This is an optimization exercise on Yosys and OpenROAD, whose aim is small area and a short achievable clock period, not a production implementation. At most, simulation tests tie the RTL to the original design; equivalence was not proved. Not every run is shown, and edits may drop behaviour that the tests do not exercise. No functional check of the RTL was part of runs 2 and 3. No activity file was given, so power comes from the tool's default toggle rates.

==> flow/config.mk <==
export PLATFORM = sky130hd
export DESIGN_NAME = SingleCycle_MIPS
export DESIGN_NICKNAME = SingleCycle_MIPS
export VERILOG_FILES = /design/flow/design.v
export SDC_FILE = /design/flow/constraint.sdc
export NUM_CORES = 4
export LEC_CHECK = 0
export CAP_MARGIN = 20
export CORE_MARGIN = 2
export CORE_UTILIZATION = 40
export SLEW_MARGIN = 20
==> flow/constraint.sdc <==
create_clock -name core_clock -period 13.0 [get_ports {clk}]
set_input_delay 2.6000 -clock core_clock [delete_from_list [all_inputs] [get_ports {clk}]]
set_output_delay 2.6000 -clock core_clock [all_outputs]
set_load 0.01 [all_outputs]
==> flow/design.v <==
module SingleCycle_MIPS( 
    clk,
    rst_n,
    IR_addr,
    IR,
    RF_writedata,
    ReadDataMem,
    CEN,
    WEN,
    A,
    ReadData2,
    OEN
);
    input         clk, rst_n;
    input  [31:0] IR;
    output [31:0] IR_addr, RF_writedata;
    input  [31:0] ReadDataMem;   
    output        CEN;   
    output        WEN;   
    output  [6:0] A;   
    output [31:0] ReadData2;   
    output        OEN;   
	wire [5:0] Opcode;
	assign Opcode = IR[31:26];
	wire [4:0]rs;
	assign rs = IR[25:21];
	wire [4:0]rt;
	assign rt = IR[20:16];
	wire [4:0]rd;
	assign rd = IR[15:11];
	wire [4:0]shamt;
	assign shamt = IR[10:6];
	wire [5:0]funct;
	assign funct = IR[5:0];
	wire [15:0]offset;
	assign offset = IR[15:0];
	wire [25:0]address;
	assign address = IR[25:0];
	wire [31:0] PC_nxt;
	wire [31:0] ReadData1;
	wire RegDst, Branch, Jump, Jal, Jr, MemRead, MemtoReg,  MemWrite, ALUSrc, RegWrite;
	assign Jr = (Opcode==6'b000000&funct==6'b001000)? 1:0;
	wire [1:0] ALUOp;
	wire [31:0] ALUSrc2;
	wire [31:0] ALUResult;
	assign A = ALUResult[8:2];
	wire [3:0] ALUCtrl;
	wire [4:0] W_R1;
	wire [4:0] W_R2;
	wire [31:0] W_D;
	wire [31:0] PCadd4;
	wire [31:0] S_EX1;
	wire [31:0] S_EX2;
	wire [27:0] addr_shf;
	wire [31:0] PCresult;
	wire PCSrc;
	wire [31:0]PC1;
	wire [31:0]PC2;
	wire [31:0]PC3;
	wire [31:0]JumpAddr;
	wire zero;
	reg [31:0] PC_in;
	assign IR_addr =  PC_in;
	assign JumpAddr = {PCadd4[31:28],addr_shf[27:0]};
	assign PCSrc = Branch & zero;
	Control control(Opcode, RegDst, Branch, Jump, Jal, MemRead, MemtoReg, ALUOp, MemWrite, ALUSrc, RegWrite);
	MUX_2to1_5bit mux1(rt, rd, RegDst, W_R1);
	MUX_2to1_5bit jalmux1(W_R1, 5'b11111, Jal, W_R2);
	MUX_2to1 jalmux2(RF_writedata, PCadd4, Jal, W_D);
	MUX_2to1 jalmux3(PC2, JumpAddr, Jal, PC3);
	MUX_2to1 jrmux(PC3, ReadData1, Jr, PC_nxt);
	SignExtender_16to32 signextend (offset, S_EX1);
	LeftShifter_2bit leftshifter1(S_EX1, S_EX2);
	Adder32Bit PCadder(PC_in, 4, PCadd4);
	LeftShifter_26to28 leftshifter2(address,addr_shf);
	Adder32Bit adder(PCadd4, S_EX2, PCresult);
	MUX_2to1 mux2(ReadData2, S_EX1, ALUSrc, ALUSrc2);
	MUX_2to1 mux3(ALUResult, ReadDataMem, MemtoReg, RF_writedata);
	MUX_2to1 mux4(PCadd4, PCresult, PCSrc, PC1);
	MUX_2to1 mux5(PC1, JumpAddr, Jump, PC2); 
	ALU_Control alu_ctrl(funct, ALUOp, ALUCtrl);
	ALU_Core alucore(ReadData1 , ALUSrc2 , ALUCtrl , ALUResult , zero);
	assign CEN = 0;
	assign OEN = 0;
	assign WEN = (MemWrite==1)? 0 : 1;
	always @(posedge clk or negedge rst_n )begin
	if (rst_n==1'b0)begin
	 PC_in <= 0;
	end
	else
	begin
	 PC_in <= PC_nxt;
	end
end	
	Register register1(clk, rst_n, RegWrite, rs, rt, W_R2, W_D, ReadData1, ReadData2);
endmodule
module Adder32Bit(input1, input2, out);
  input [31:0] input1, input2;
  output [31:0] out;
  reg [31:0]out;
      always@(input1 or input2)
        begin
          out  = input1 + input2;
        end
endmodule
module ALU_Control(FunctField, ALUOp, ALUCtrl);
input [5:0]FunctField;
input [1:0]ALUOp;
output [3:0]ALUCtrl;
reg [3:0]ALUCtrl;
always@(FunctField or ALUOp)
begin
    if(ALUOp == 2'b10)       
    begin
      case(FunctField)        
        6'b100000: ALUCtrl = 4'b0010;     
        6'b100010: ALUCtrl = 4'b0110;     
        6'b100100: ALUCtrl = 4'b0000;     
        6'b100101: ALUCtrl = 4'b0001;     
        6'b101010: ALUCtrl = 4'b0111;     
		6'b100111: ALUCtrl = 4'b1100;	  
		default ALUCtrl = 4'b0010;
    endcase
    end
    else if(ALUOp == 2'b00)      
    begin
        ALUCtrl = 4'b0010;                
    end
    else  
    begin
        ALUCtrl = 4'b0110;                
    end        
end    
endmodule  
module ALU_Core(ALUSrc1 , ALUSrc2 , ALUCtrl , ALUResult , Zero);
  input[31:0] ALUSrc1;
  input[31:0] ALUSrc2;
  input[3:0] ALUCtrl;
  output Zero;
  reg Zero;
  output [31:0]ALUResult;
  reg [31:0]ALUResult;
  always @(ALUSrc1 or ALUSrc2 or ALUCtrl)
    begin
          if(ALUCtrl == 4'b0010)  
          begin
               ALUResult = ALUSrc1 + ALUSrc2; 
               if(ALUResult == 32'h0000)
               begin
                      Zero = 1'b1;
               end 
               else
                 begin
                      Zero = 1'b0;
                 end
          end
          else if(ALUCtrl == 4'b0110)  
          begin
               ALUResult = ALUSrc1 - ALUSrc2; 
               if(ALUResult == 32'h0000)
               begin
                      Zero = 1'b1;
               end 
               else
                 begin
                      Zero = 1'b0;
                 end
          end
          else if(ALUCtrl == 4'b0000)  
          begin
               ALUResult = ALUSrc1 & ALUSrc2; 
               if(ALUResult == 32'h0000)
               begin
                      Zero = 1'b1;
               end 
               else
                 begin
                      Zero = 1'b0;
                 end
          end
          else if(ALUCtrl == 4'b0001)  
          begin
               ALUResult = ALUSrc1 | ALUSrc2; 
               if(ALUResult == 32'h0000)
               begin
                      Zero = 1'b1;
               end 
               else
                 begin
                      Zero = 1'b0;
                 end
          end     
          else  
          begin
               ALUResult = (ALUSrc1 < ALUSrc2)? 1:0; 
               if(ALUResult == 1)
               begin
                      Zero = 1'b1;
               end 
               else
                 begin
                      Zero = 1'b0;
                 end
          end
    end
endmodule
module Control(OpCode, RegDst, Branch, Jump, Jal, MemRead, MemtoReg, ALUOp, MemWrite, ALUSrc, RegWrite);
input [5:0] OpCode;
output reg RegDst, Branch, Jump, Jal,  MemRead, MemtoReg, MemWrite, ALUSrc, RegWrite;
output reg [1:0]  ALUOp;
always @(*)
begin 
case(OpCode)
	6'b000000:  
		begin
			  ALUOp = 2'b10;   
              RegDst = 1;
              Branch = 0;
              MemRead = 0;
              MemWrite = 0;
              ALUSrc = 0;
              MemtoReg = 0;
              RegWrite = 1;
			  Jump = 0;
			  Jal = 0;
		end
	6'b100011:  
		begin
			  ALUOp = 2'b00;   
              RegDst = 0;
              Branch = 0;
              MemRead = 1;
              MemWrite = 0;
              ALUSrc = 1;
              MemtoReg = 1;
			  RegWrite = 1;
			  Jump = 0;
			  Jal = 0;
		end
	6'b101011:  
		begin
			  ALUOp = 2'b00;   
              RegDst = 0;   
              Branch = 0;
              MemRead = 0;
              MemWrite = 1;
              ALUSrc = 1;
              MemtoReg = 1;  
              RegWrite = 0;
			  Jump = 0;
			  Jal = 0;
		end
	6'b000100:  
		begin
			  ALUOp = 2'b01;   
              RegDst = 0;   
              Branch = 1;
              MemRead = 0;
              MemWrite = 0;
              ALUSrc = 0; 
              MemtoReg = 0;  
              RegWrite = 0;  
			  Jump = 0;
			  Jal = 0;
		end
	6'b000010: 
		begin
			  ALUOp = 2'b10;   
              RegDst = 0;
              Branch = 0;
              MemRead = 0;
              MemWrite = 0;
              ALUSrc = 0;
              MemtoReg = 0;
              RegWrite = 0;
			  Jump = 1;
			  Jal = 0;
		end
	6'b000011:  
		begin
			ALUOp = 2'b10;   
            RegDst = 0;
            Branch = 0;
            MemRead = 0;
            MemWrite = 0;
            ALUSrc = 0;
            MemtoReg = 0;
            RegWrite = 1;
			Jump = 0;
			Jal = 1;
		end
	default:
		begin
		ALUOp = 2'b10;   
        RegDst = 0;
        Branch = 0;
              MemRead = 0;
              MemWrite = 0;
              ALUSrc = 0;
              MemtoReg = 0;
              RegWrite = 0;
			  Jump = 0;
			  Jal = 0;
		end
endcase
end
endmodule
module LeftShifter_26to28(inData,outData);
  input [25:0]inData;
  output [27:0]outData;
  reg [27:0]outData;
  always@(inData)
    begin
      outData={2'b00,inData}<<2;
    end
endmodule    
module LeftShifter_2bit(inData,outData);
  input [31:0]inData;
  output [31:0]outData;
  reg [31:0]outData;
  always@(inData)
    begin
      outData=inData<<2;
    end
endmodule    
module MUX_2to1( input1 , input2, select, out );
  input [31:0] input1, input2;
  input select;
  output [31:0]out;
  reg [31:0]out;
  always @(input1 or input2 or select )
    begin 
      case(select)
          1'b0:  out=input1;
          1'b1:  out=input2;
      endcase
    end
 endmodule   
 module MUX_2to1_5bit( input1 , input2, select, out );
  input [4:0] input1, input2;
  input select;
  output [4:0]out;
  reg [4:0]out;
  always @(input1 or input2 or select )
    begin 
      case(select)
          1'b0:  out=input1;
          1'b1:  out=input2;
      endcase
    end
 endmodule   
 module SignExtender_16to32(inputData, outputData);
  input[15:0] inputData;
  output[31:0] outputData;
  reg [31:0] outputData;
  always@(inputData)
    begin
      outputData[15:0]  = inputData[15:0];
      outputData[31:16] = {16{inputData[15]}};
    end
endmodule
module Register(clk, rst_n, RegWrite, ReadReg1, ReadReg2, WriteReg, WriteData, ReadData1, ReadData2);
	input clk;
	input rst_n;
	input RegWrite;
	input [4:0] ReadReg1;
	input [4:0] ReadReg2;
	input [4:0] WriteReg;
	input [31:0] WriteData;
	output [31:0] ReadData1;
	output [31:0] ReadData2;
	integer i;
	reg [31:0] RegMemory[0:31];
assign ReadData1 = RegMemory[ReadReg1];
assign ReadData2 = RegMemory[ReadReg2];
always @(posedge clk or negedge rst_n)
	if (rst_n==1'b0)begin
		for(i=0;i<32;i=i+1)
			RegMemory[i] <= 0;
	end
	else
	begin
		if (RegWrite)begin
		RegMemory[WriteReg] <= WriteData;
		end
	end	
endmodule
==> flow/run.sh <==
#!/bin/bash
# synth_recipe.tcl (not shown) runs the flow's synth.tcl, then flattens the netlist and writes it again
# the make line also repeats each setting of config.mk as NAME=value (left out here)
make -C /OpenROAD-flow-scripts/flow DESIGN_CONFIG=/design/flow/config.mk WORK_HOME=/design/flow/orfs CLKGATE_MAP_FILE= SYNTH_SCRIPT=/design/flow/synth_recipe.tcl finish
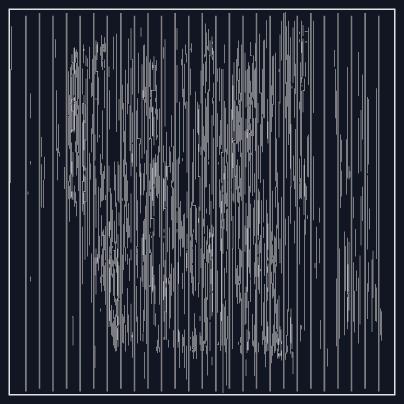
Run 1: met4 routing
Drawn at 1 px/um. Supply wires on this layer in gray.
longest straight run: 187 um
nets with wire on the layer: 366
main direction: vertical
wire length on this layer: 27.2 mm
share of all routed wire: 7.9%
total wire length: 344200 um
via count: 61480

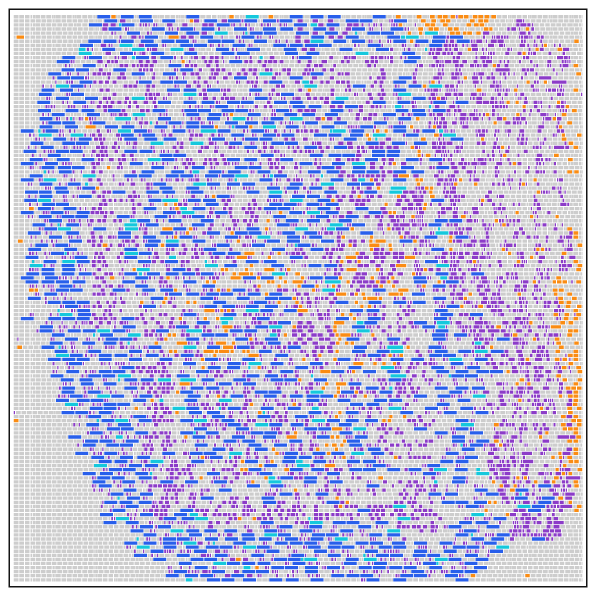
Run 1: placed cells, one color a class
Drawn at 1.5 px/um. Fill, decap, tap and diode cells in gray.
legend:
  cyan:
    class: clock drivers and dummy loads
    cells: 203
    share_of_their_area: 5.8%
  orange:
    class: remaining buffers and delay cells
    cells: 527
    share_of_their_area: 7.5%
  purple:
    class: remaining logic cells
    cells: 4773
    share_of_their_area: 46%
  blue:
    class: registers
    cells: 1056
    share_of_their_area: 41%
Seq area share: 39.11%
Core ar.: 0.1435 mm^2
row count: 139

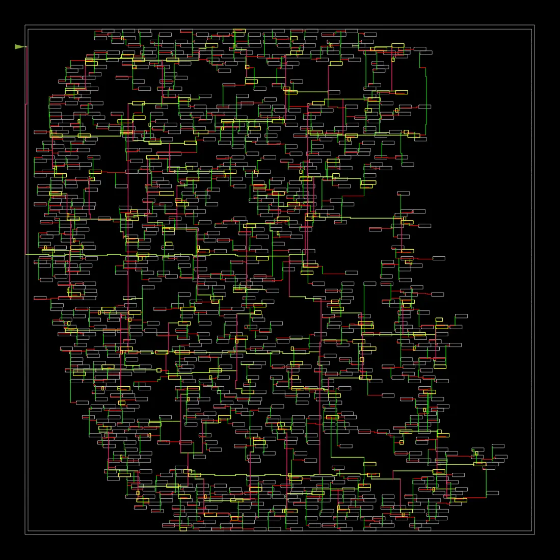
Run 1: clock routing
clock network power: 3390 uW
Worst Skew: 0.04319 ns

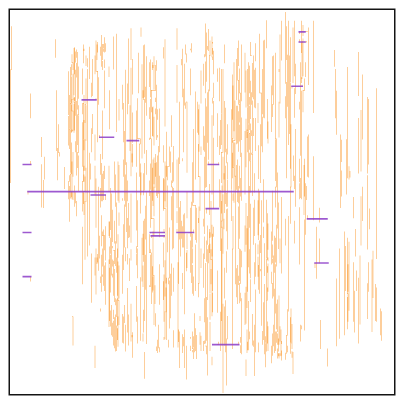
Run 1: wiring by layer
Drawn at 1 px/um. Two of the layers only.
legend:
  purple:
    layer: M5
    wire_length: 484 um
  orange:
    layer: M4
    wire_length: 27.2 mm
WL/cell: 40.53 um
Tot GR Track Use: 45.67%

==> out/results.ini, run 1 <==
[worst_setup_path]
critical_path.max_fanout=16
slowest_stage=nor2_4
reg2reg_depth=19
arrival_ns=10.35
end_kind=output port
worstPathCellList=clkdlybuf4s50_1 -> nand2b_1 -> nor2_4 -> buf_4 -> buf_4 -> a221oi_1 -> nand4_1 -> o32a_1 -> a21oi_1 -> ha_1 -> clkinv_1 -> a21oi_1 -> o31ai_1 -> o21ai_0 -> o211ai_1 -> o41ai_1 -> o31ai_1 -> xnor2_1 -> nor2_1 -> o32ai_4 -> inv_1 -> clkdlybuf4s50_1
critical_path.top_delay_family=compound AO/OA/AOI/OAI gates
startpoint_type=input pin
cp_num_buf_inv=6
crit_type=input pin to output port

[clock_network]
tritoncts=yes
cts_hold_buf=0
clock-sinks=1056
cts_resized=0
numCtsBuffers=113
clk_pin_slew_ns=0.06
cts_max_level=3
cts_setup_buffers=0

[global_route]
grt_util_met2_pct=63.03
use_met1_pct=56.97
grt_max_degree=168
antenna_found_initial=33
grt_pass1_wl_um=469800
grt_pass1_vias=56960
busiest_layer=met2
grt_util_met3_pct=21.56
grt-ovfl-total=0

[routing]
drt-initial-drc-count=11950
drc=0
viasPerCell=7.239
first_pass_iters=10
ant_nets=0

[yosys]
synth_top_area_cell=dfrtp_1
synthFlopType=dfrtp_1
yosys-top-cells-area=dfrtp_1 (46%), o21ai_0 (8.6%), nand2_1 (6.8%)
syn_area_mm2=0.05775
ys_types=88
yosysWarnings=12
synth_edf_count=0
synth_area_per_cell_um2=9.020
ys_seq_area_share_pct=45.76
syn_inst=6402
synth-seq-cells=1056
yosysTopAreaCellShare_pct=45.76
async_flop_share_pct=100.0

[min_path]
holdPathStages=2
min_path_type=flop to flop

[floorplan]
dieWidth_um=384.0
dieArea_mm2=0.1474
ios=172
die_y_um=384.0

[flow_run]
maxCapViolations=0

[sta]
hold_violations=0
setup_viol=0
drv_slew=0
rsz0062_at_grt=false
period_needed_ns=12.95
finalCritPeriodShare_pct=99.62
tns_ns=0
fin_ws_ns=0.04878
slew_headroom_pct=14.98
holdWs_ns=0.5128
max_freq_mhz=77.21
worst_pin_slew_ns=1.275

[final_layout]
regArea_mm2=0.02643
nFillCells=13750
final_util_pct=47.09
layout_commonest_cell=dfrtp_1
mostFrequentLayoutCells=dfrtp_1 (1056), nand2_1 (1014), o21ai_0 (988)
multi_input_area_mm2=0.02956
nets=6666

[outcome]
status=complete, no violations

[placement]
pre_cts_ws_ns=0.5104
gp_congestion=1.016
port_buffers=169

[power]
powerDensity_mw_per_mm2=121.8
power.total_uw=8230
peakVddDrop_mv=0.1095
leakage_uw=0.02893

run 1: cell usage after synthesis (63+ instances only):
| master | n |
|---|---|
| dfrtp_1 | 1056 |
| a22oi_1 | 326 |
| a22o_1 | 318 |
| a21oi_1 | 251 |
| nand2_1 | 1042 |
| clkbuf_1 | 512 |
| mux2_2 | 107 |
| o21ai_0 | 992 |
| nand3_1 | 97 |
| inv_1 | 125 |
| ha_1 | 126 |
| nor2_1 | 265 |
| a221oi_1 | 337 |
| nand4_1 | 144 |
| o32a_1 | 63 |
| mux2i_1 | 67 |
run 1: logic make-up (layout without fill, tap and decap cells):
family,count (synthesis),count (layout),share of synthesized area (%)
AOI/OAI and AO/OA,2544,2544,29.53
and+or+nand+nor,1718,1718,12.77
DFF,1056,1056,45.76
buffers and inverters,701,857,4.650
muxes,174,174,3.248
adders and majority gates,129,129,2.834
xor gates and xnor gates,79,79,1.198
other,1,33,0.006494
run 1: metrics by stage:
step | std cells | area, um^2
3_5_place_dp | 8257 | 63670
4_1_cts | 8460 | 67440
3_3_place_gp | 8257 | 63650
5_1_grt | 8467 | 67500
6_report | 8493 | 67560
2_1_floorplan | 6403 | 57750
run 1: final cells by class:
type / instances / share of cell area [%]
repair buffers: 527 / 7.211
diodes: 31 / 0.1148
flip-flops and latches: 1056 / 39.11
clock buffers: 163 / 4.869
clock inverters: 40 / 0.7111
well taps: 1903 / 3.524
multi-input cells: 4646 / 43.75
inverters: 127 / 0.7056
run 1: state kept, by name (all words and copies together) (netlist names):
register and flops:
PC_in 32, register1.RegMemory 1024
run 1: power breakdown:
group          leakage, uW  internal [uW]  switching [uW]  total [uW]
clock              0.00184           1910            1480        3390
combinational       0.0124            453             895        1350
sequential          0.0147           3370             124        3500
run 1: path summary, 6_finish.rpt:
check,from,to,slack [ns]
hold / removal,register1.RegMemory[26][31],register1.RegMemory[26][31],0.51
min in group asynchronous,rst_n,register1.RegMemory[19][27],1.81
hold reg to reg,register1.RegMemory[26][31],register1.RegMemory[26][31],0.51
setup / recovery,IR[19],RF_writedata[30],0.05
max in group asynchronous,rst_n,register1.RegMemory[18][0],8.30
setup reg to reg,register1.RegMemory[30][4],PC_in[5],6.16
run 1: worst min-delay path, stage by stage, from the launching register on:
cell and delay [ns]:
dfrtp_1 0.36, nand2_1 0.05, o21ai_0 0.06
run 1: layer usage:
layer  up-vias  routed length, um
li1      23960                  -
met1     30040             125600
met2      5680             136300
met3      1757              54730
met4        38              27150
met5         -                483
Run 1, sequential cells colored by netlist name:
Drawn at 1.5 px/um. Other cells in gray.
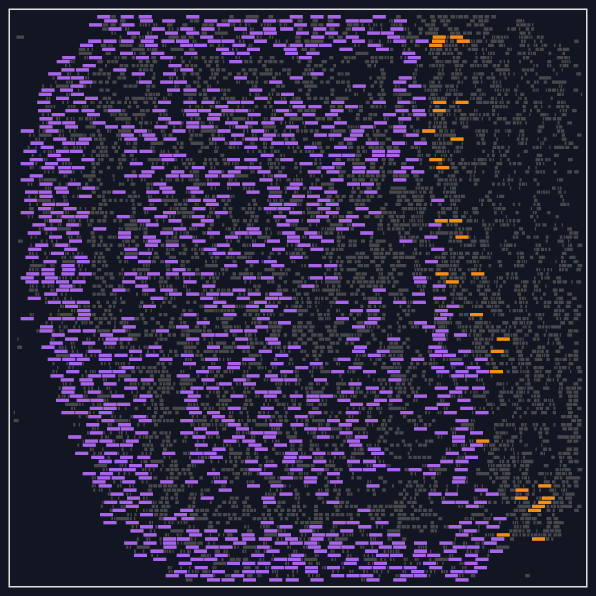

==> run 2: a larger rewrite; changed files in full <==
==> flow/design.v <==
module SingleCycle_MIPS(
    clk,
    rst_n,
    IR_addr,
    IR,
    RF_writedata,
    ReadDataMem,
    CEN,
    WEN,
    A,
    ReadData2,
    OEN
);
    input         clk, rst_n;
    input  [31:0] IR;
    output [31:0] IR_addr, RF_writedata;
    input  [31:0] ReadDataMem;
    output        CEN;
    output        WEN;
    output  [6:0] A;
    output [31:0] ReadData2;
    output        OEN;
    wire [5:0]  op    = IR[31:26];
    wire [4:0]  rs    = IR[25:21];
    wire [4:0]  rt    = IR[20:16];
    wire [4:0]  rd    = IR[15:11];
    wire [5:0]  funct = IR[5:0];
    wire [31:0] simm  = {{16{IR[15]}}, IR[15:0]};
    wire is_r   = (op == 6'b000000);
    wire is_lw  = (op == 6'b100011);
    wire is_sw  = (op == 6'b101011);
    wire is_beq = (op == 6'b000100);
    wire is_j   = (op == 6'b000010);
    wire is_jal = (op == 6'b000011);
    wire is_jr  = is_r & (funct == 6'b001000);
    wire f_sub = (funct == 6'b100010);
    wire f_and = (funct == 6'b100100);
    wire f_or  = (funct == 6'b100101);
    wire f_slt = (funct == 6'b101010) | (funct == 6'b100111);
    reg  [31:0] PC;
    reg  [31:0] valid;
    wire [31:0] rf [0:31];
    wire [31:0] sel1 = (32'd1 << rs) & valid;
    wire [31:0] sel2 = (32'd1 << rt) & valid;
    wire [31:0] R1, R2;
    genvar b, k;
    generate
        for (b = 0; b < 32; b = b + 1) begin : rd_bit
            wire [31:0] col;
            for (k = 0; k < 32; k = k + 1) begin : c
                assign col[k] = rf[k][b];
            end
            rf_read_bit p1 (.d(col), .s(sel1), .y(R1[b]));
            rf_read_bit p2 (.d(col), .s(sel2), .y(R2[b]));
        end
    endgenerate
    wire        subop = f_sub | f_slt;
    wire [32:0] addsub = {1'b0, R1} + {1'b0, R2 ^ {32{subop}}} + {32'd0, subop};
    wire        ltu = ~addsub[32];
    reg  [31:0] alu;
    always @(*) begin
        if (f_and)      alu = R1 & R2;
        else if (f_or)  alu = R1 | R2;
        else if (f_slt) alu = {31'd0, ltu};
        else            alu = addsub[31:0];
    end
    assign RF_writedata = is_lw ? ReadDataMem : alu;
    wire [8:0] addr_lo = R1[8:0] + IR[8:0];
    assign A         = addr_lo[8:2];
    assign ReadData2 = R2;
    assign WEN       = ~is_sw;
    assign CEN       = 1'b0;
    assign OEN       = 1'b0;
    wire [31:0] pc4   = PC + 32'd4;
    wire [31:0] pcbr  = pc4 + {simm[29:0], 2'b00};
    wire [31:0] pcj   = {pc4[31:28], IR[25:0], 2'b00};
    wire        eq    = (R1 == R2);
    reg  [31:0] pc_nxt;
    always @(*) begin
        if (is_jr)                 pc_nxt = R1;
        else if (is_j | is_jal)    pc_nxt = pcj;
        else if (is_beq & eq)      pc_nxt = pcbr;
        else                       pc_nxt = pc4;
    end
    assign IR_addr = PC;
    always @(posedge clk or negedge rst_n) begin
        if (!rst_n) PC <= 32'd0;
        else        PC <= pc_nxt;
    end
    wire        we    = is_r | is_lw | is_jal;
    wire [4:0]  waddr = is_jal ? 5'd31 : (is_lw ? rt : rd);
    wire [31:0] wdata = is_jal ? pc4 : RF_writedata;
    wire [31:0] wsel  = (32'd1 << waddr) & {32{we}};
    wire [31:0] whold = ~wsel;
    always @(posedge clk or negedge rst_n) begin
        if (!rst_n) valid <= 32'd0;
        else        valid <= valid | wsel;
    end
    generate
        for (k = 0; k < 32; k = k + 1) begin : regs
            reg  [31:0] r;
            wire [31:0] d;
            for (b = 0; b < 32; b = b + 1) begin : w
                ao22_cell u (.a1(wsel[k]), .a2(wdata[b]), .b1(whold[k]), .b2(r[b]), .y(d[b]));
            end
            always @(posedge clk) r <= d;
            assign rf[k] = r;
        end
    endgenerate
endmodule
module rf_read_bit(d, s, y);
    input  [31:0] d, s;
    output        y;
    wire   [10:0] p;
    genvar i;
    generate
        for (i = 0; i < 10; i = i + 1) begin : g
            aoi222_cell u (.a1(d[3*i]), .a2(s[3*i]), .b1(d[3*i+1]), .b2(s[3*i+1]),
                           .c1(d[3*i+2]), .c2(s[3*i+2]), .y(p[i]));
        end
    endgenerate
    aoi22_cell  u10 (.a1(d[30]), .a2(s[30]), .b1(d[31]), .b2(s[31]), .y(p[10]));
    wire q0, q1, q2;
    nand4_cell  n0 (.a(p[0]), .b(p[1]), .c(p[2]), .d(p[3]), .y(q0));
    nand4_cell  n1 (.a(p[4]), .b(p[5]), .c(p[6]), .d(p[7]), .y(q1));
    nand3_cell  n2 (.a(p[8]), .b(p[9]), .c(p[10]), .y(q2));
    or3_cell    o  (.a(q0), .b(q1), .c(q2), .y(y));
endmodule
module aoi222_cell(a1, a2, b1, b2, c1, c2, y);
    input a1, a2, b1, b2, c1, c2;
    output y;
    assign y = ~((a1 & a2) | (b1 & b2) | (c1 & c2));
endmodule
module aoi22_cell(a1, a2, b1, b2, y);
    input a1, a2, b1, b2;
    output y;
    assign y = ~((a1 & a2) | (b1 & b2));
endmodule
module ao22_cell(a1, a2, b1, b2, y);
    input a1, a2, b1, b2;
    output y;
    assign y = (a1 & a2) | (b1 & b2);
endmodule
module nand4_cell(a, b, c, d, y);
    input a, b, c, d;
    output y;
    assign y = ~(a & b & c & d);
endmodule
module nand3_cell(a, b, c, y);
    input a, b, c;
    output y;
    assign y = ~(a & b & c);
endmodule
module or3_cell(a, b, c, y);
    input a, b, c;
    output y;
    assign y = a | b | c;
endmodule
==> flow/config.mk <==
export PLATFORM = sky130hd
export DESIGN_NAME = SingleCycle_MIPS
export DESIGN_NICKNAME = SingleCycle_MIPS
export VERILOG_FILES = /design/flow/design.v
export SDC_FILE = /design/flow/constraint.sdc
export NUM_CORES = 4
export LEC_CHECK = 0
export CAP_MARGIN = 20
export CORE_MARGIN = 2
export CORE_UTILIZATION = 40
export SLEW_MARGIN = 20
export SYNTH_HIERARCHICAL = 1
export SYNTH_MINIMUM_KEEP_SIZE = 0
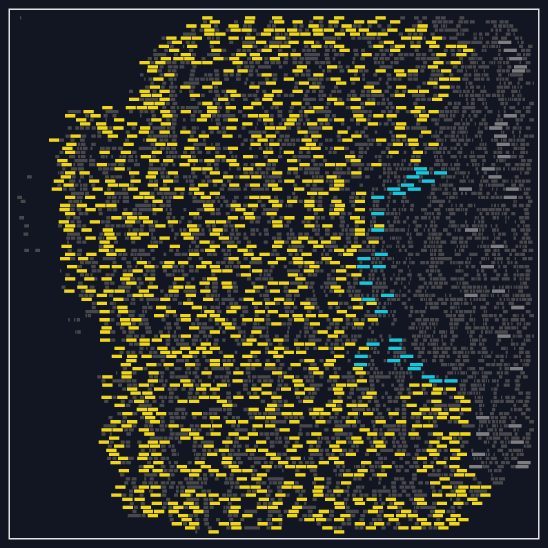
Run 2: sequential cells colored by netlist name
Drawn at 1.5 px/um. Other sequential cells in the stronger gray, the rest of the logic in the fainter gray.
legend:
  cyan:
    signal: valid
    flops: 32
    where: middle right
  yellow:
    signal: regs.r
    flops: 1024
Finished Core Util: 48.11%
Seq area share: 38.30%

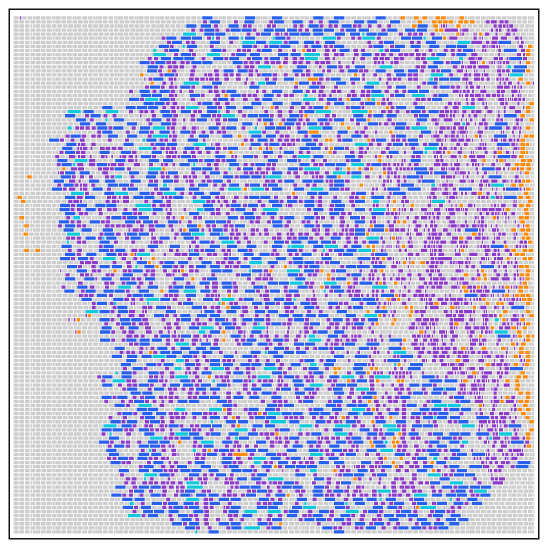
Run 2: placed cells, one color a class
Drawn at 1.5 px/um. Fill, decap, tap and diode cells in gray.
legend:
  blue:
    class: registers
    cells: 1088
    share_of_their_area: 40%
  cyan:
    class: clock drivers and dummy loads
    cells: 214
    share_of_their_area: 7.2%
  purple:
    class: remaining logic cells
    cells: 3258
    share_of_their_area: 48%
  orange:
    class: remaining buffers and delay cells
    cells: 355
    share_of_their_area: 5.6%
fin area: 0.05771 mm^2
row count: 127
Core ar.: 0.1200 mm^2

==> run 2 against run 1 <==
Effect of this change: clock power increased by 4%; utilization is 1.0 points higher; highest routed layer unchanged; combinational power is 37% lower; register-to-register slack worse by 0.17 ns; largest power group is now the clock network; global-route usage shrank 9.4 points; via count is 20% lower; die area down 16%; still clean; total power decreased by 4.4%; clock skew rose by 0.0026 ns; flip-flop and latch count up 32; worst hold slack got worse by 0.035 ns; critical path type unchanged; synthesized cell count is 31% lower.
==> out/results.ini, run 2 <==
[sta]
finalCritPeriodShare_pct=94.11  ; -5.5 points
tns_ns=0  ; unchanged
drv_slew=0  ; unchanged
max_freq_mhz=81.74  ; +5.9%
rsz0062_at_grt=false
period_needed_ns=12.23  ; -0.7166 ns

[power]
peakVddDrop_mv=0.1092  ; -0.26%
powerDensity_mw_per_mm2=136.3  ; +12%

[min_path]
min_path_type=flop to flop
min_from=valid[12]

[yosys]
synth-seq-cells=1088  ; +3.0%
synthAdderAreaFrac_pct=3.698  ; +0.86 points
yosys-top-cells-area=dfxtp_1 (42%), a22o_1 (19%), a222oi_1 (13%)
synth_compound_area_share_pct=37.98  ; +8.5 points
synth-simple-area-share_pct=8.081  ; -4.7 points
ys_types=73  ; -17%
async_flop_share_pct=5.882  ; -94 points
synth_top_family_by_area=compound AO/OA/AOI/OAI gates
ys_seq_area_share_pct=45.62  ; -0.14 points
syn_inst=4398  ; -31%
synthFlopType=dfxtp_1
synth_common_cells=a22o_1 (1026), dfxtp_1 (1024), a222oi_1 (641), inv_1 (155), ha_1 (140)

[placement]
gp_congestion=1.009  ; -0.62%
port_buffers=169  ; unchanged

[global_route]
grt_util_met2_pct=51.62  ; -11 points
grt-ovfl-total=0  ; unchanged
gr-usage-all-layers_pct=36.27  ; -9.4 points
use_met1_pct=48.35  ; -8.6 points
grt_pass1_vias=45160  ; -21%

[clock_network]
tritoncts=yes
cts_resized=0  ; unchanged
clock-sinks=1088  ; +3.0%
cts_hold_buf=0  ; unchanged
cts_setup_buffers=0  ; unchanged

[routing]
ant_nets=0  ; unchanged
viasPerCell=7.550  ; +4.3%

[final_layout]
largest_register_ffs=1024  ; unchanged
nets=5024  ; -25%
reg_top3=regs.r x1024, PC x32, valid x32
nFillCells=10990  ; -20%
layout_commonest_cell=a22o_1

[outcome]
status=complete, no violations

[floorplan]
die_y_um=352.0  ; -8.3%

[worst_setup_path]
startpoint_type=input pin
end_kind=output port

[flow_run]
maxCapViolations=0  ; unchanged

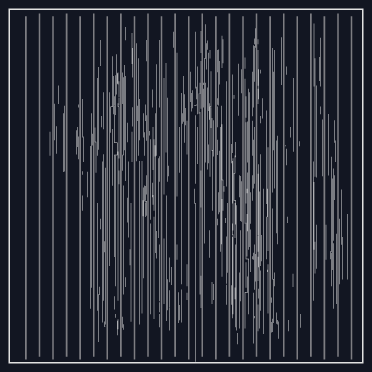
Run 2: met4 routing
Drawn at 1 px/um. Supply wires on this layer in gray.
main direction: vertical
longest straight run: 191 um
nets with wire on the layer: 242
wire length on this layer: 15400 um
share of all routed wire: 6.4%
total wire length: 239100 um
via count: 49330

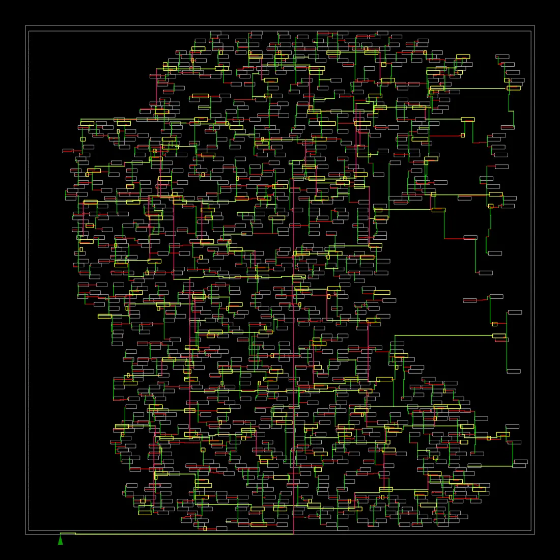
Run 2: clock routing
Worst Skew: 0.04574 ns
num sequential: 1088
clock network power: 3510 uW
total clock buffers created by CTS: 113

[run 2: layout make-up]
| cell class | count | area, um^2 | area share [%] |
|---|---|---|---|
| multi-input combinational | 3103 | 25890 | 44.86 |
| clock inverter | 68 | 868.3 | 1.505 |
| timing repair buffer | 355 | 3123 | 5.411 |
| antenna | 7 | 17.52 | 0.03035 |
| clock buffer | 146 | 3114 | 5.396 |
| inverter | 155 | 581.8 | 1.008 |
| tap | 1612 | 2017 | 3.495 |
| sequential | 1088 | 22100 | 38.30 |
[run 2: per-stage QoR]
step	util [%]	instances	worst slack [ns]	hold WS [ns]
after CTS	48.07	6526	1.035	0.4759
after detailed placement	44.75	6312	1.039	0.4606
after floorplan	-	4399	3.137	0.4403
after global routing	48.09	6527	0.4615	0.4951
after global placement	44.75	6312	1.053	0.4544
final	48.11	6534	0.7654	0.4774
[run 2: worst paths after layout]
path / to / slack [ns] / cells after the start
max: RF_writedata[28] / 0.77 / 22
min: valid[12] / 0.48 / 1
max reg2reg: PC[17] / 5.99 / 15
min reg2reg: valid[12] / 0.48 / 1
max in group asynchronous: valid[27] / 10.24 / 2
min in group asynchronous: PC[22] / 2.09 / 2
[run 2: metal layers]
layer	part of all wire [%]	vias up	wire length, um
li1	-	20040	-
met1	38	24180	91570
met2	41	4427	97380
met3	15	677	34690
met4	6.4	8	15370
met5	0.020	-	49
[run 2: cell families (layout without fill, tap and decap cells)]
group,count (synthesis),in the layout
mux,44,44
fa+ha+maj,142,142
flops,1088,1088
buf+inv,208,724
xor+xnor,113,113
simple gates,733,733
other cells,1,9
compound gates,2069,2069
[run 2: worst max-delay path: stages]
cell	delay [ns]
clkdlybuf4s50_1	0.78
nor3b_1	0.85
and3_1	0.71
buf_4	0.40
a222oi_1	0.14
nand4_1	0.26
or3_1	0.31
xnor2_1	0.19
ha_1	0.30
a21oi_1	0.19
a21oi_1	0.11
o21ai_1	0.18
a21boi_1	0.14
a41o_1	0.33
a21oi_1	0.31
o21ai_1	0.13
buf_4	0.17
a31oi_1	0.22
xnor2_1	0.10
a222oi_1	0.57
inv_1	0.10
clkdlybuf4s50_1	0.51
[run 2: power by group]
group	switching (uW)	internal (uW)	leakage, uW
Combinational	507	349	0.0114
Sequential	85.4	3410	0.00907
Clock	1510	2010	0.00196
Total	2100	5770	0.0224
[run 2: modules after synthesis, one instance, submodules excluded, a selection]
module            cell area [um^2]  cells inside  flops+latches  times used
SingleCycle_MIPS             30750          2414           1088           1
aoi22_cell                   12.51             1              0          64
aoi222_cell                  10.01             1              0         640
ao22_cell                    8.758             1              0        1024
nand4_cell                   6.256             1              0         128
or3_cell                     6.256             1              0          64
nand3_cell                   5.005             1              0          64
Run 2, wiring by layer:
Drawn at 1.5 px/um. Two of the layers only.
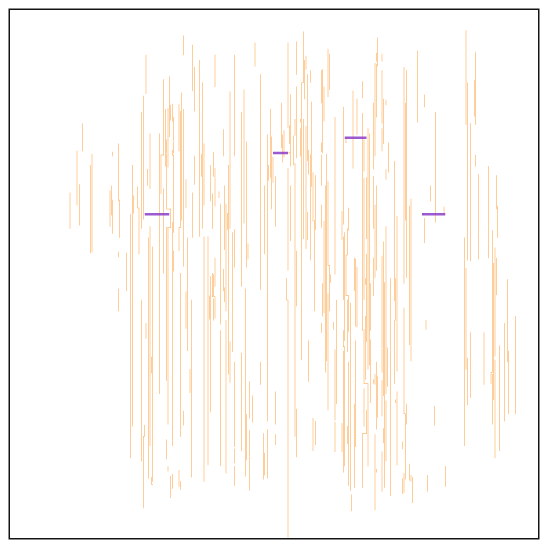

==> run 2 -> run 3 <==
--- a/flow/design.v
+++ b/flow/design.v
@@ -55,18 +55,46 @@
         end
     endgenerate
     wire        subop = f_sub | f_slt;
-    wire [32:0] addsub = {1'b0, R1} + {1'b0, R2 ^ {32{subop}}} + {32'd0, subop};
-    wire        ltu = ~addsub[32];
-    reg  [31:0] alu;
-    always @(*) begin
-        if (f_and)      alu = R1 & R2;
-        else if (f_or)  alu = R1 | R2;
-        else if (f_slt) alu = {31'd0, ltu};
-        else            alu = addsub[31:0];
-    end
-    assign RF_writedata = is_lw ? ReadDataMem : alu;
-    wire [8:0] addr_lo = R1[8:0] + IR[8:0];
-    assign A         = addr_lo[8:2];
+    wire [31:0] bx = R2 ^ {32{subop}};
+    wire [31:0] p  = R1 ^ bx;
+    wire [31:0] G0, T0;
+    maj3n_cell g00 (.a(R1[0]), .b(bx[0]), .c(subop), .y(G0[0]));
+    genvar i;
+    generate
+        for (i = 1; i < 32; i = i + 1) begin : l0
+            nand2_cell g (.a(R1[i]), .b(bx[i]), .y(G0[i]));
+            nor2_cell  t (.a(R1[i]), .b(bx[i]), .y(T0[i]));
+        end
+    endgenerate
+    assign T0[0] = 1'b0;
+    wire [31:0] gc;
+    ks_tree #(.LV(5)) ks (.gn(G0), .tn(T0), .g(gc));
+    wire [31:0] cy   = {gc[30:0], subop};    
+    wire        cout = gc[31];
+    wire sel_sum = ~is_lw & ~f_and & ~f_or & ~f_slt;
+    wire [31:0] early = ({32{is_lw}} & ReadDataMem)
+                      | ({32{~is_lw & f_and}} & (R1 & R2))
+                      | ({32{~is_lw & f_or}}  & (R1 | R2));
+    wire [31:0] x0 = early | ({32{sel_sum}} & p);
+    wire [31:0] x1 = early | ({32{sel_sum}} & ~p);
+    wire        slt_bit = ~is_lw & f_slt;
+    generate
+        for (i = 1; i < 32; i = i + 1) begin : res
+            mux2_cell m (.a0(x0[i]), .a1(x1[i]), .s(cy[i]), .y(RF_writedata[i]));
+        end
+    endgenerate
+    wire r0 = subop ? x1[0] : x0[0];
+    mux2_cell m0 (.a0(r0 | slt_bit), .a1(r0), .s(cout), .y(RF_writedata[0]));
+    wire [8:0] ap = R1[8:0] ^ IR[8:0];
+    wire [7:0] agn, atn, agc;
+    generate
+        for (i = 0; i < 8; i = i + 1) begin : al0
+            nand2_cell g (.a(R1[i]), .b(IR[i]), .y(agn[i]));
+            nor2_cell  t (.a(R1[i]), .b(IR[i]), .y(atn[i]));
+        end
+    endgenerate
+    ks_tree #(.LV(3)) aks (.gn(agn), .tn(atn), .g(agc));
+    assign A         = ap[8:2] ^ agc[7:1];
     assign ReadData2 = R2;
     assign WEN       = ~is_sw;
     assign CEN       = 1'b0;
@@ -156,3 +184,74 @@
     output y;
     assign y = a | b | c;
 endmodule
+module maj3n_cell(a, b, c, y);
+    input a, b, c;
+    output y;
+    assign y = ~((a & b) | (c & (a | b)));
+endmodule
+module nand2_cell(a, b, y);
+    input a, b;
+    output y;
+    assign y = ~(a & b);
+endmodule
+module nor2_cell(a, b, y);
+    input a, b;
+    output y;
+    assign y = ~(a | b);
+endmodule
+module inv_cell(a, y);
+    input a;
+    output y;
+    assign y = ~a;
+endmodule
+module aoi21_cell(a1, a2, b1, y);
+    input a1, a2, b1;
+    output y;
+    assign y = ~((a1 & a2) | b1);
+endmodule
+module oai21_cell(a1, a2, b1, y);
+    input a1, a2, b1;
+    output y;
+    assign y = ~((a1 | a2) & b1);
+endmodule
+module mux2_cell(a0, a1, s, y);
+    input a0, a1, s;
+    output y;
+    assign y = s ? a1 : a0;
+endmodule
+module ks_tree(gn, tn, g);
+    parameter LV = 5;
+    localparam N = 1 << LV;
+    input  [N-1:0] gn, tn;
+    output [N-1:0] g;
+    wire [N-1:0] G [0:LV];
+    wire [N-1:0] T [0:LV];
+    assign G[0] = gn;
+    assign T[0] = tn;
+    genvar i, lv;
+    generate
+        for (lv = 1; lv <= LV; lv = lv + 1) begin : lvl
+            for (i = 0; i < N; i = i + 1) begin : n
+                if (i < (1 << (lv - 1))) begin : fwd
+                    inv_cell f (.a(G[lv-1][i]), .y(G[lv][i]));
+                    assign T[lv][i] = 1'b0;
+                end else if (lv % 2 == 1) begin : pos
+                    oai21_cell g (.a1(T[lv-1][i]), .a2(G[lv-1][i-(1<<(lv-1))]), .b1(G[lv-1][i]), .y(G[lv][i]));
+                    if (i >= (1 << lv)) begin : tt
+                        nor2_cell t (.a(T[lv-1][i]), .b(T[lv-1][i-(1<<(lv-1))]), .y(T[lv][i]));
+                    end else begin : tz
+                        assign T[lv][i] = 1'b0;
+                    end
+                end else begin : neg
+                    aoi21_cell g (.a1(T[lv-1][i]), .a2(G[lv-1][i-(1<<(lv-1))]), .b1(G[lv-1][i]), .y(G[lv][i]));
+                    if (i >= (1 << lv)) begin : tt
+                        nand2_cell t (.a(T[lv-1][i]), .b(T[lv-1][i-(1<<(lv-1))]), .y(T[lv][i]));
+                    end else begin : tz
+                        assign T[lv][i] = 1'b1;
+                    end
+                end
+            end
+        end
+    endgenerate
+    assign g = G[LV];
+endmodule
--- a/flow/config.mk
+++ b/flow/config.mk
@@ -8,6 +8,7 @@
 export CAP_MARGIN = 20
 export CORE_MARGIN = 2
 export CORE_UTILIZATION = 40
+export SETUP_SLACK_MARGIN = 4.0
 export SLEW_MARGIN = 20
 export SYNTH_HIERARCHICAL = 1
 export SYNTH_MINIMUM_KEEP_SIZE = 0
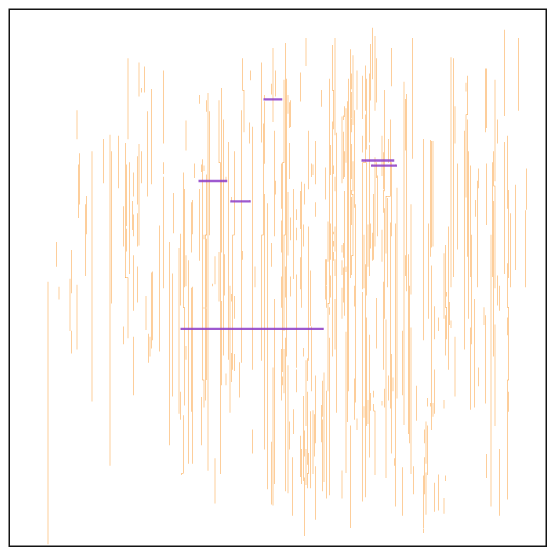
Run 3: wiring by layer
Drawn at 1.5 px/um. Two of the layers only.
legend:
  purple:
    layer: M5
    wire_length: 170 um
  orange:
    layer: M4
    wire_length: 19300 um
via count: 52160
total wire length: 257100 um
WL/cell: 36.72 um

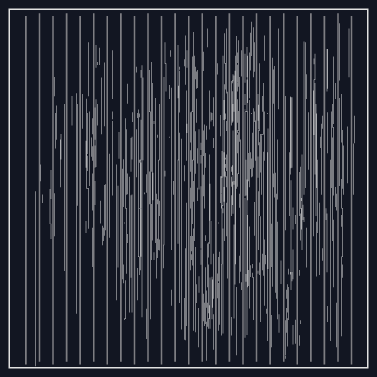
Run 3: met4 routing
Drawn at 1 px/um. Supply wires on this layer in gray.
wire length on this layer: 19300 um
main direction: vertical
share of all routed wire: 7.5%

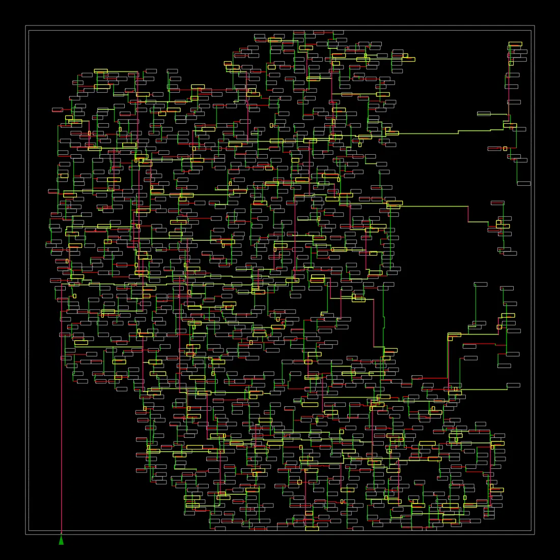
Run 3: clock routing
clock latency (worst-skew pair): 0.77 ns
clk sinks: 1088
total clock buffers created by CTS: 114

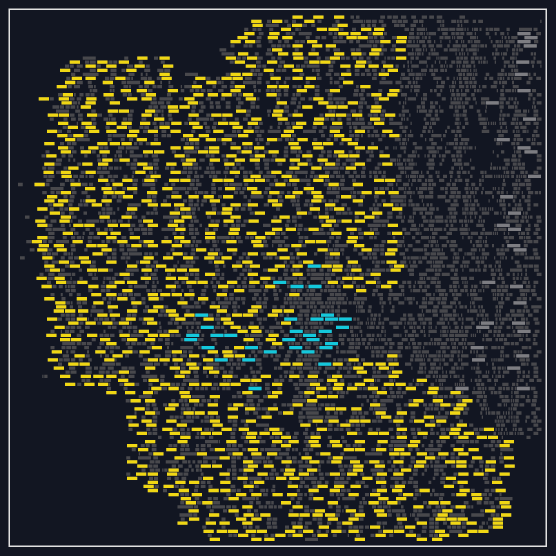
Run 3: sequential cells colored by netlist name
Drawn at 1.5 px/um. Other sequential cells in the stronger gray, the rest of the logic in the fainter gray.
legend:
  yellow:
    signal: regs.r
    flops: 1024
  cyan:
    signal: valid
    flops: 32
    where: center
not colored: 32
Reg area: 0.02210 mm^2
Finished Core Util: 50.58%

==> run 3 against run 2 <==
Effect of this change: highest routed layer unchanged; routed wire length grew 7.5%; global-route usage grew 1.9 points; combinational power grew 3.3%; synthesized area up 2.9%; worst setup slack improved by 2.8 ns; largest cell class unchanged; cell count up 7.1%; register-to-register slack gained 1.4 ns; sequential power is essentially flat.
==> out/results.ini, run 3 <==
[outcome]
status=complete, no violations

[worst_setup_path]
end_kind=output port
slowest_stage=or3_4
cp.depth=19  ; -14%
cpPeakStageDelay_ns=0.64  ; -0.21 ns
worstPathCellList=buf_12 -> and3b_2 -> and3_2 -> buf_6 -> a222oi_1 -> nand4_1 -> or3_4 -> inv_4 -> xnor2_2 -> inv_2 -> nand2_1 -> o21ai_2 -> a21oi_2 -> buf_4 -> o21ai_2 -> a21oi_2 -> o21ai_2 -> mux2_4 -> buf_2
reg2reg_setup_slack_ns=7.35  ; +1.36 ns
crit_type=input pin to output port
worstPathRequired_ns=10.40
cp_num_buf_inv=6  ; +1
reg2reg_depth=15  ; unchanged
critical_path.top_delay_family=simple AND/OR/NAND/NOR gates
arrival_ns=6.83
startpoint_type=input pin
cpMostUsedCell=o21ai_2

[clock_network]
cts_hold_buf=0  ; unchanged
ctsRootBufferMaster=clkbuf_16
clk_pin_slew_ns=0.06
tritoncts=yes

[global_route]
grt_pass1_vias=47990  ; +6.3%
grt-ovfl-total=0  ; unchanged
gr-usage-all-layers_pct=38.14  ; +1.9 points
antenna_found_initial=10
grt_max_degree=72

[sta]
drv_slew=0  ; unchanged
max_freq_mhz=106.0  ; +30%
rsz0062_at_grt=true
fin_worst_skew_ns=0.09594  ; +0.05020 ns
period_needed_ns=9.434  ; -2.801 ns
finalCritPeriodShare_pct=72.57  ; -22 points
fin_ws_ns=3.566  ; +2.801 ns
tns_ns=0  ; unchanged

[routing]
ant_nets=0  ; unchanged
viasPerCell=7.452  ; -1.3%

[floorplan]
ios=172
start_util_pct=40.33
dieWidth_um=357.1
die_y_um=357.1  ; +1.4%
core-area_mm2=0.1236  ; +3.1%
core.rowCount=129  ; +1.6%

[power]
powerDensity_mw_per_mm2=126.3  ; -7.4%
peakVddDrop_mv=0.1192  ; +9.2%

[final_layout]
mostFrequentLayoutCells=a22o_1 (1026), dfxtp_1 (1024), a222oi_1 (641)
top_register=regs.r
reg_top3=regs.r x1024, PC x32, valid x32
largest_register_ffs=1024  ; unchanged
syn_to_final_growth_pct=25.42
nets=5432  ; +8.1%
multi_input_area_mm2=0.02912  ; +12%
nFillCells=11140  ; +1.3%
layout_commonest_cell=a22o_1

[yosys]
syn_inst=4715  ; +7.2%
synth_area_per_cell_um2=10.57
syn_area_mm2=0.04986

[placement]
gp_congestion=1.051  ; +4.2%
pre_cts_ws_ns=1.718  ; +0.6789 ns
port_buffers=169  ; unchanged

[min_path]
holdPathStages=1  ; unchanged
min_path_type=flop to flop

[flow_run]
maxCapViolations=0  ; unchanged

==> run 3: metal layers <==
metal,vias to the layer above,GRT usage (%),part of all wire (%)
met5,-,0.1481,0.066
met4,12,23.64,7.5
met3,843,14.36,14
met2,4367,55.14,41
met1,25650,47.82,37
li1,21290,-,-
==> run 3: metrics by stage <==
stage	utilization (%)	hold slack [ns]	cells	area [um^2]	power (uW)
final	50.58	0.4872	7000	62540	7897
after global routing	50.57	0.5035	6997	62530	8094
after CTS	50.01	0.4775	6970	61830	7851
after detailed placement	44.44	0.4602	6652	54950	4387
after global placement	44.44	0.4567	6652	54950	4383
after floorplan	-	0.4393	4716	49860	4060
==> run 3: final timing paths <==
check,from,endpoint
worst min register to register,valid[27],valid[27]
worst max-delay path,IR[19],RF_writedata[0]
max in group asynchronous,rst_n,valid[31]
worst max register to register,valid[8],PC[25]
min in group asynchronous,rst_n,PC[17]
worst min-delay path,valid[27],valid[27]
==> run 3: report_power, final <==
part	internal [uW]	total (uW)	switching, uW
clock network	2010	3520	1520
registers	3410	3490	84.1
logic	366	884	518
total	5780	7900	2120
==> run 3: what timing repair did <==
action                     4_1_cts  5_1_grt
gates cloned                     9        3
setup endpoints to repair       71       38
gates resized for setup        742      146
buffers inserted                98       23
pin swaps                      242      127
==> run 3: cell type report <==
type | instances | share of cell area [%]
Multi-Input combinational cell | 3395 | 46.56
Antenna cell | 4 | 0.01601
Tap cell | 1637 | 3.275
Inverter | 174 | 1.092
Clock inverter | 55 | 1.174
Sequential cell | 1088 | 35.34
Timing Repair Buffer | 491 | 7.323
Clock buffer | 156 | 5.216
Run 3, placed cells, one color a class:
Drawn at 1.5 px/um. Fill, decap, tap and diode cells in gray.
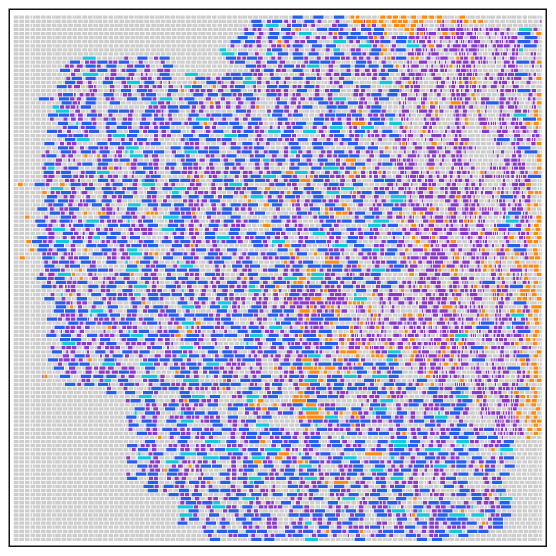

==> run 3 -> run 4 <==
--- a/flow/design.v
+++ b/flow/design.v
@@ -33,10 +33,10 @@
     wire is_j   = (op == 6'b000010);
     wire is_jal = (op == 6'b000011);
     wire is_jr  = is_r & (funct == 6'b001000);
-    wire f_sub = (funct == 6'b100010);
-    wire f_and = (funct == 6'b100100);
-    wire f_or  = (funct == 6'b100101);
-    wire f_slt = (funct == 6'b101010) | (funct == 6'b100111);
+    wire f_sub = (funct == 6'b100010) | is_beq;
+    wire f_and = (funct == 6'b100100) & ~is_beq;
+    wire f_or  = (funct == 6'b100101) & ~is_beq;
+    wire f_slt = ((funct == 6'b101010) | (funct == 6'b100111)) & ~is_beq;
     reg  [31:0] PC;
     reg  [31:0] valid;
     wire [31:0] rf [0:31];
@@ -71,13 +71,14 @@
     ks_tree #(.LV(5)) ks (.gn(G0), .tn(T0), .g(gc));
     wire [31:0] cy   = {gc[30:0], subop};    
     wire        cout = gc[31];
-    wire sel_sum = ~is_lw & ~f_and & ~f_or & ~f_slt;
-    wire [31:0] early = ({32{is_lw}} & ReadDataMem)
-                      | ({32{~is_lw & f_and}} & (R1 & R2))
-                      | ({32{~is_lw & f_or}}  & (R1 | R2));
+    wire is_mem  = is_lw | is_sw;
+    wire sel_sum = ~is_mem & ~f_and & ~f_or & ~f_slt;
+    wire [31:0] early = ({32{is_mem}} & ReadDataMem)
+                      | ({32{~is_mem & f_and}} & (R1 & R2))
+                      | ({32{~is_mem & f_or}}  & (R1 | R2));
     wire [31:0] x0 = early | ({32{sel_sum}} & p);
     wire [31:0] x1 = early | ({32{sel_sum}} & ~p);
-    wire        slt_bit = ~is_lw & f_slt;
+    wire        slt_bit = ~is_mem & f_slt;
     generate
         for (i = 1; i < 32; i = i + 1) begin : res
             mux2_cell m (.a0(x0[i]), .a1(x1[i]), .s(cy[i]), .y(RF_writedata[i]));
@@ -102,7 +103,7 @@
     wire [31:0] pc4   = PC + 32'd4;
     wire [31:0] pcbr  = pc4 + {simm[29:0], 2'b00};
     wire [31:0] pcj   = {pc4[31:28], IR[25:0], 2'b00};
-    wire        eq    = (R1 == R2);
+    wire        eq    = &p;
     reg  [31:0] pc_nxt;
     always @(*) begin
         if (is_jr)                 pc_nxt = R1;
--- a/flow/config.mk
+++ b/flow/config.mk
@@ -7,8 +7,9 @@
 export LEC_CHECK = 0
 export CAP_MARGIN = 20
 export CORE_MARGIN = 2
-export CORE_UTILIZATION = 40
-export SETUP_SLACK_MARGIN = 4.0
+export CORE_UTILIZATION = 50
+export CTS_BUF_LIST = sky130_fd_sc_hd__clkbuf_8
+export SETUP_SLACK_MARGIN = 4.5
 export SLEW_MARGIN = 20
 export SYNTH_HIERARCHICAL = 1
 export SYNTH_MINIMUM_KEEP_SIZE = 0
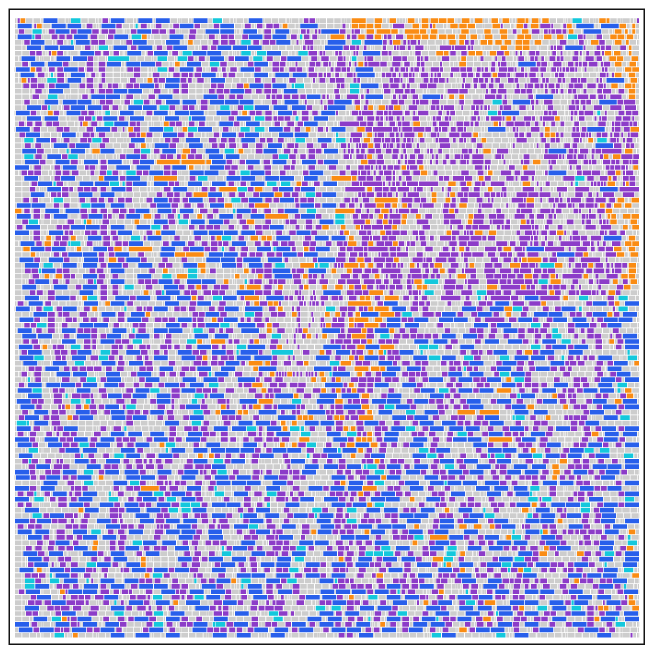
Run 4: placed cells, one color a class
Drawn at 2 px/um. Fill, decap, tap and diode cells in gray.
legend:
  orange:
    class: remaining buffers and delay cells
    cells: 540
    share_of_their_area: 8.9%
  blue:
    class: registers
    cells: 1088
    share_of_their_area: 37%
  cyan:
    class: clock drivers and dummy loads
    cells: 323
    share_of_their_area: 6.0%
  purple:
    class: remaining logic cells
    cells: 3385
    share_of_their_area: 49%
fin area: 0.06206 mm^2
Core ar.: 0.09685 mm^2

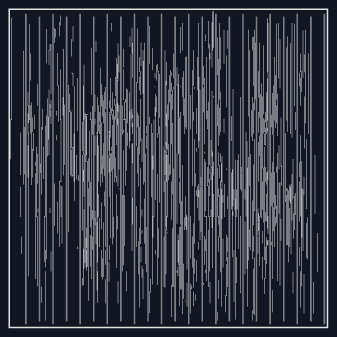
Run 4: met4 routing
Drawn at 1 px/um. Supply wires on this layer in gray.
nets with wire on the layer: 372
wire length on this layer: 23.7 mm
longest straight run: 160 um
share of all routed wire: 8.8%
total wire length: 267600 um
via count: 53040

==> run 4 against run 3 <==
Effect of this change: largest cell class unchanged; global-route usage rose by 12 points; cell count fell by 5.4%; sequential power rose by 1%; first-iteration DRC count rose by 9.5%; total power fell by 3.2%; still clean on timing, DRC and antenna; critical endpoint unchanged; flip-flop and latch count did not move; highest routed layer unchanged.
==> out/results.ini, run 4 <==
[placement]
gp_congestion=1.071  ; +1.9%
port_buffers=169  ; unchanged
dpl.hpwl_um=164700

[final_layout]
layout_commonest_cell=a22o_1
regArea_mm2=0.02210  ; unchanged
multi_input_area_mm2=0.02900  ; -0.39%
final_util_pct=64.08  ; +13 points
nFillCells=7930  ; -29%
nets=5296  ; -2.5%
top_register=regs.r
mostFrequentLayoutCells=a22o_1 (1026), dfxtp_1 (1024), a222oi_1 (640)
largest_register_ffs=1024  ; unchanged
reg_top3=regs.r x1024, PC x32, valid x32
syn_to_final_growth_pct=26.92
drive_gt1_share_pct=24.59

[power]
peakVddDrop_mv=0.08610  ; -28%
power.total_uw=7644  ; -3.2%
switching_share_pct=28.91  ; +2.1 points
leakage_uw=0.02405
p_sw_uw=2210  ; +4.3%
power_frac_comb_pct=13.4  ; +2.2 points
clock_power_share_pct=40.4  ; -4.2 points
seqPwrFrac_pct=46.2  ; +2.0 points
powerDensity_mw_per_mm2=123.2  ; -2.5%
intPower_uw=5434  ; -5.9%

[routing]
ant_nets=0  ; unchanged
drt-initial-drc-count=14080
first_pass_iters=14
viasPerCell=8.011  ; +7.5%
drc=0

[sta]
drv_slew=0  ; unchanged
fin_worst_skew_ns=0.04790  ; -0.04804 ns
setup_viol=0
hold_violations=0
finalCritPeriodShare_pct=73.60  ; +1.0 points
max_freq_mhz=104.5  ; -1.4%
tns_ns=0  ; unchanged
worst_pin_slew_ns=1.294
slew_headroom_pct=13.76
period_needed_ns=9.568  ; +0.1345 ns
rsz0062_at_grt=true

[global_route]
grt-ovfl-total=0  ; unchanged
antenna_found_initial=26  ; +16
grt_pass1_wl_um=363200
grt_pass1_vias=47340  ; -1.4%
grt_max_degree=65  ; -9.7%

[floorplan]
die_y_um=316.7  ; -11%
start_util_pct=50.49  ; +10 points
ios=172  ; unchanged
dieWidth_um=316.7  ; -11%
core.rowCount=114  ; -12%
dieArea_mm2=0.1003

[yosys]
syn_inst=4524  ; -4.1%
syn_area_mm2=0.04890  ; -1.9%
yosysWarnings=9
synth_area_per_cell_um2=10.81  ; +2.2%

[worst_setup_path]
critical_path.max_fanout=7
worstPathRequired_ns=10.40  ; about the same
arrival_ns=6.97  ; +0.14 ns
end_kind=output port
startpoint_type=input pin
timing.rr.start=valid[15]
startpoint=IR[16]
crit_type=input pin to output port

[min_path]
min_path_type=flop to flop
min_from=valid[29]

[clock_network]
clock_path_buffers=3
clk_pin_slew_ns=0.07  ; about the same
numCtsBuffers=177  ; +55%
clock-sinks=1088  ; unchanged
cts_max_level=4
ctsRootBufferMaster=clkbuf_8
tritoncts=yes

[flow_run]
maxCapViolations=0  ; unchanged

[outcome]
status=complete, no violations

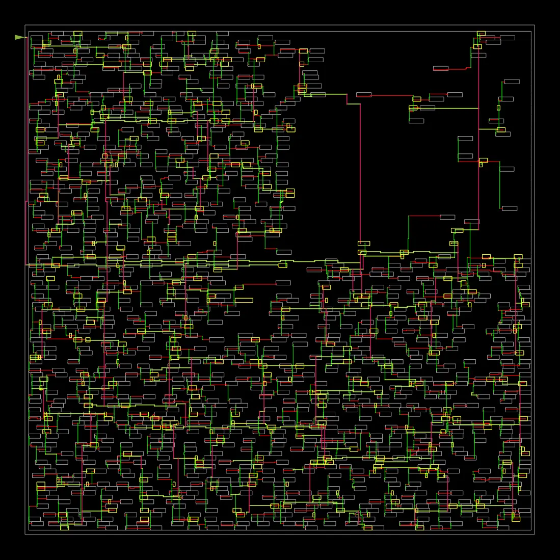
Run 4: clock routing
# clk buffers: 224
clock latency (worst-skew pair): 0.93 ns

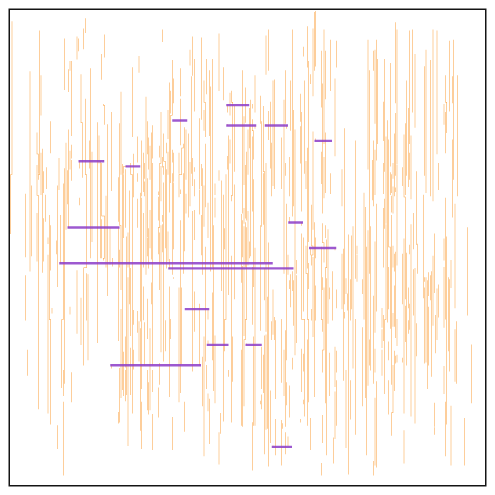
Run 4: wiring by layer
Drawn at 1.5 px/um. Two of the layers only.
legend:
  orange:
    layer: M4
    wire_length: 23.7 mm
  purple:
    layer: M5
    wire_length: 477 um
WL/cell: 40.42 um
Tot GR Track Use: 50.51%

run 4: layout make-up:
class | count | share of cell area, %
Multi-Input combinational cell | 3295 | 46.73
Sequential cell | 1088 | 35.61
Timing Repair Buffer | 540 | 8.631
Clock buffer | 224 | 4.968
Tap cell | 1276 | 2.573
Clock inverter | 99 | 0.8589
Inverter | 90 | 0.5887
Antenna cell | 9 | 0.03629
run 4: final timing paths:
| kind | to | slack [ns] | depth (start not counted) |
|---|---|---|---|
| min | valid[29] | 0.49 | 1 |
| max | RF_writedata[0] | 3.43 | 17 |
| min in group asynchronous | PC[0] | 1.81 | 1 |
| max in group asynchronous | valid[21] | 10.38 | 1 |
| min reg2reg | valid[29] | 0.49 | 1 |
| max reg2reg | PC[20] | 7.06 | 13 |
run 4: layer usage:
layer | global-route usage, % | vias up | part of all wire (%)
li1 | - | 20990 | -
met1 | 63.76 | 25750 | 35
met2 | 68.89 | 5098 | 39
met3 | 21.94 | 1178 | 17
met4 | 34.78 | 34 | 8.8
met5 | 0.3314 | - | 0.18
run 4: repair_timing:
| item | 4_1_cts | 5_1_grt |
|---|---|---|
| endpoints found under the setup margin | 100 | 42 |
| resized for setup | 863 | 123 |
| pin swaps | 269 | 124 |
| cloned | 14 | 6 |
| buffers inserted | 144 | 33 |
| hold endpoints to repair | 0 | 0 |
| hold buffers | 0 | 0 |
run 4: per-stage QoR:
step | setup slack [ns] | hold slack, ns | instances | cell area (um^2)
after CTS | 3.748 | 0.4800 | 6573 | 61190
after global placement | 1.571 | 0.4595 | 6092 | 53530
after global routing | 3.568 | 0.5086 | 6615 | 62050
final | 3.432 | 0.4854 | 6621 | 62060
after detailed placement | 1.613 | 0.4623 | 6092 | 53530
after floorplan | 4.519 | 0.4403 | 4525 | 48910
run 4: critical path, cell delays in order:
cell and delay, ns:
buf_12 0.12, and3b_2 0.25, and3_4 0.24, buf_12 0.16, a222oi_1 0.48, nand4_1 0.70, or3_4 0.69, xor2_4 0.23
nand2_2 0.13, o21ai_4 0.22, a21oi_4 0.10, o21ai_2 0.17, a21oi_2 0.06, buf_4 0.14, o21ai_4 0.16, mux2_4 0.34
buf_2 0.15
run 4: power groups by stage:
| stage | combinational [uW] | clock (uW) | sequential [uW] |
|---|---|---|---|
| after floorplan | 574 | 0 | 3580 |
| after global placement | 947 | 0 | 3590 |
| after detailed placement | 953 | 0 | 3590 |
| after CTS | 988 | 3070 | 3520 |
| after global routing | 1090 | 3220 | 3530 |
| final | 1030 | 3090 | 3530 |
Run 4, sequential cells colored by netlist name:
Drawn at 2 px/um. Other sequential cells in the stronger gray, the rest of the logic in the fainter gray.
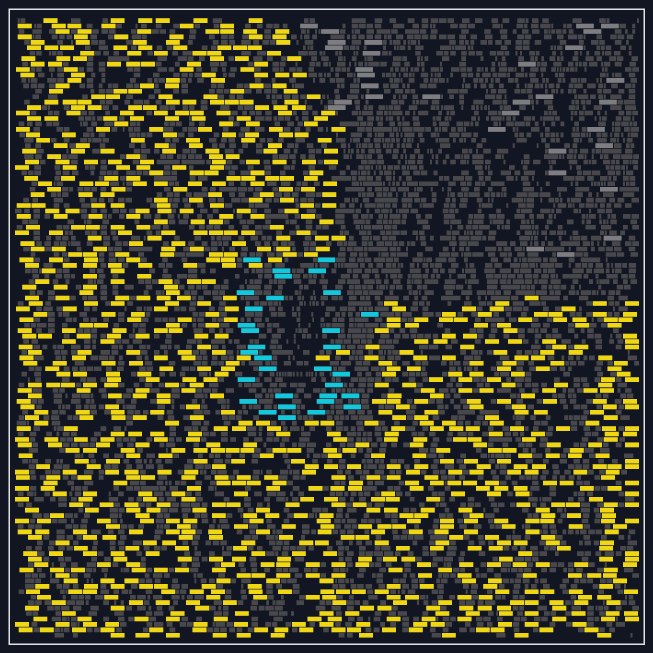

==> run 4 -> run 5 <==
--- a/flow/design.v
+++ b/flow/design.v
@@ -50,8 +50,11 @@
             for (k = 0; k < 32; k = k + 1) begin : c
                 assign col[k] = rf[k][b];
             end
-            rf_read_bit p1 (.d(col), .s(sel1), .y(R1[b]));
-            rf_read_bit p2 (.d(col), .s(sel2), .y(R2[b]));
+            wire n1, n2;
+            rf_read_bit p1 (.d(col), .s(sel1), .yn(n1));
+            rf_read_bit p2 (.d(col), .s(sel2), .yn(n2));
+            inv_cell i1 (.a(n1), .y(R1[b]));
+            inv_cell i2 (.a(n2), .y(R2[b]));
         end
     endgenerate
     wire        subop = f_sub | f_slt;
@@ -137,9 +140,9 @@
         end
     endgenerate
 endmodule
-module rf_read_bit(d, s, y);
+module rf_read_bit(d, s, yn);
     input  [31:0] d, s;
-    output        y;
+    output        yn;
     wire   [10:0] p;
     genvar i;
     generate
@@ -153,7 +156,7 @@
     nand4_cell  n0 (.a(p[0]), .b(p[1]), .c(p[2]), .d(p[3]), .y(q0));
     nand4_cell  n1 (.a(p[4]), .b(p[5]), .c(p[6]), .d(p[7]), .y(q1));
     nand3_cell  n2 (.a(p[8]), .b(p[9]), .c(p[10]), .y(q2));
-    or3_cell    o  (.a(q0), .b(q1), .c(q2), .y(y));
+    nor3_cell   o  (.a(q0), .b(q1), .c(q2), .y(yn));
 endmodule
 module aoi222_cell(a1, a2, b1, b2, c1, c2, y);
     input a1, a2, b1, b2, c1, c2;
@@ -180,10 +183,10 @@
     output y;
     assign y = ~(a & b & c);
 endmodule
-module or3_cell(a, b, c, y);
+module nor3_cell(a, b, c, y);
     input a, b, c;
     output y;
-    assign y = a | b | c;
+    assign y = ~(a | b | c);
 endmodule
 module maj3n_cell(a, b, c, y);
     input a, b, c;
==> flow/flow/run.sh (new file) <==
#!/bin/bash
# The standard layout (standard.sh) with two changes:
# - the ports are buffered by the smallest buffer rather than the one
#   buffer_ports picks by default (timing repair still upsizes the buffers
#   on critical paths);
# - clock tree synthesis uses larger sink clusters and no dummy loads.
# Each step's full output goes to a log file of its own in this folder.
set -euo pipefail
export BUFFER_PORTS_ARGS="-buffer_cell sky130_fd_sc_hd__buf_1"
export CTS_ARGS="-sink_clustering_enable -repair_clock_nets -sink_clustering_size 26 -sink_clustering_max_diameter 70 -dont_use_dummy_load"
bash standard.sh synth > synth.log 2>&1
bash standard.sh floorplan > floorplan.log 2>&1
bash standard.sh place > place.log 2>&1
bash standard.sh cts > cts.log 2>&1
bash standard.sh route > route.log 2>&1
bash standard.sh finish > finish.log 2>&1
==> flow/standard.sh (new file) <==
#!/bin/bash
# synth_recipe.tcl (not shown) runs the flow's synth.tcl, then flattens the netlist and writes it again
# the make line also repeats each setting of config.mk as NAME=value (left out here)
make -C /OpenROAD-flow-scripts/flow DESIGN_CONFIG=/design/flow/config.mk WORK_HOME=/design/flow/orfs CLKGATE_MAP_FILE= SYNTH_SCRIPT=/design/flow/synth_recipe.tcl "${@:-finish}"
--- a/flow/config.mk
+++ b/flow/config.mk
@@ -7,9 +7,9 @@
 export LEC_CHECK = 0
 export CAP_MARGIN = 20
 export CORE_MARGIN = 2
-export CORE_UTILIZATION = 50
-export CTS_BUF_LIST = sky130_fd_sc_hd__clkbuf_8
-export SETUP_SLACK_MARGIN = 4.5
+export CORE_UTILIZATION = 60
+export PLACE_DENSITY = 0.75
+export SETUP_SLACK_MARGIN = 4
 export SLEW_MARGIN = 20
 export SYNTH_HIERARCHICAL = 1
 export SYNTH_MINIMUM_KEEP_SIZE = 0
removed: flow/run.sh
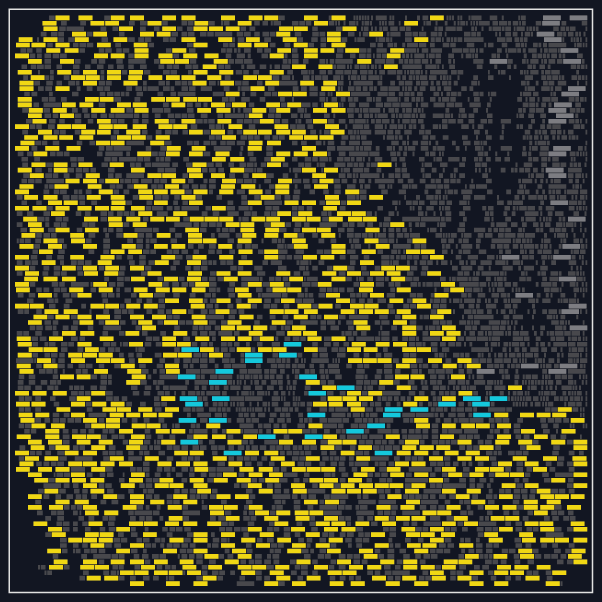
Run 5: sequential cells colored by netlist name
Drawn at 2 px/um. Other sequential cells in the stronger gray, the rest of the logic in the fainter gray.
legend:
  yellow:
    signal: regs.r
    flops: 1024
    where: spread over the die
  cyan:
    signal: valid
    flops: 32
not colored: 32
Seq. pwr: 3520 uW
Seq area share: 38.72%
Finished Core Util: 69.75%

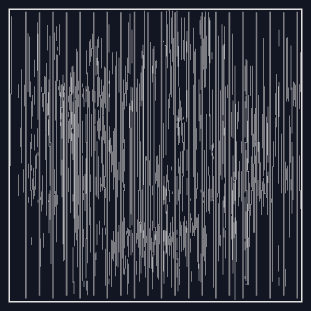
Run 5: met4 routing
Drawn at 1 px/um. Supply wires on this layer in gray.
longest straight run: 216 um
share of all routed wire: 8.9%
wire length on this layer: 20.8 mm
main direction: vertical
via count: 51530
total wire length: 234100 um

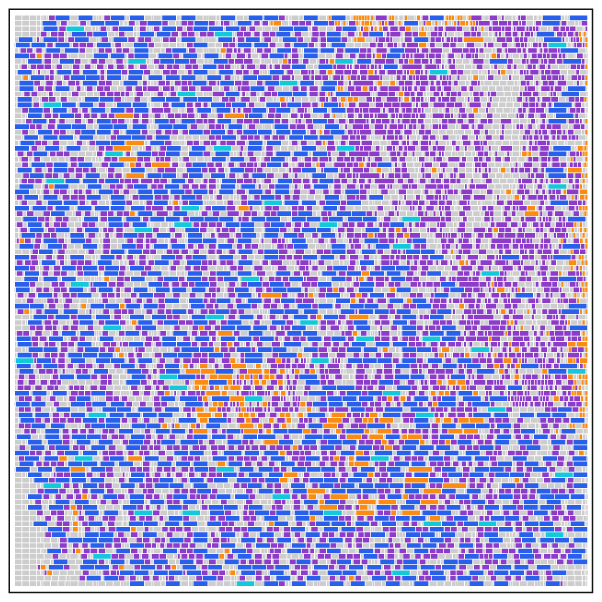
Run 5: placed cells, one color a class
Drawn at 2 px/um. Fill, decap, tap and diode cells in gray.
legend:
  purple:
    class: remaining logic cells
    cells: 3445
    share_of_their_area: 52%
  cyan:
    class: clock-net drivers
    cells: 55
    share_of_their_area: 2.5%
  orange:
    class: remaining buffers and delay cells
    cells: 423
    share_of_their_area: 6.4%
  blue:
    class: registers
    cells: 1088
    share_of_their_area: 40%
Core ar.: 0.08185 mm^2
fin area: 0.05709 mm^2
row count: 105

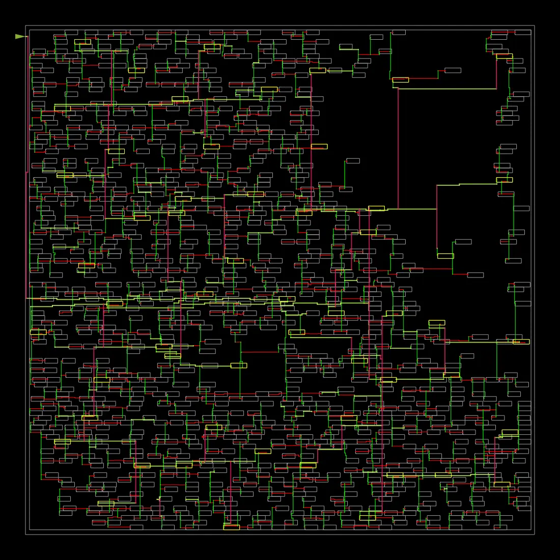
Run 5: clock routing
clock network power: 1870 uW
total clock buffers created by CTS: 55
Worst Skew: 0.1240 ns

==> run 5 against run 4 <==
Effect of this change: first-iteration DRC count rose by 0.25%; largest power group unchanged; synthesized cell count rose by 1.4%; utilization rose by 5.7 points; largest cell class unchanged; sequential share of layout area rose by 3.1 points; highest routed layer unchanged; still clean on timing, DRC and antenna.
==> out/results.ini, run 5 <==
[final_layout]
fin_cells=6087  ; -8.1%
layout_commonest_cell=a22o_1
nFillCells=6276  ; -21%
mostFrequentLayoutCells=a22o_1 (1026), dfxtp_1 (1024), a222oi_1 (640)
reg_top3=regs.r x1024, PC x32, valid x32
drive_gt1_share_pct=18.36  ; -6.2 points
nets=5117  ; -3.4%
syn_to_final_growth_pct=15.61
top_register=regs.r
largest_register_ffs=1024  ; unchanged

[sta]
slew_headroom_pct=15.82  ; +2.1 points
holdWs_ns=0.4863  ; +0.0008910 ns
tns_ns=0  ; unchanged
setup_viol=0  ; unchanged
finalCritPeriodShare_pct=72.17  ; -1.4 points
rsz0062_at_grt=true
hold_violations=0  ; unchanged
max_freq_mhz=106.6  ; +2.0%
drv_slew=0  ; unchanged
worst_pin_slew_ns=1.258  ; -0.03565 ns
period_needed_ns=9.382  ; -0.1865 ns

[power]
seqPwrFrac_pct=55.7  ; +9.5 points
clock_power_share_pct=29.6  ; -11 points
switching_share_pct=28.57  ; -0.34 points
intPower_uw=4513  ; -17%
leakage_uw=0.02160  ; -10%
powerDensity_mw_per_mm2=110.7  ; -10%
p_sw_uw=1805  ; -18%
power_frac_comb_pct=14.7  ; +1.3 points
peakVddDrop_mv=0.1585  ; +84%

[placement]
dpl.hpwl_um=140400  ; -15%
placed_cell_area_mm2=0.05251  ; -1.9%
dp_cells=5926  ; -2.7%
gp_congestion=1.006  ; -6.0%
port_buffers=169  ; unchanged

[min_path]
holdPathStages=1  ; unchanged
min_to=valid[13]
min_path_type=flop to flop
min_from=valid[13]

[worst_setup_path]
r2r_end=PC[26]
reg2reg_depth=16  ; +3
timing.rr.start=valid[6]
crit_type=input pin to output port
startpoint=IR[19]
end_kind=output port
worstPathRequired_ns=10.40  ; about the same
arrival_ns=6.78  ; -0.19 ns
critical_path.max_fanout=32  ; +25
reg2reg_setup_slack_ns=6.67  ; -0.39 ns
startpoint_type=input pin

[flow_run]
maxCapViolations=0  ; unchanged

[routing]
drt-initial-drc-count=14120  ; +0.25%
wire_per_inst_um=38.46  ; -4.8%
drc=0  ; unchanged
viasPerCell=8.465  ; +5.7%
ant_nets=0  ; unchanged
first_pass_iters=17  ; +3

[global_route]
grt_pass1_vias=46500  ; -1.8%
grt_util_met3_pct=19.70  ; -2.2 points
antenna_found_initial=3  ; -88%
use_met1_pct=65.54  ; +1.8 points
grt_pass1_wl_um=322900  ; -11%
busiest_layer=met2
gr-usage-all-layers_pct=50.79  ; +0.28 points
grt_util_met2_pct=70.35  ; +1.5 points
grt_max_degree=65  ; unchanged
grt-ovfl-total=0  ; unchanged

[clock_network]
clock-sinks=1088  ; unchanged
clock_path_buffers=3  ; unchanged
clk_latency_ns=0.72  ; -0.21 ns
cts_max_level=2  ; -2
tritoncts=yes
cts_hold_buf=0  ; unchanged
ctsRootBufferMaster=clkbuf_16
clk_pin_slew_ns=0.07  ; about the same

[yosys]
syn_area_mm2=0.04938  ; +0.98%
syn_inst=4588  ; +1.4%
yosysWarnings=9  ; unchanged
synth_area_per_cell_um2=10.76  ; -0.43%

[floorplan]
dieArea_mm2=0.08461  ; -16%
start_util_pct=60.33  ; +9.8 points
die_y_um=290.9  ; -8.2%
dieWidth_um=290.9  ; -8.2%
ios=172  ; unchanged

[outcome]
status=complete, no violations

[run 5: critical path, stage by stage]
cell and delay [ns]:
buf_8 0.16, and3b_2 0.30, and3_1 0.24, buf_12 0.18, a222oi_1 0.39, nand4_1 0.62
nor3_2 0.41, inv_2 0.14, xor2_4 0.19, nor2_4 0.26, o21ai_2 0.12, a21oi_2 0.19
o21ai_2 0.11, a21oi_2 0.20, inv_1 0.11, mux2_4 0.36, buf_1 0.15
[run 5: area by class of cell]
type / count / area (um^2) / share of cell area (%)
multi-input cells: 3291 / 28120 / 49.25
clock buffers: 55 / 1376 / 2.411
well taps: 1070 / 1339 / 2.345
diodes: 6 / 15.01 / 0.02630
repair buffers: 423 / 3551 / 6.220
inverters: 154 / 586.8 / 1.028
flip-flops and latches: 1088 / 22100 / 38.72
[run 5: power groups by stage]
stage / Combinational (uW) / Sequential [uW] / Clock [uW]
4_1_cts: 880 / 3510 / 1840
2_1_floorplan: 574 / 3580 / 0
6_report: 931 / 3520 / 1870
3_3_place_gp: 853 / 3580 / 0
5_1_grt: 995 / 3520 / 1950
3_5_place_dp: 865 / 3590 / 0
[run 5: how the worst max path moves through the flow]
stage / to / slack, ns / depth (start not counted)
2_1_floorplan: RF_writedata[27] / 4.36 / 16
3_3_place_gp: RF_writedata[0] / 2.59 / 17
3_5_place_dp: RF_writedata[0] / 2.50 / 17
4_1_cts: RF_writedata[19] / 3.98 / 18
5_1_grt: RF_writedata[20] / 3.72 / 19
6_report: RF_writedata[13] / 3.62 / 17
[run 5: what timing repair did]
action / 4_1_cts / 5_1_grt
cloned: 3 / 16
pin swaps: 160 / 129
setup buffers: 21 / 56
resized for setup: 308 / 273
setup endpoints to repair: 39 / 35
[run 5: per-layer routing]
metal / vias up / share of wire [%]
li1: 20480 / -
met1: 24410 / 34
met2: 5454 / 39
met3: 1172 / 18
met4: 8 / 8.9
met5: - / 0.062
[run 5: metrics by stage]
| stage | setup WS (ns) | total power [uW] |
|---|---|---|
| 3_5_place_dp | 2.499 | 4450 |
| 6_report | 3.618 | 6318 |
| 4_1_cts | 3.977 | 6225 |
| 3_3_place_gp | 2.585 | 4434 |
| 5_1_grt | 3.721 | 6468 |
| 2_1_floorplan | 4.361 | 4154 |

==> re-timing with driven ports <==
How much do the figures lean on ideal ports? The routed layouts below were timed once more, with nothing changed but the port constraints. Step 1, drivers: a clkbuf_16 drives clk and a buf_2 each remaining input, both assumed. Step 2 times the ports against the registers' clock, not the clock port: input delays grow and output delays shrink by t, the midpoint of the rising clock arrivals with the driver on. a / b / c = no drivers / after step 1 / after step 2; a / b = the first two.
run	shift t [ns]	setup slack, ns	worst hold slack (ns)	clock arrival spread, ns	cell pins on the clock port's net
run 1	0.847	0.049 / 0.023 / 0.023	0.513 / 0.513 / 0.513	0.043 / 0.044	1
run 2	0.809	0.765 / 0.736 / 0.736	0.477 / 0.477 / 0.477	0.046 / 0.045	1
run 3	0.800	3.566 / 3.412 / 3.412	0.487 / 0.487 / 0.487	0.096 / 0.096	1
run 4	0.973	3.432 / 3.280 / 3.280	0.485 / 0.485 / 0.485	0.048 / 0.048	1
run 5	0.728	3.618 / 3.538 / 3.538	0.486 / 0.486 / 0.486	0.125 / 0.124	1
After both steps every run listed still meets setup and hold. The setup slack of run 3, which loses most, moves by -0.154 ns with the drivers and by -0.154 ns with both steps.
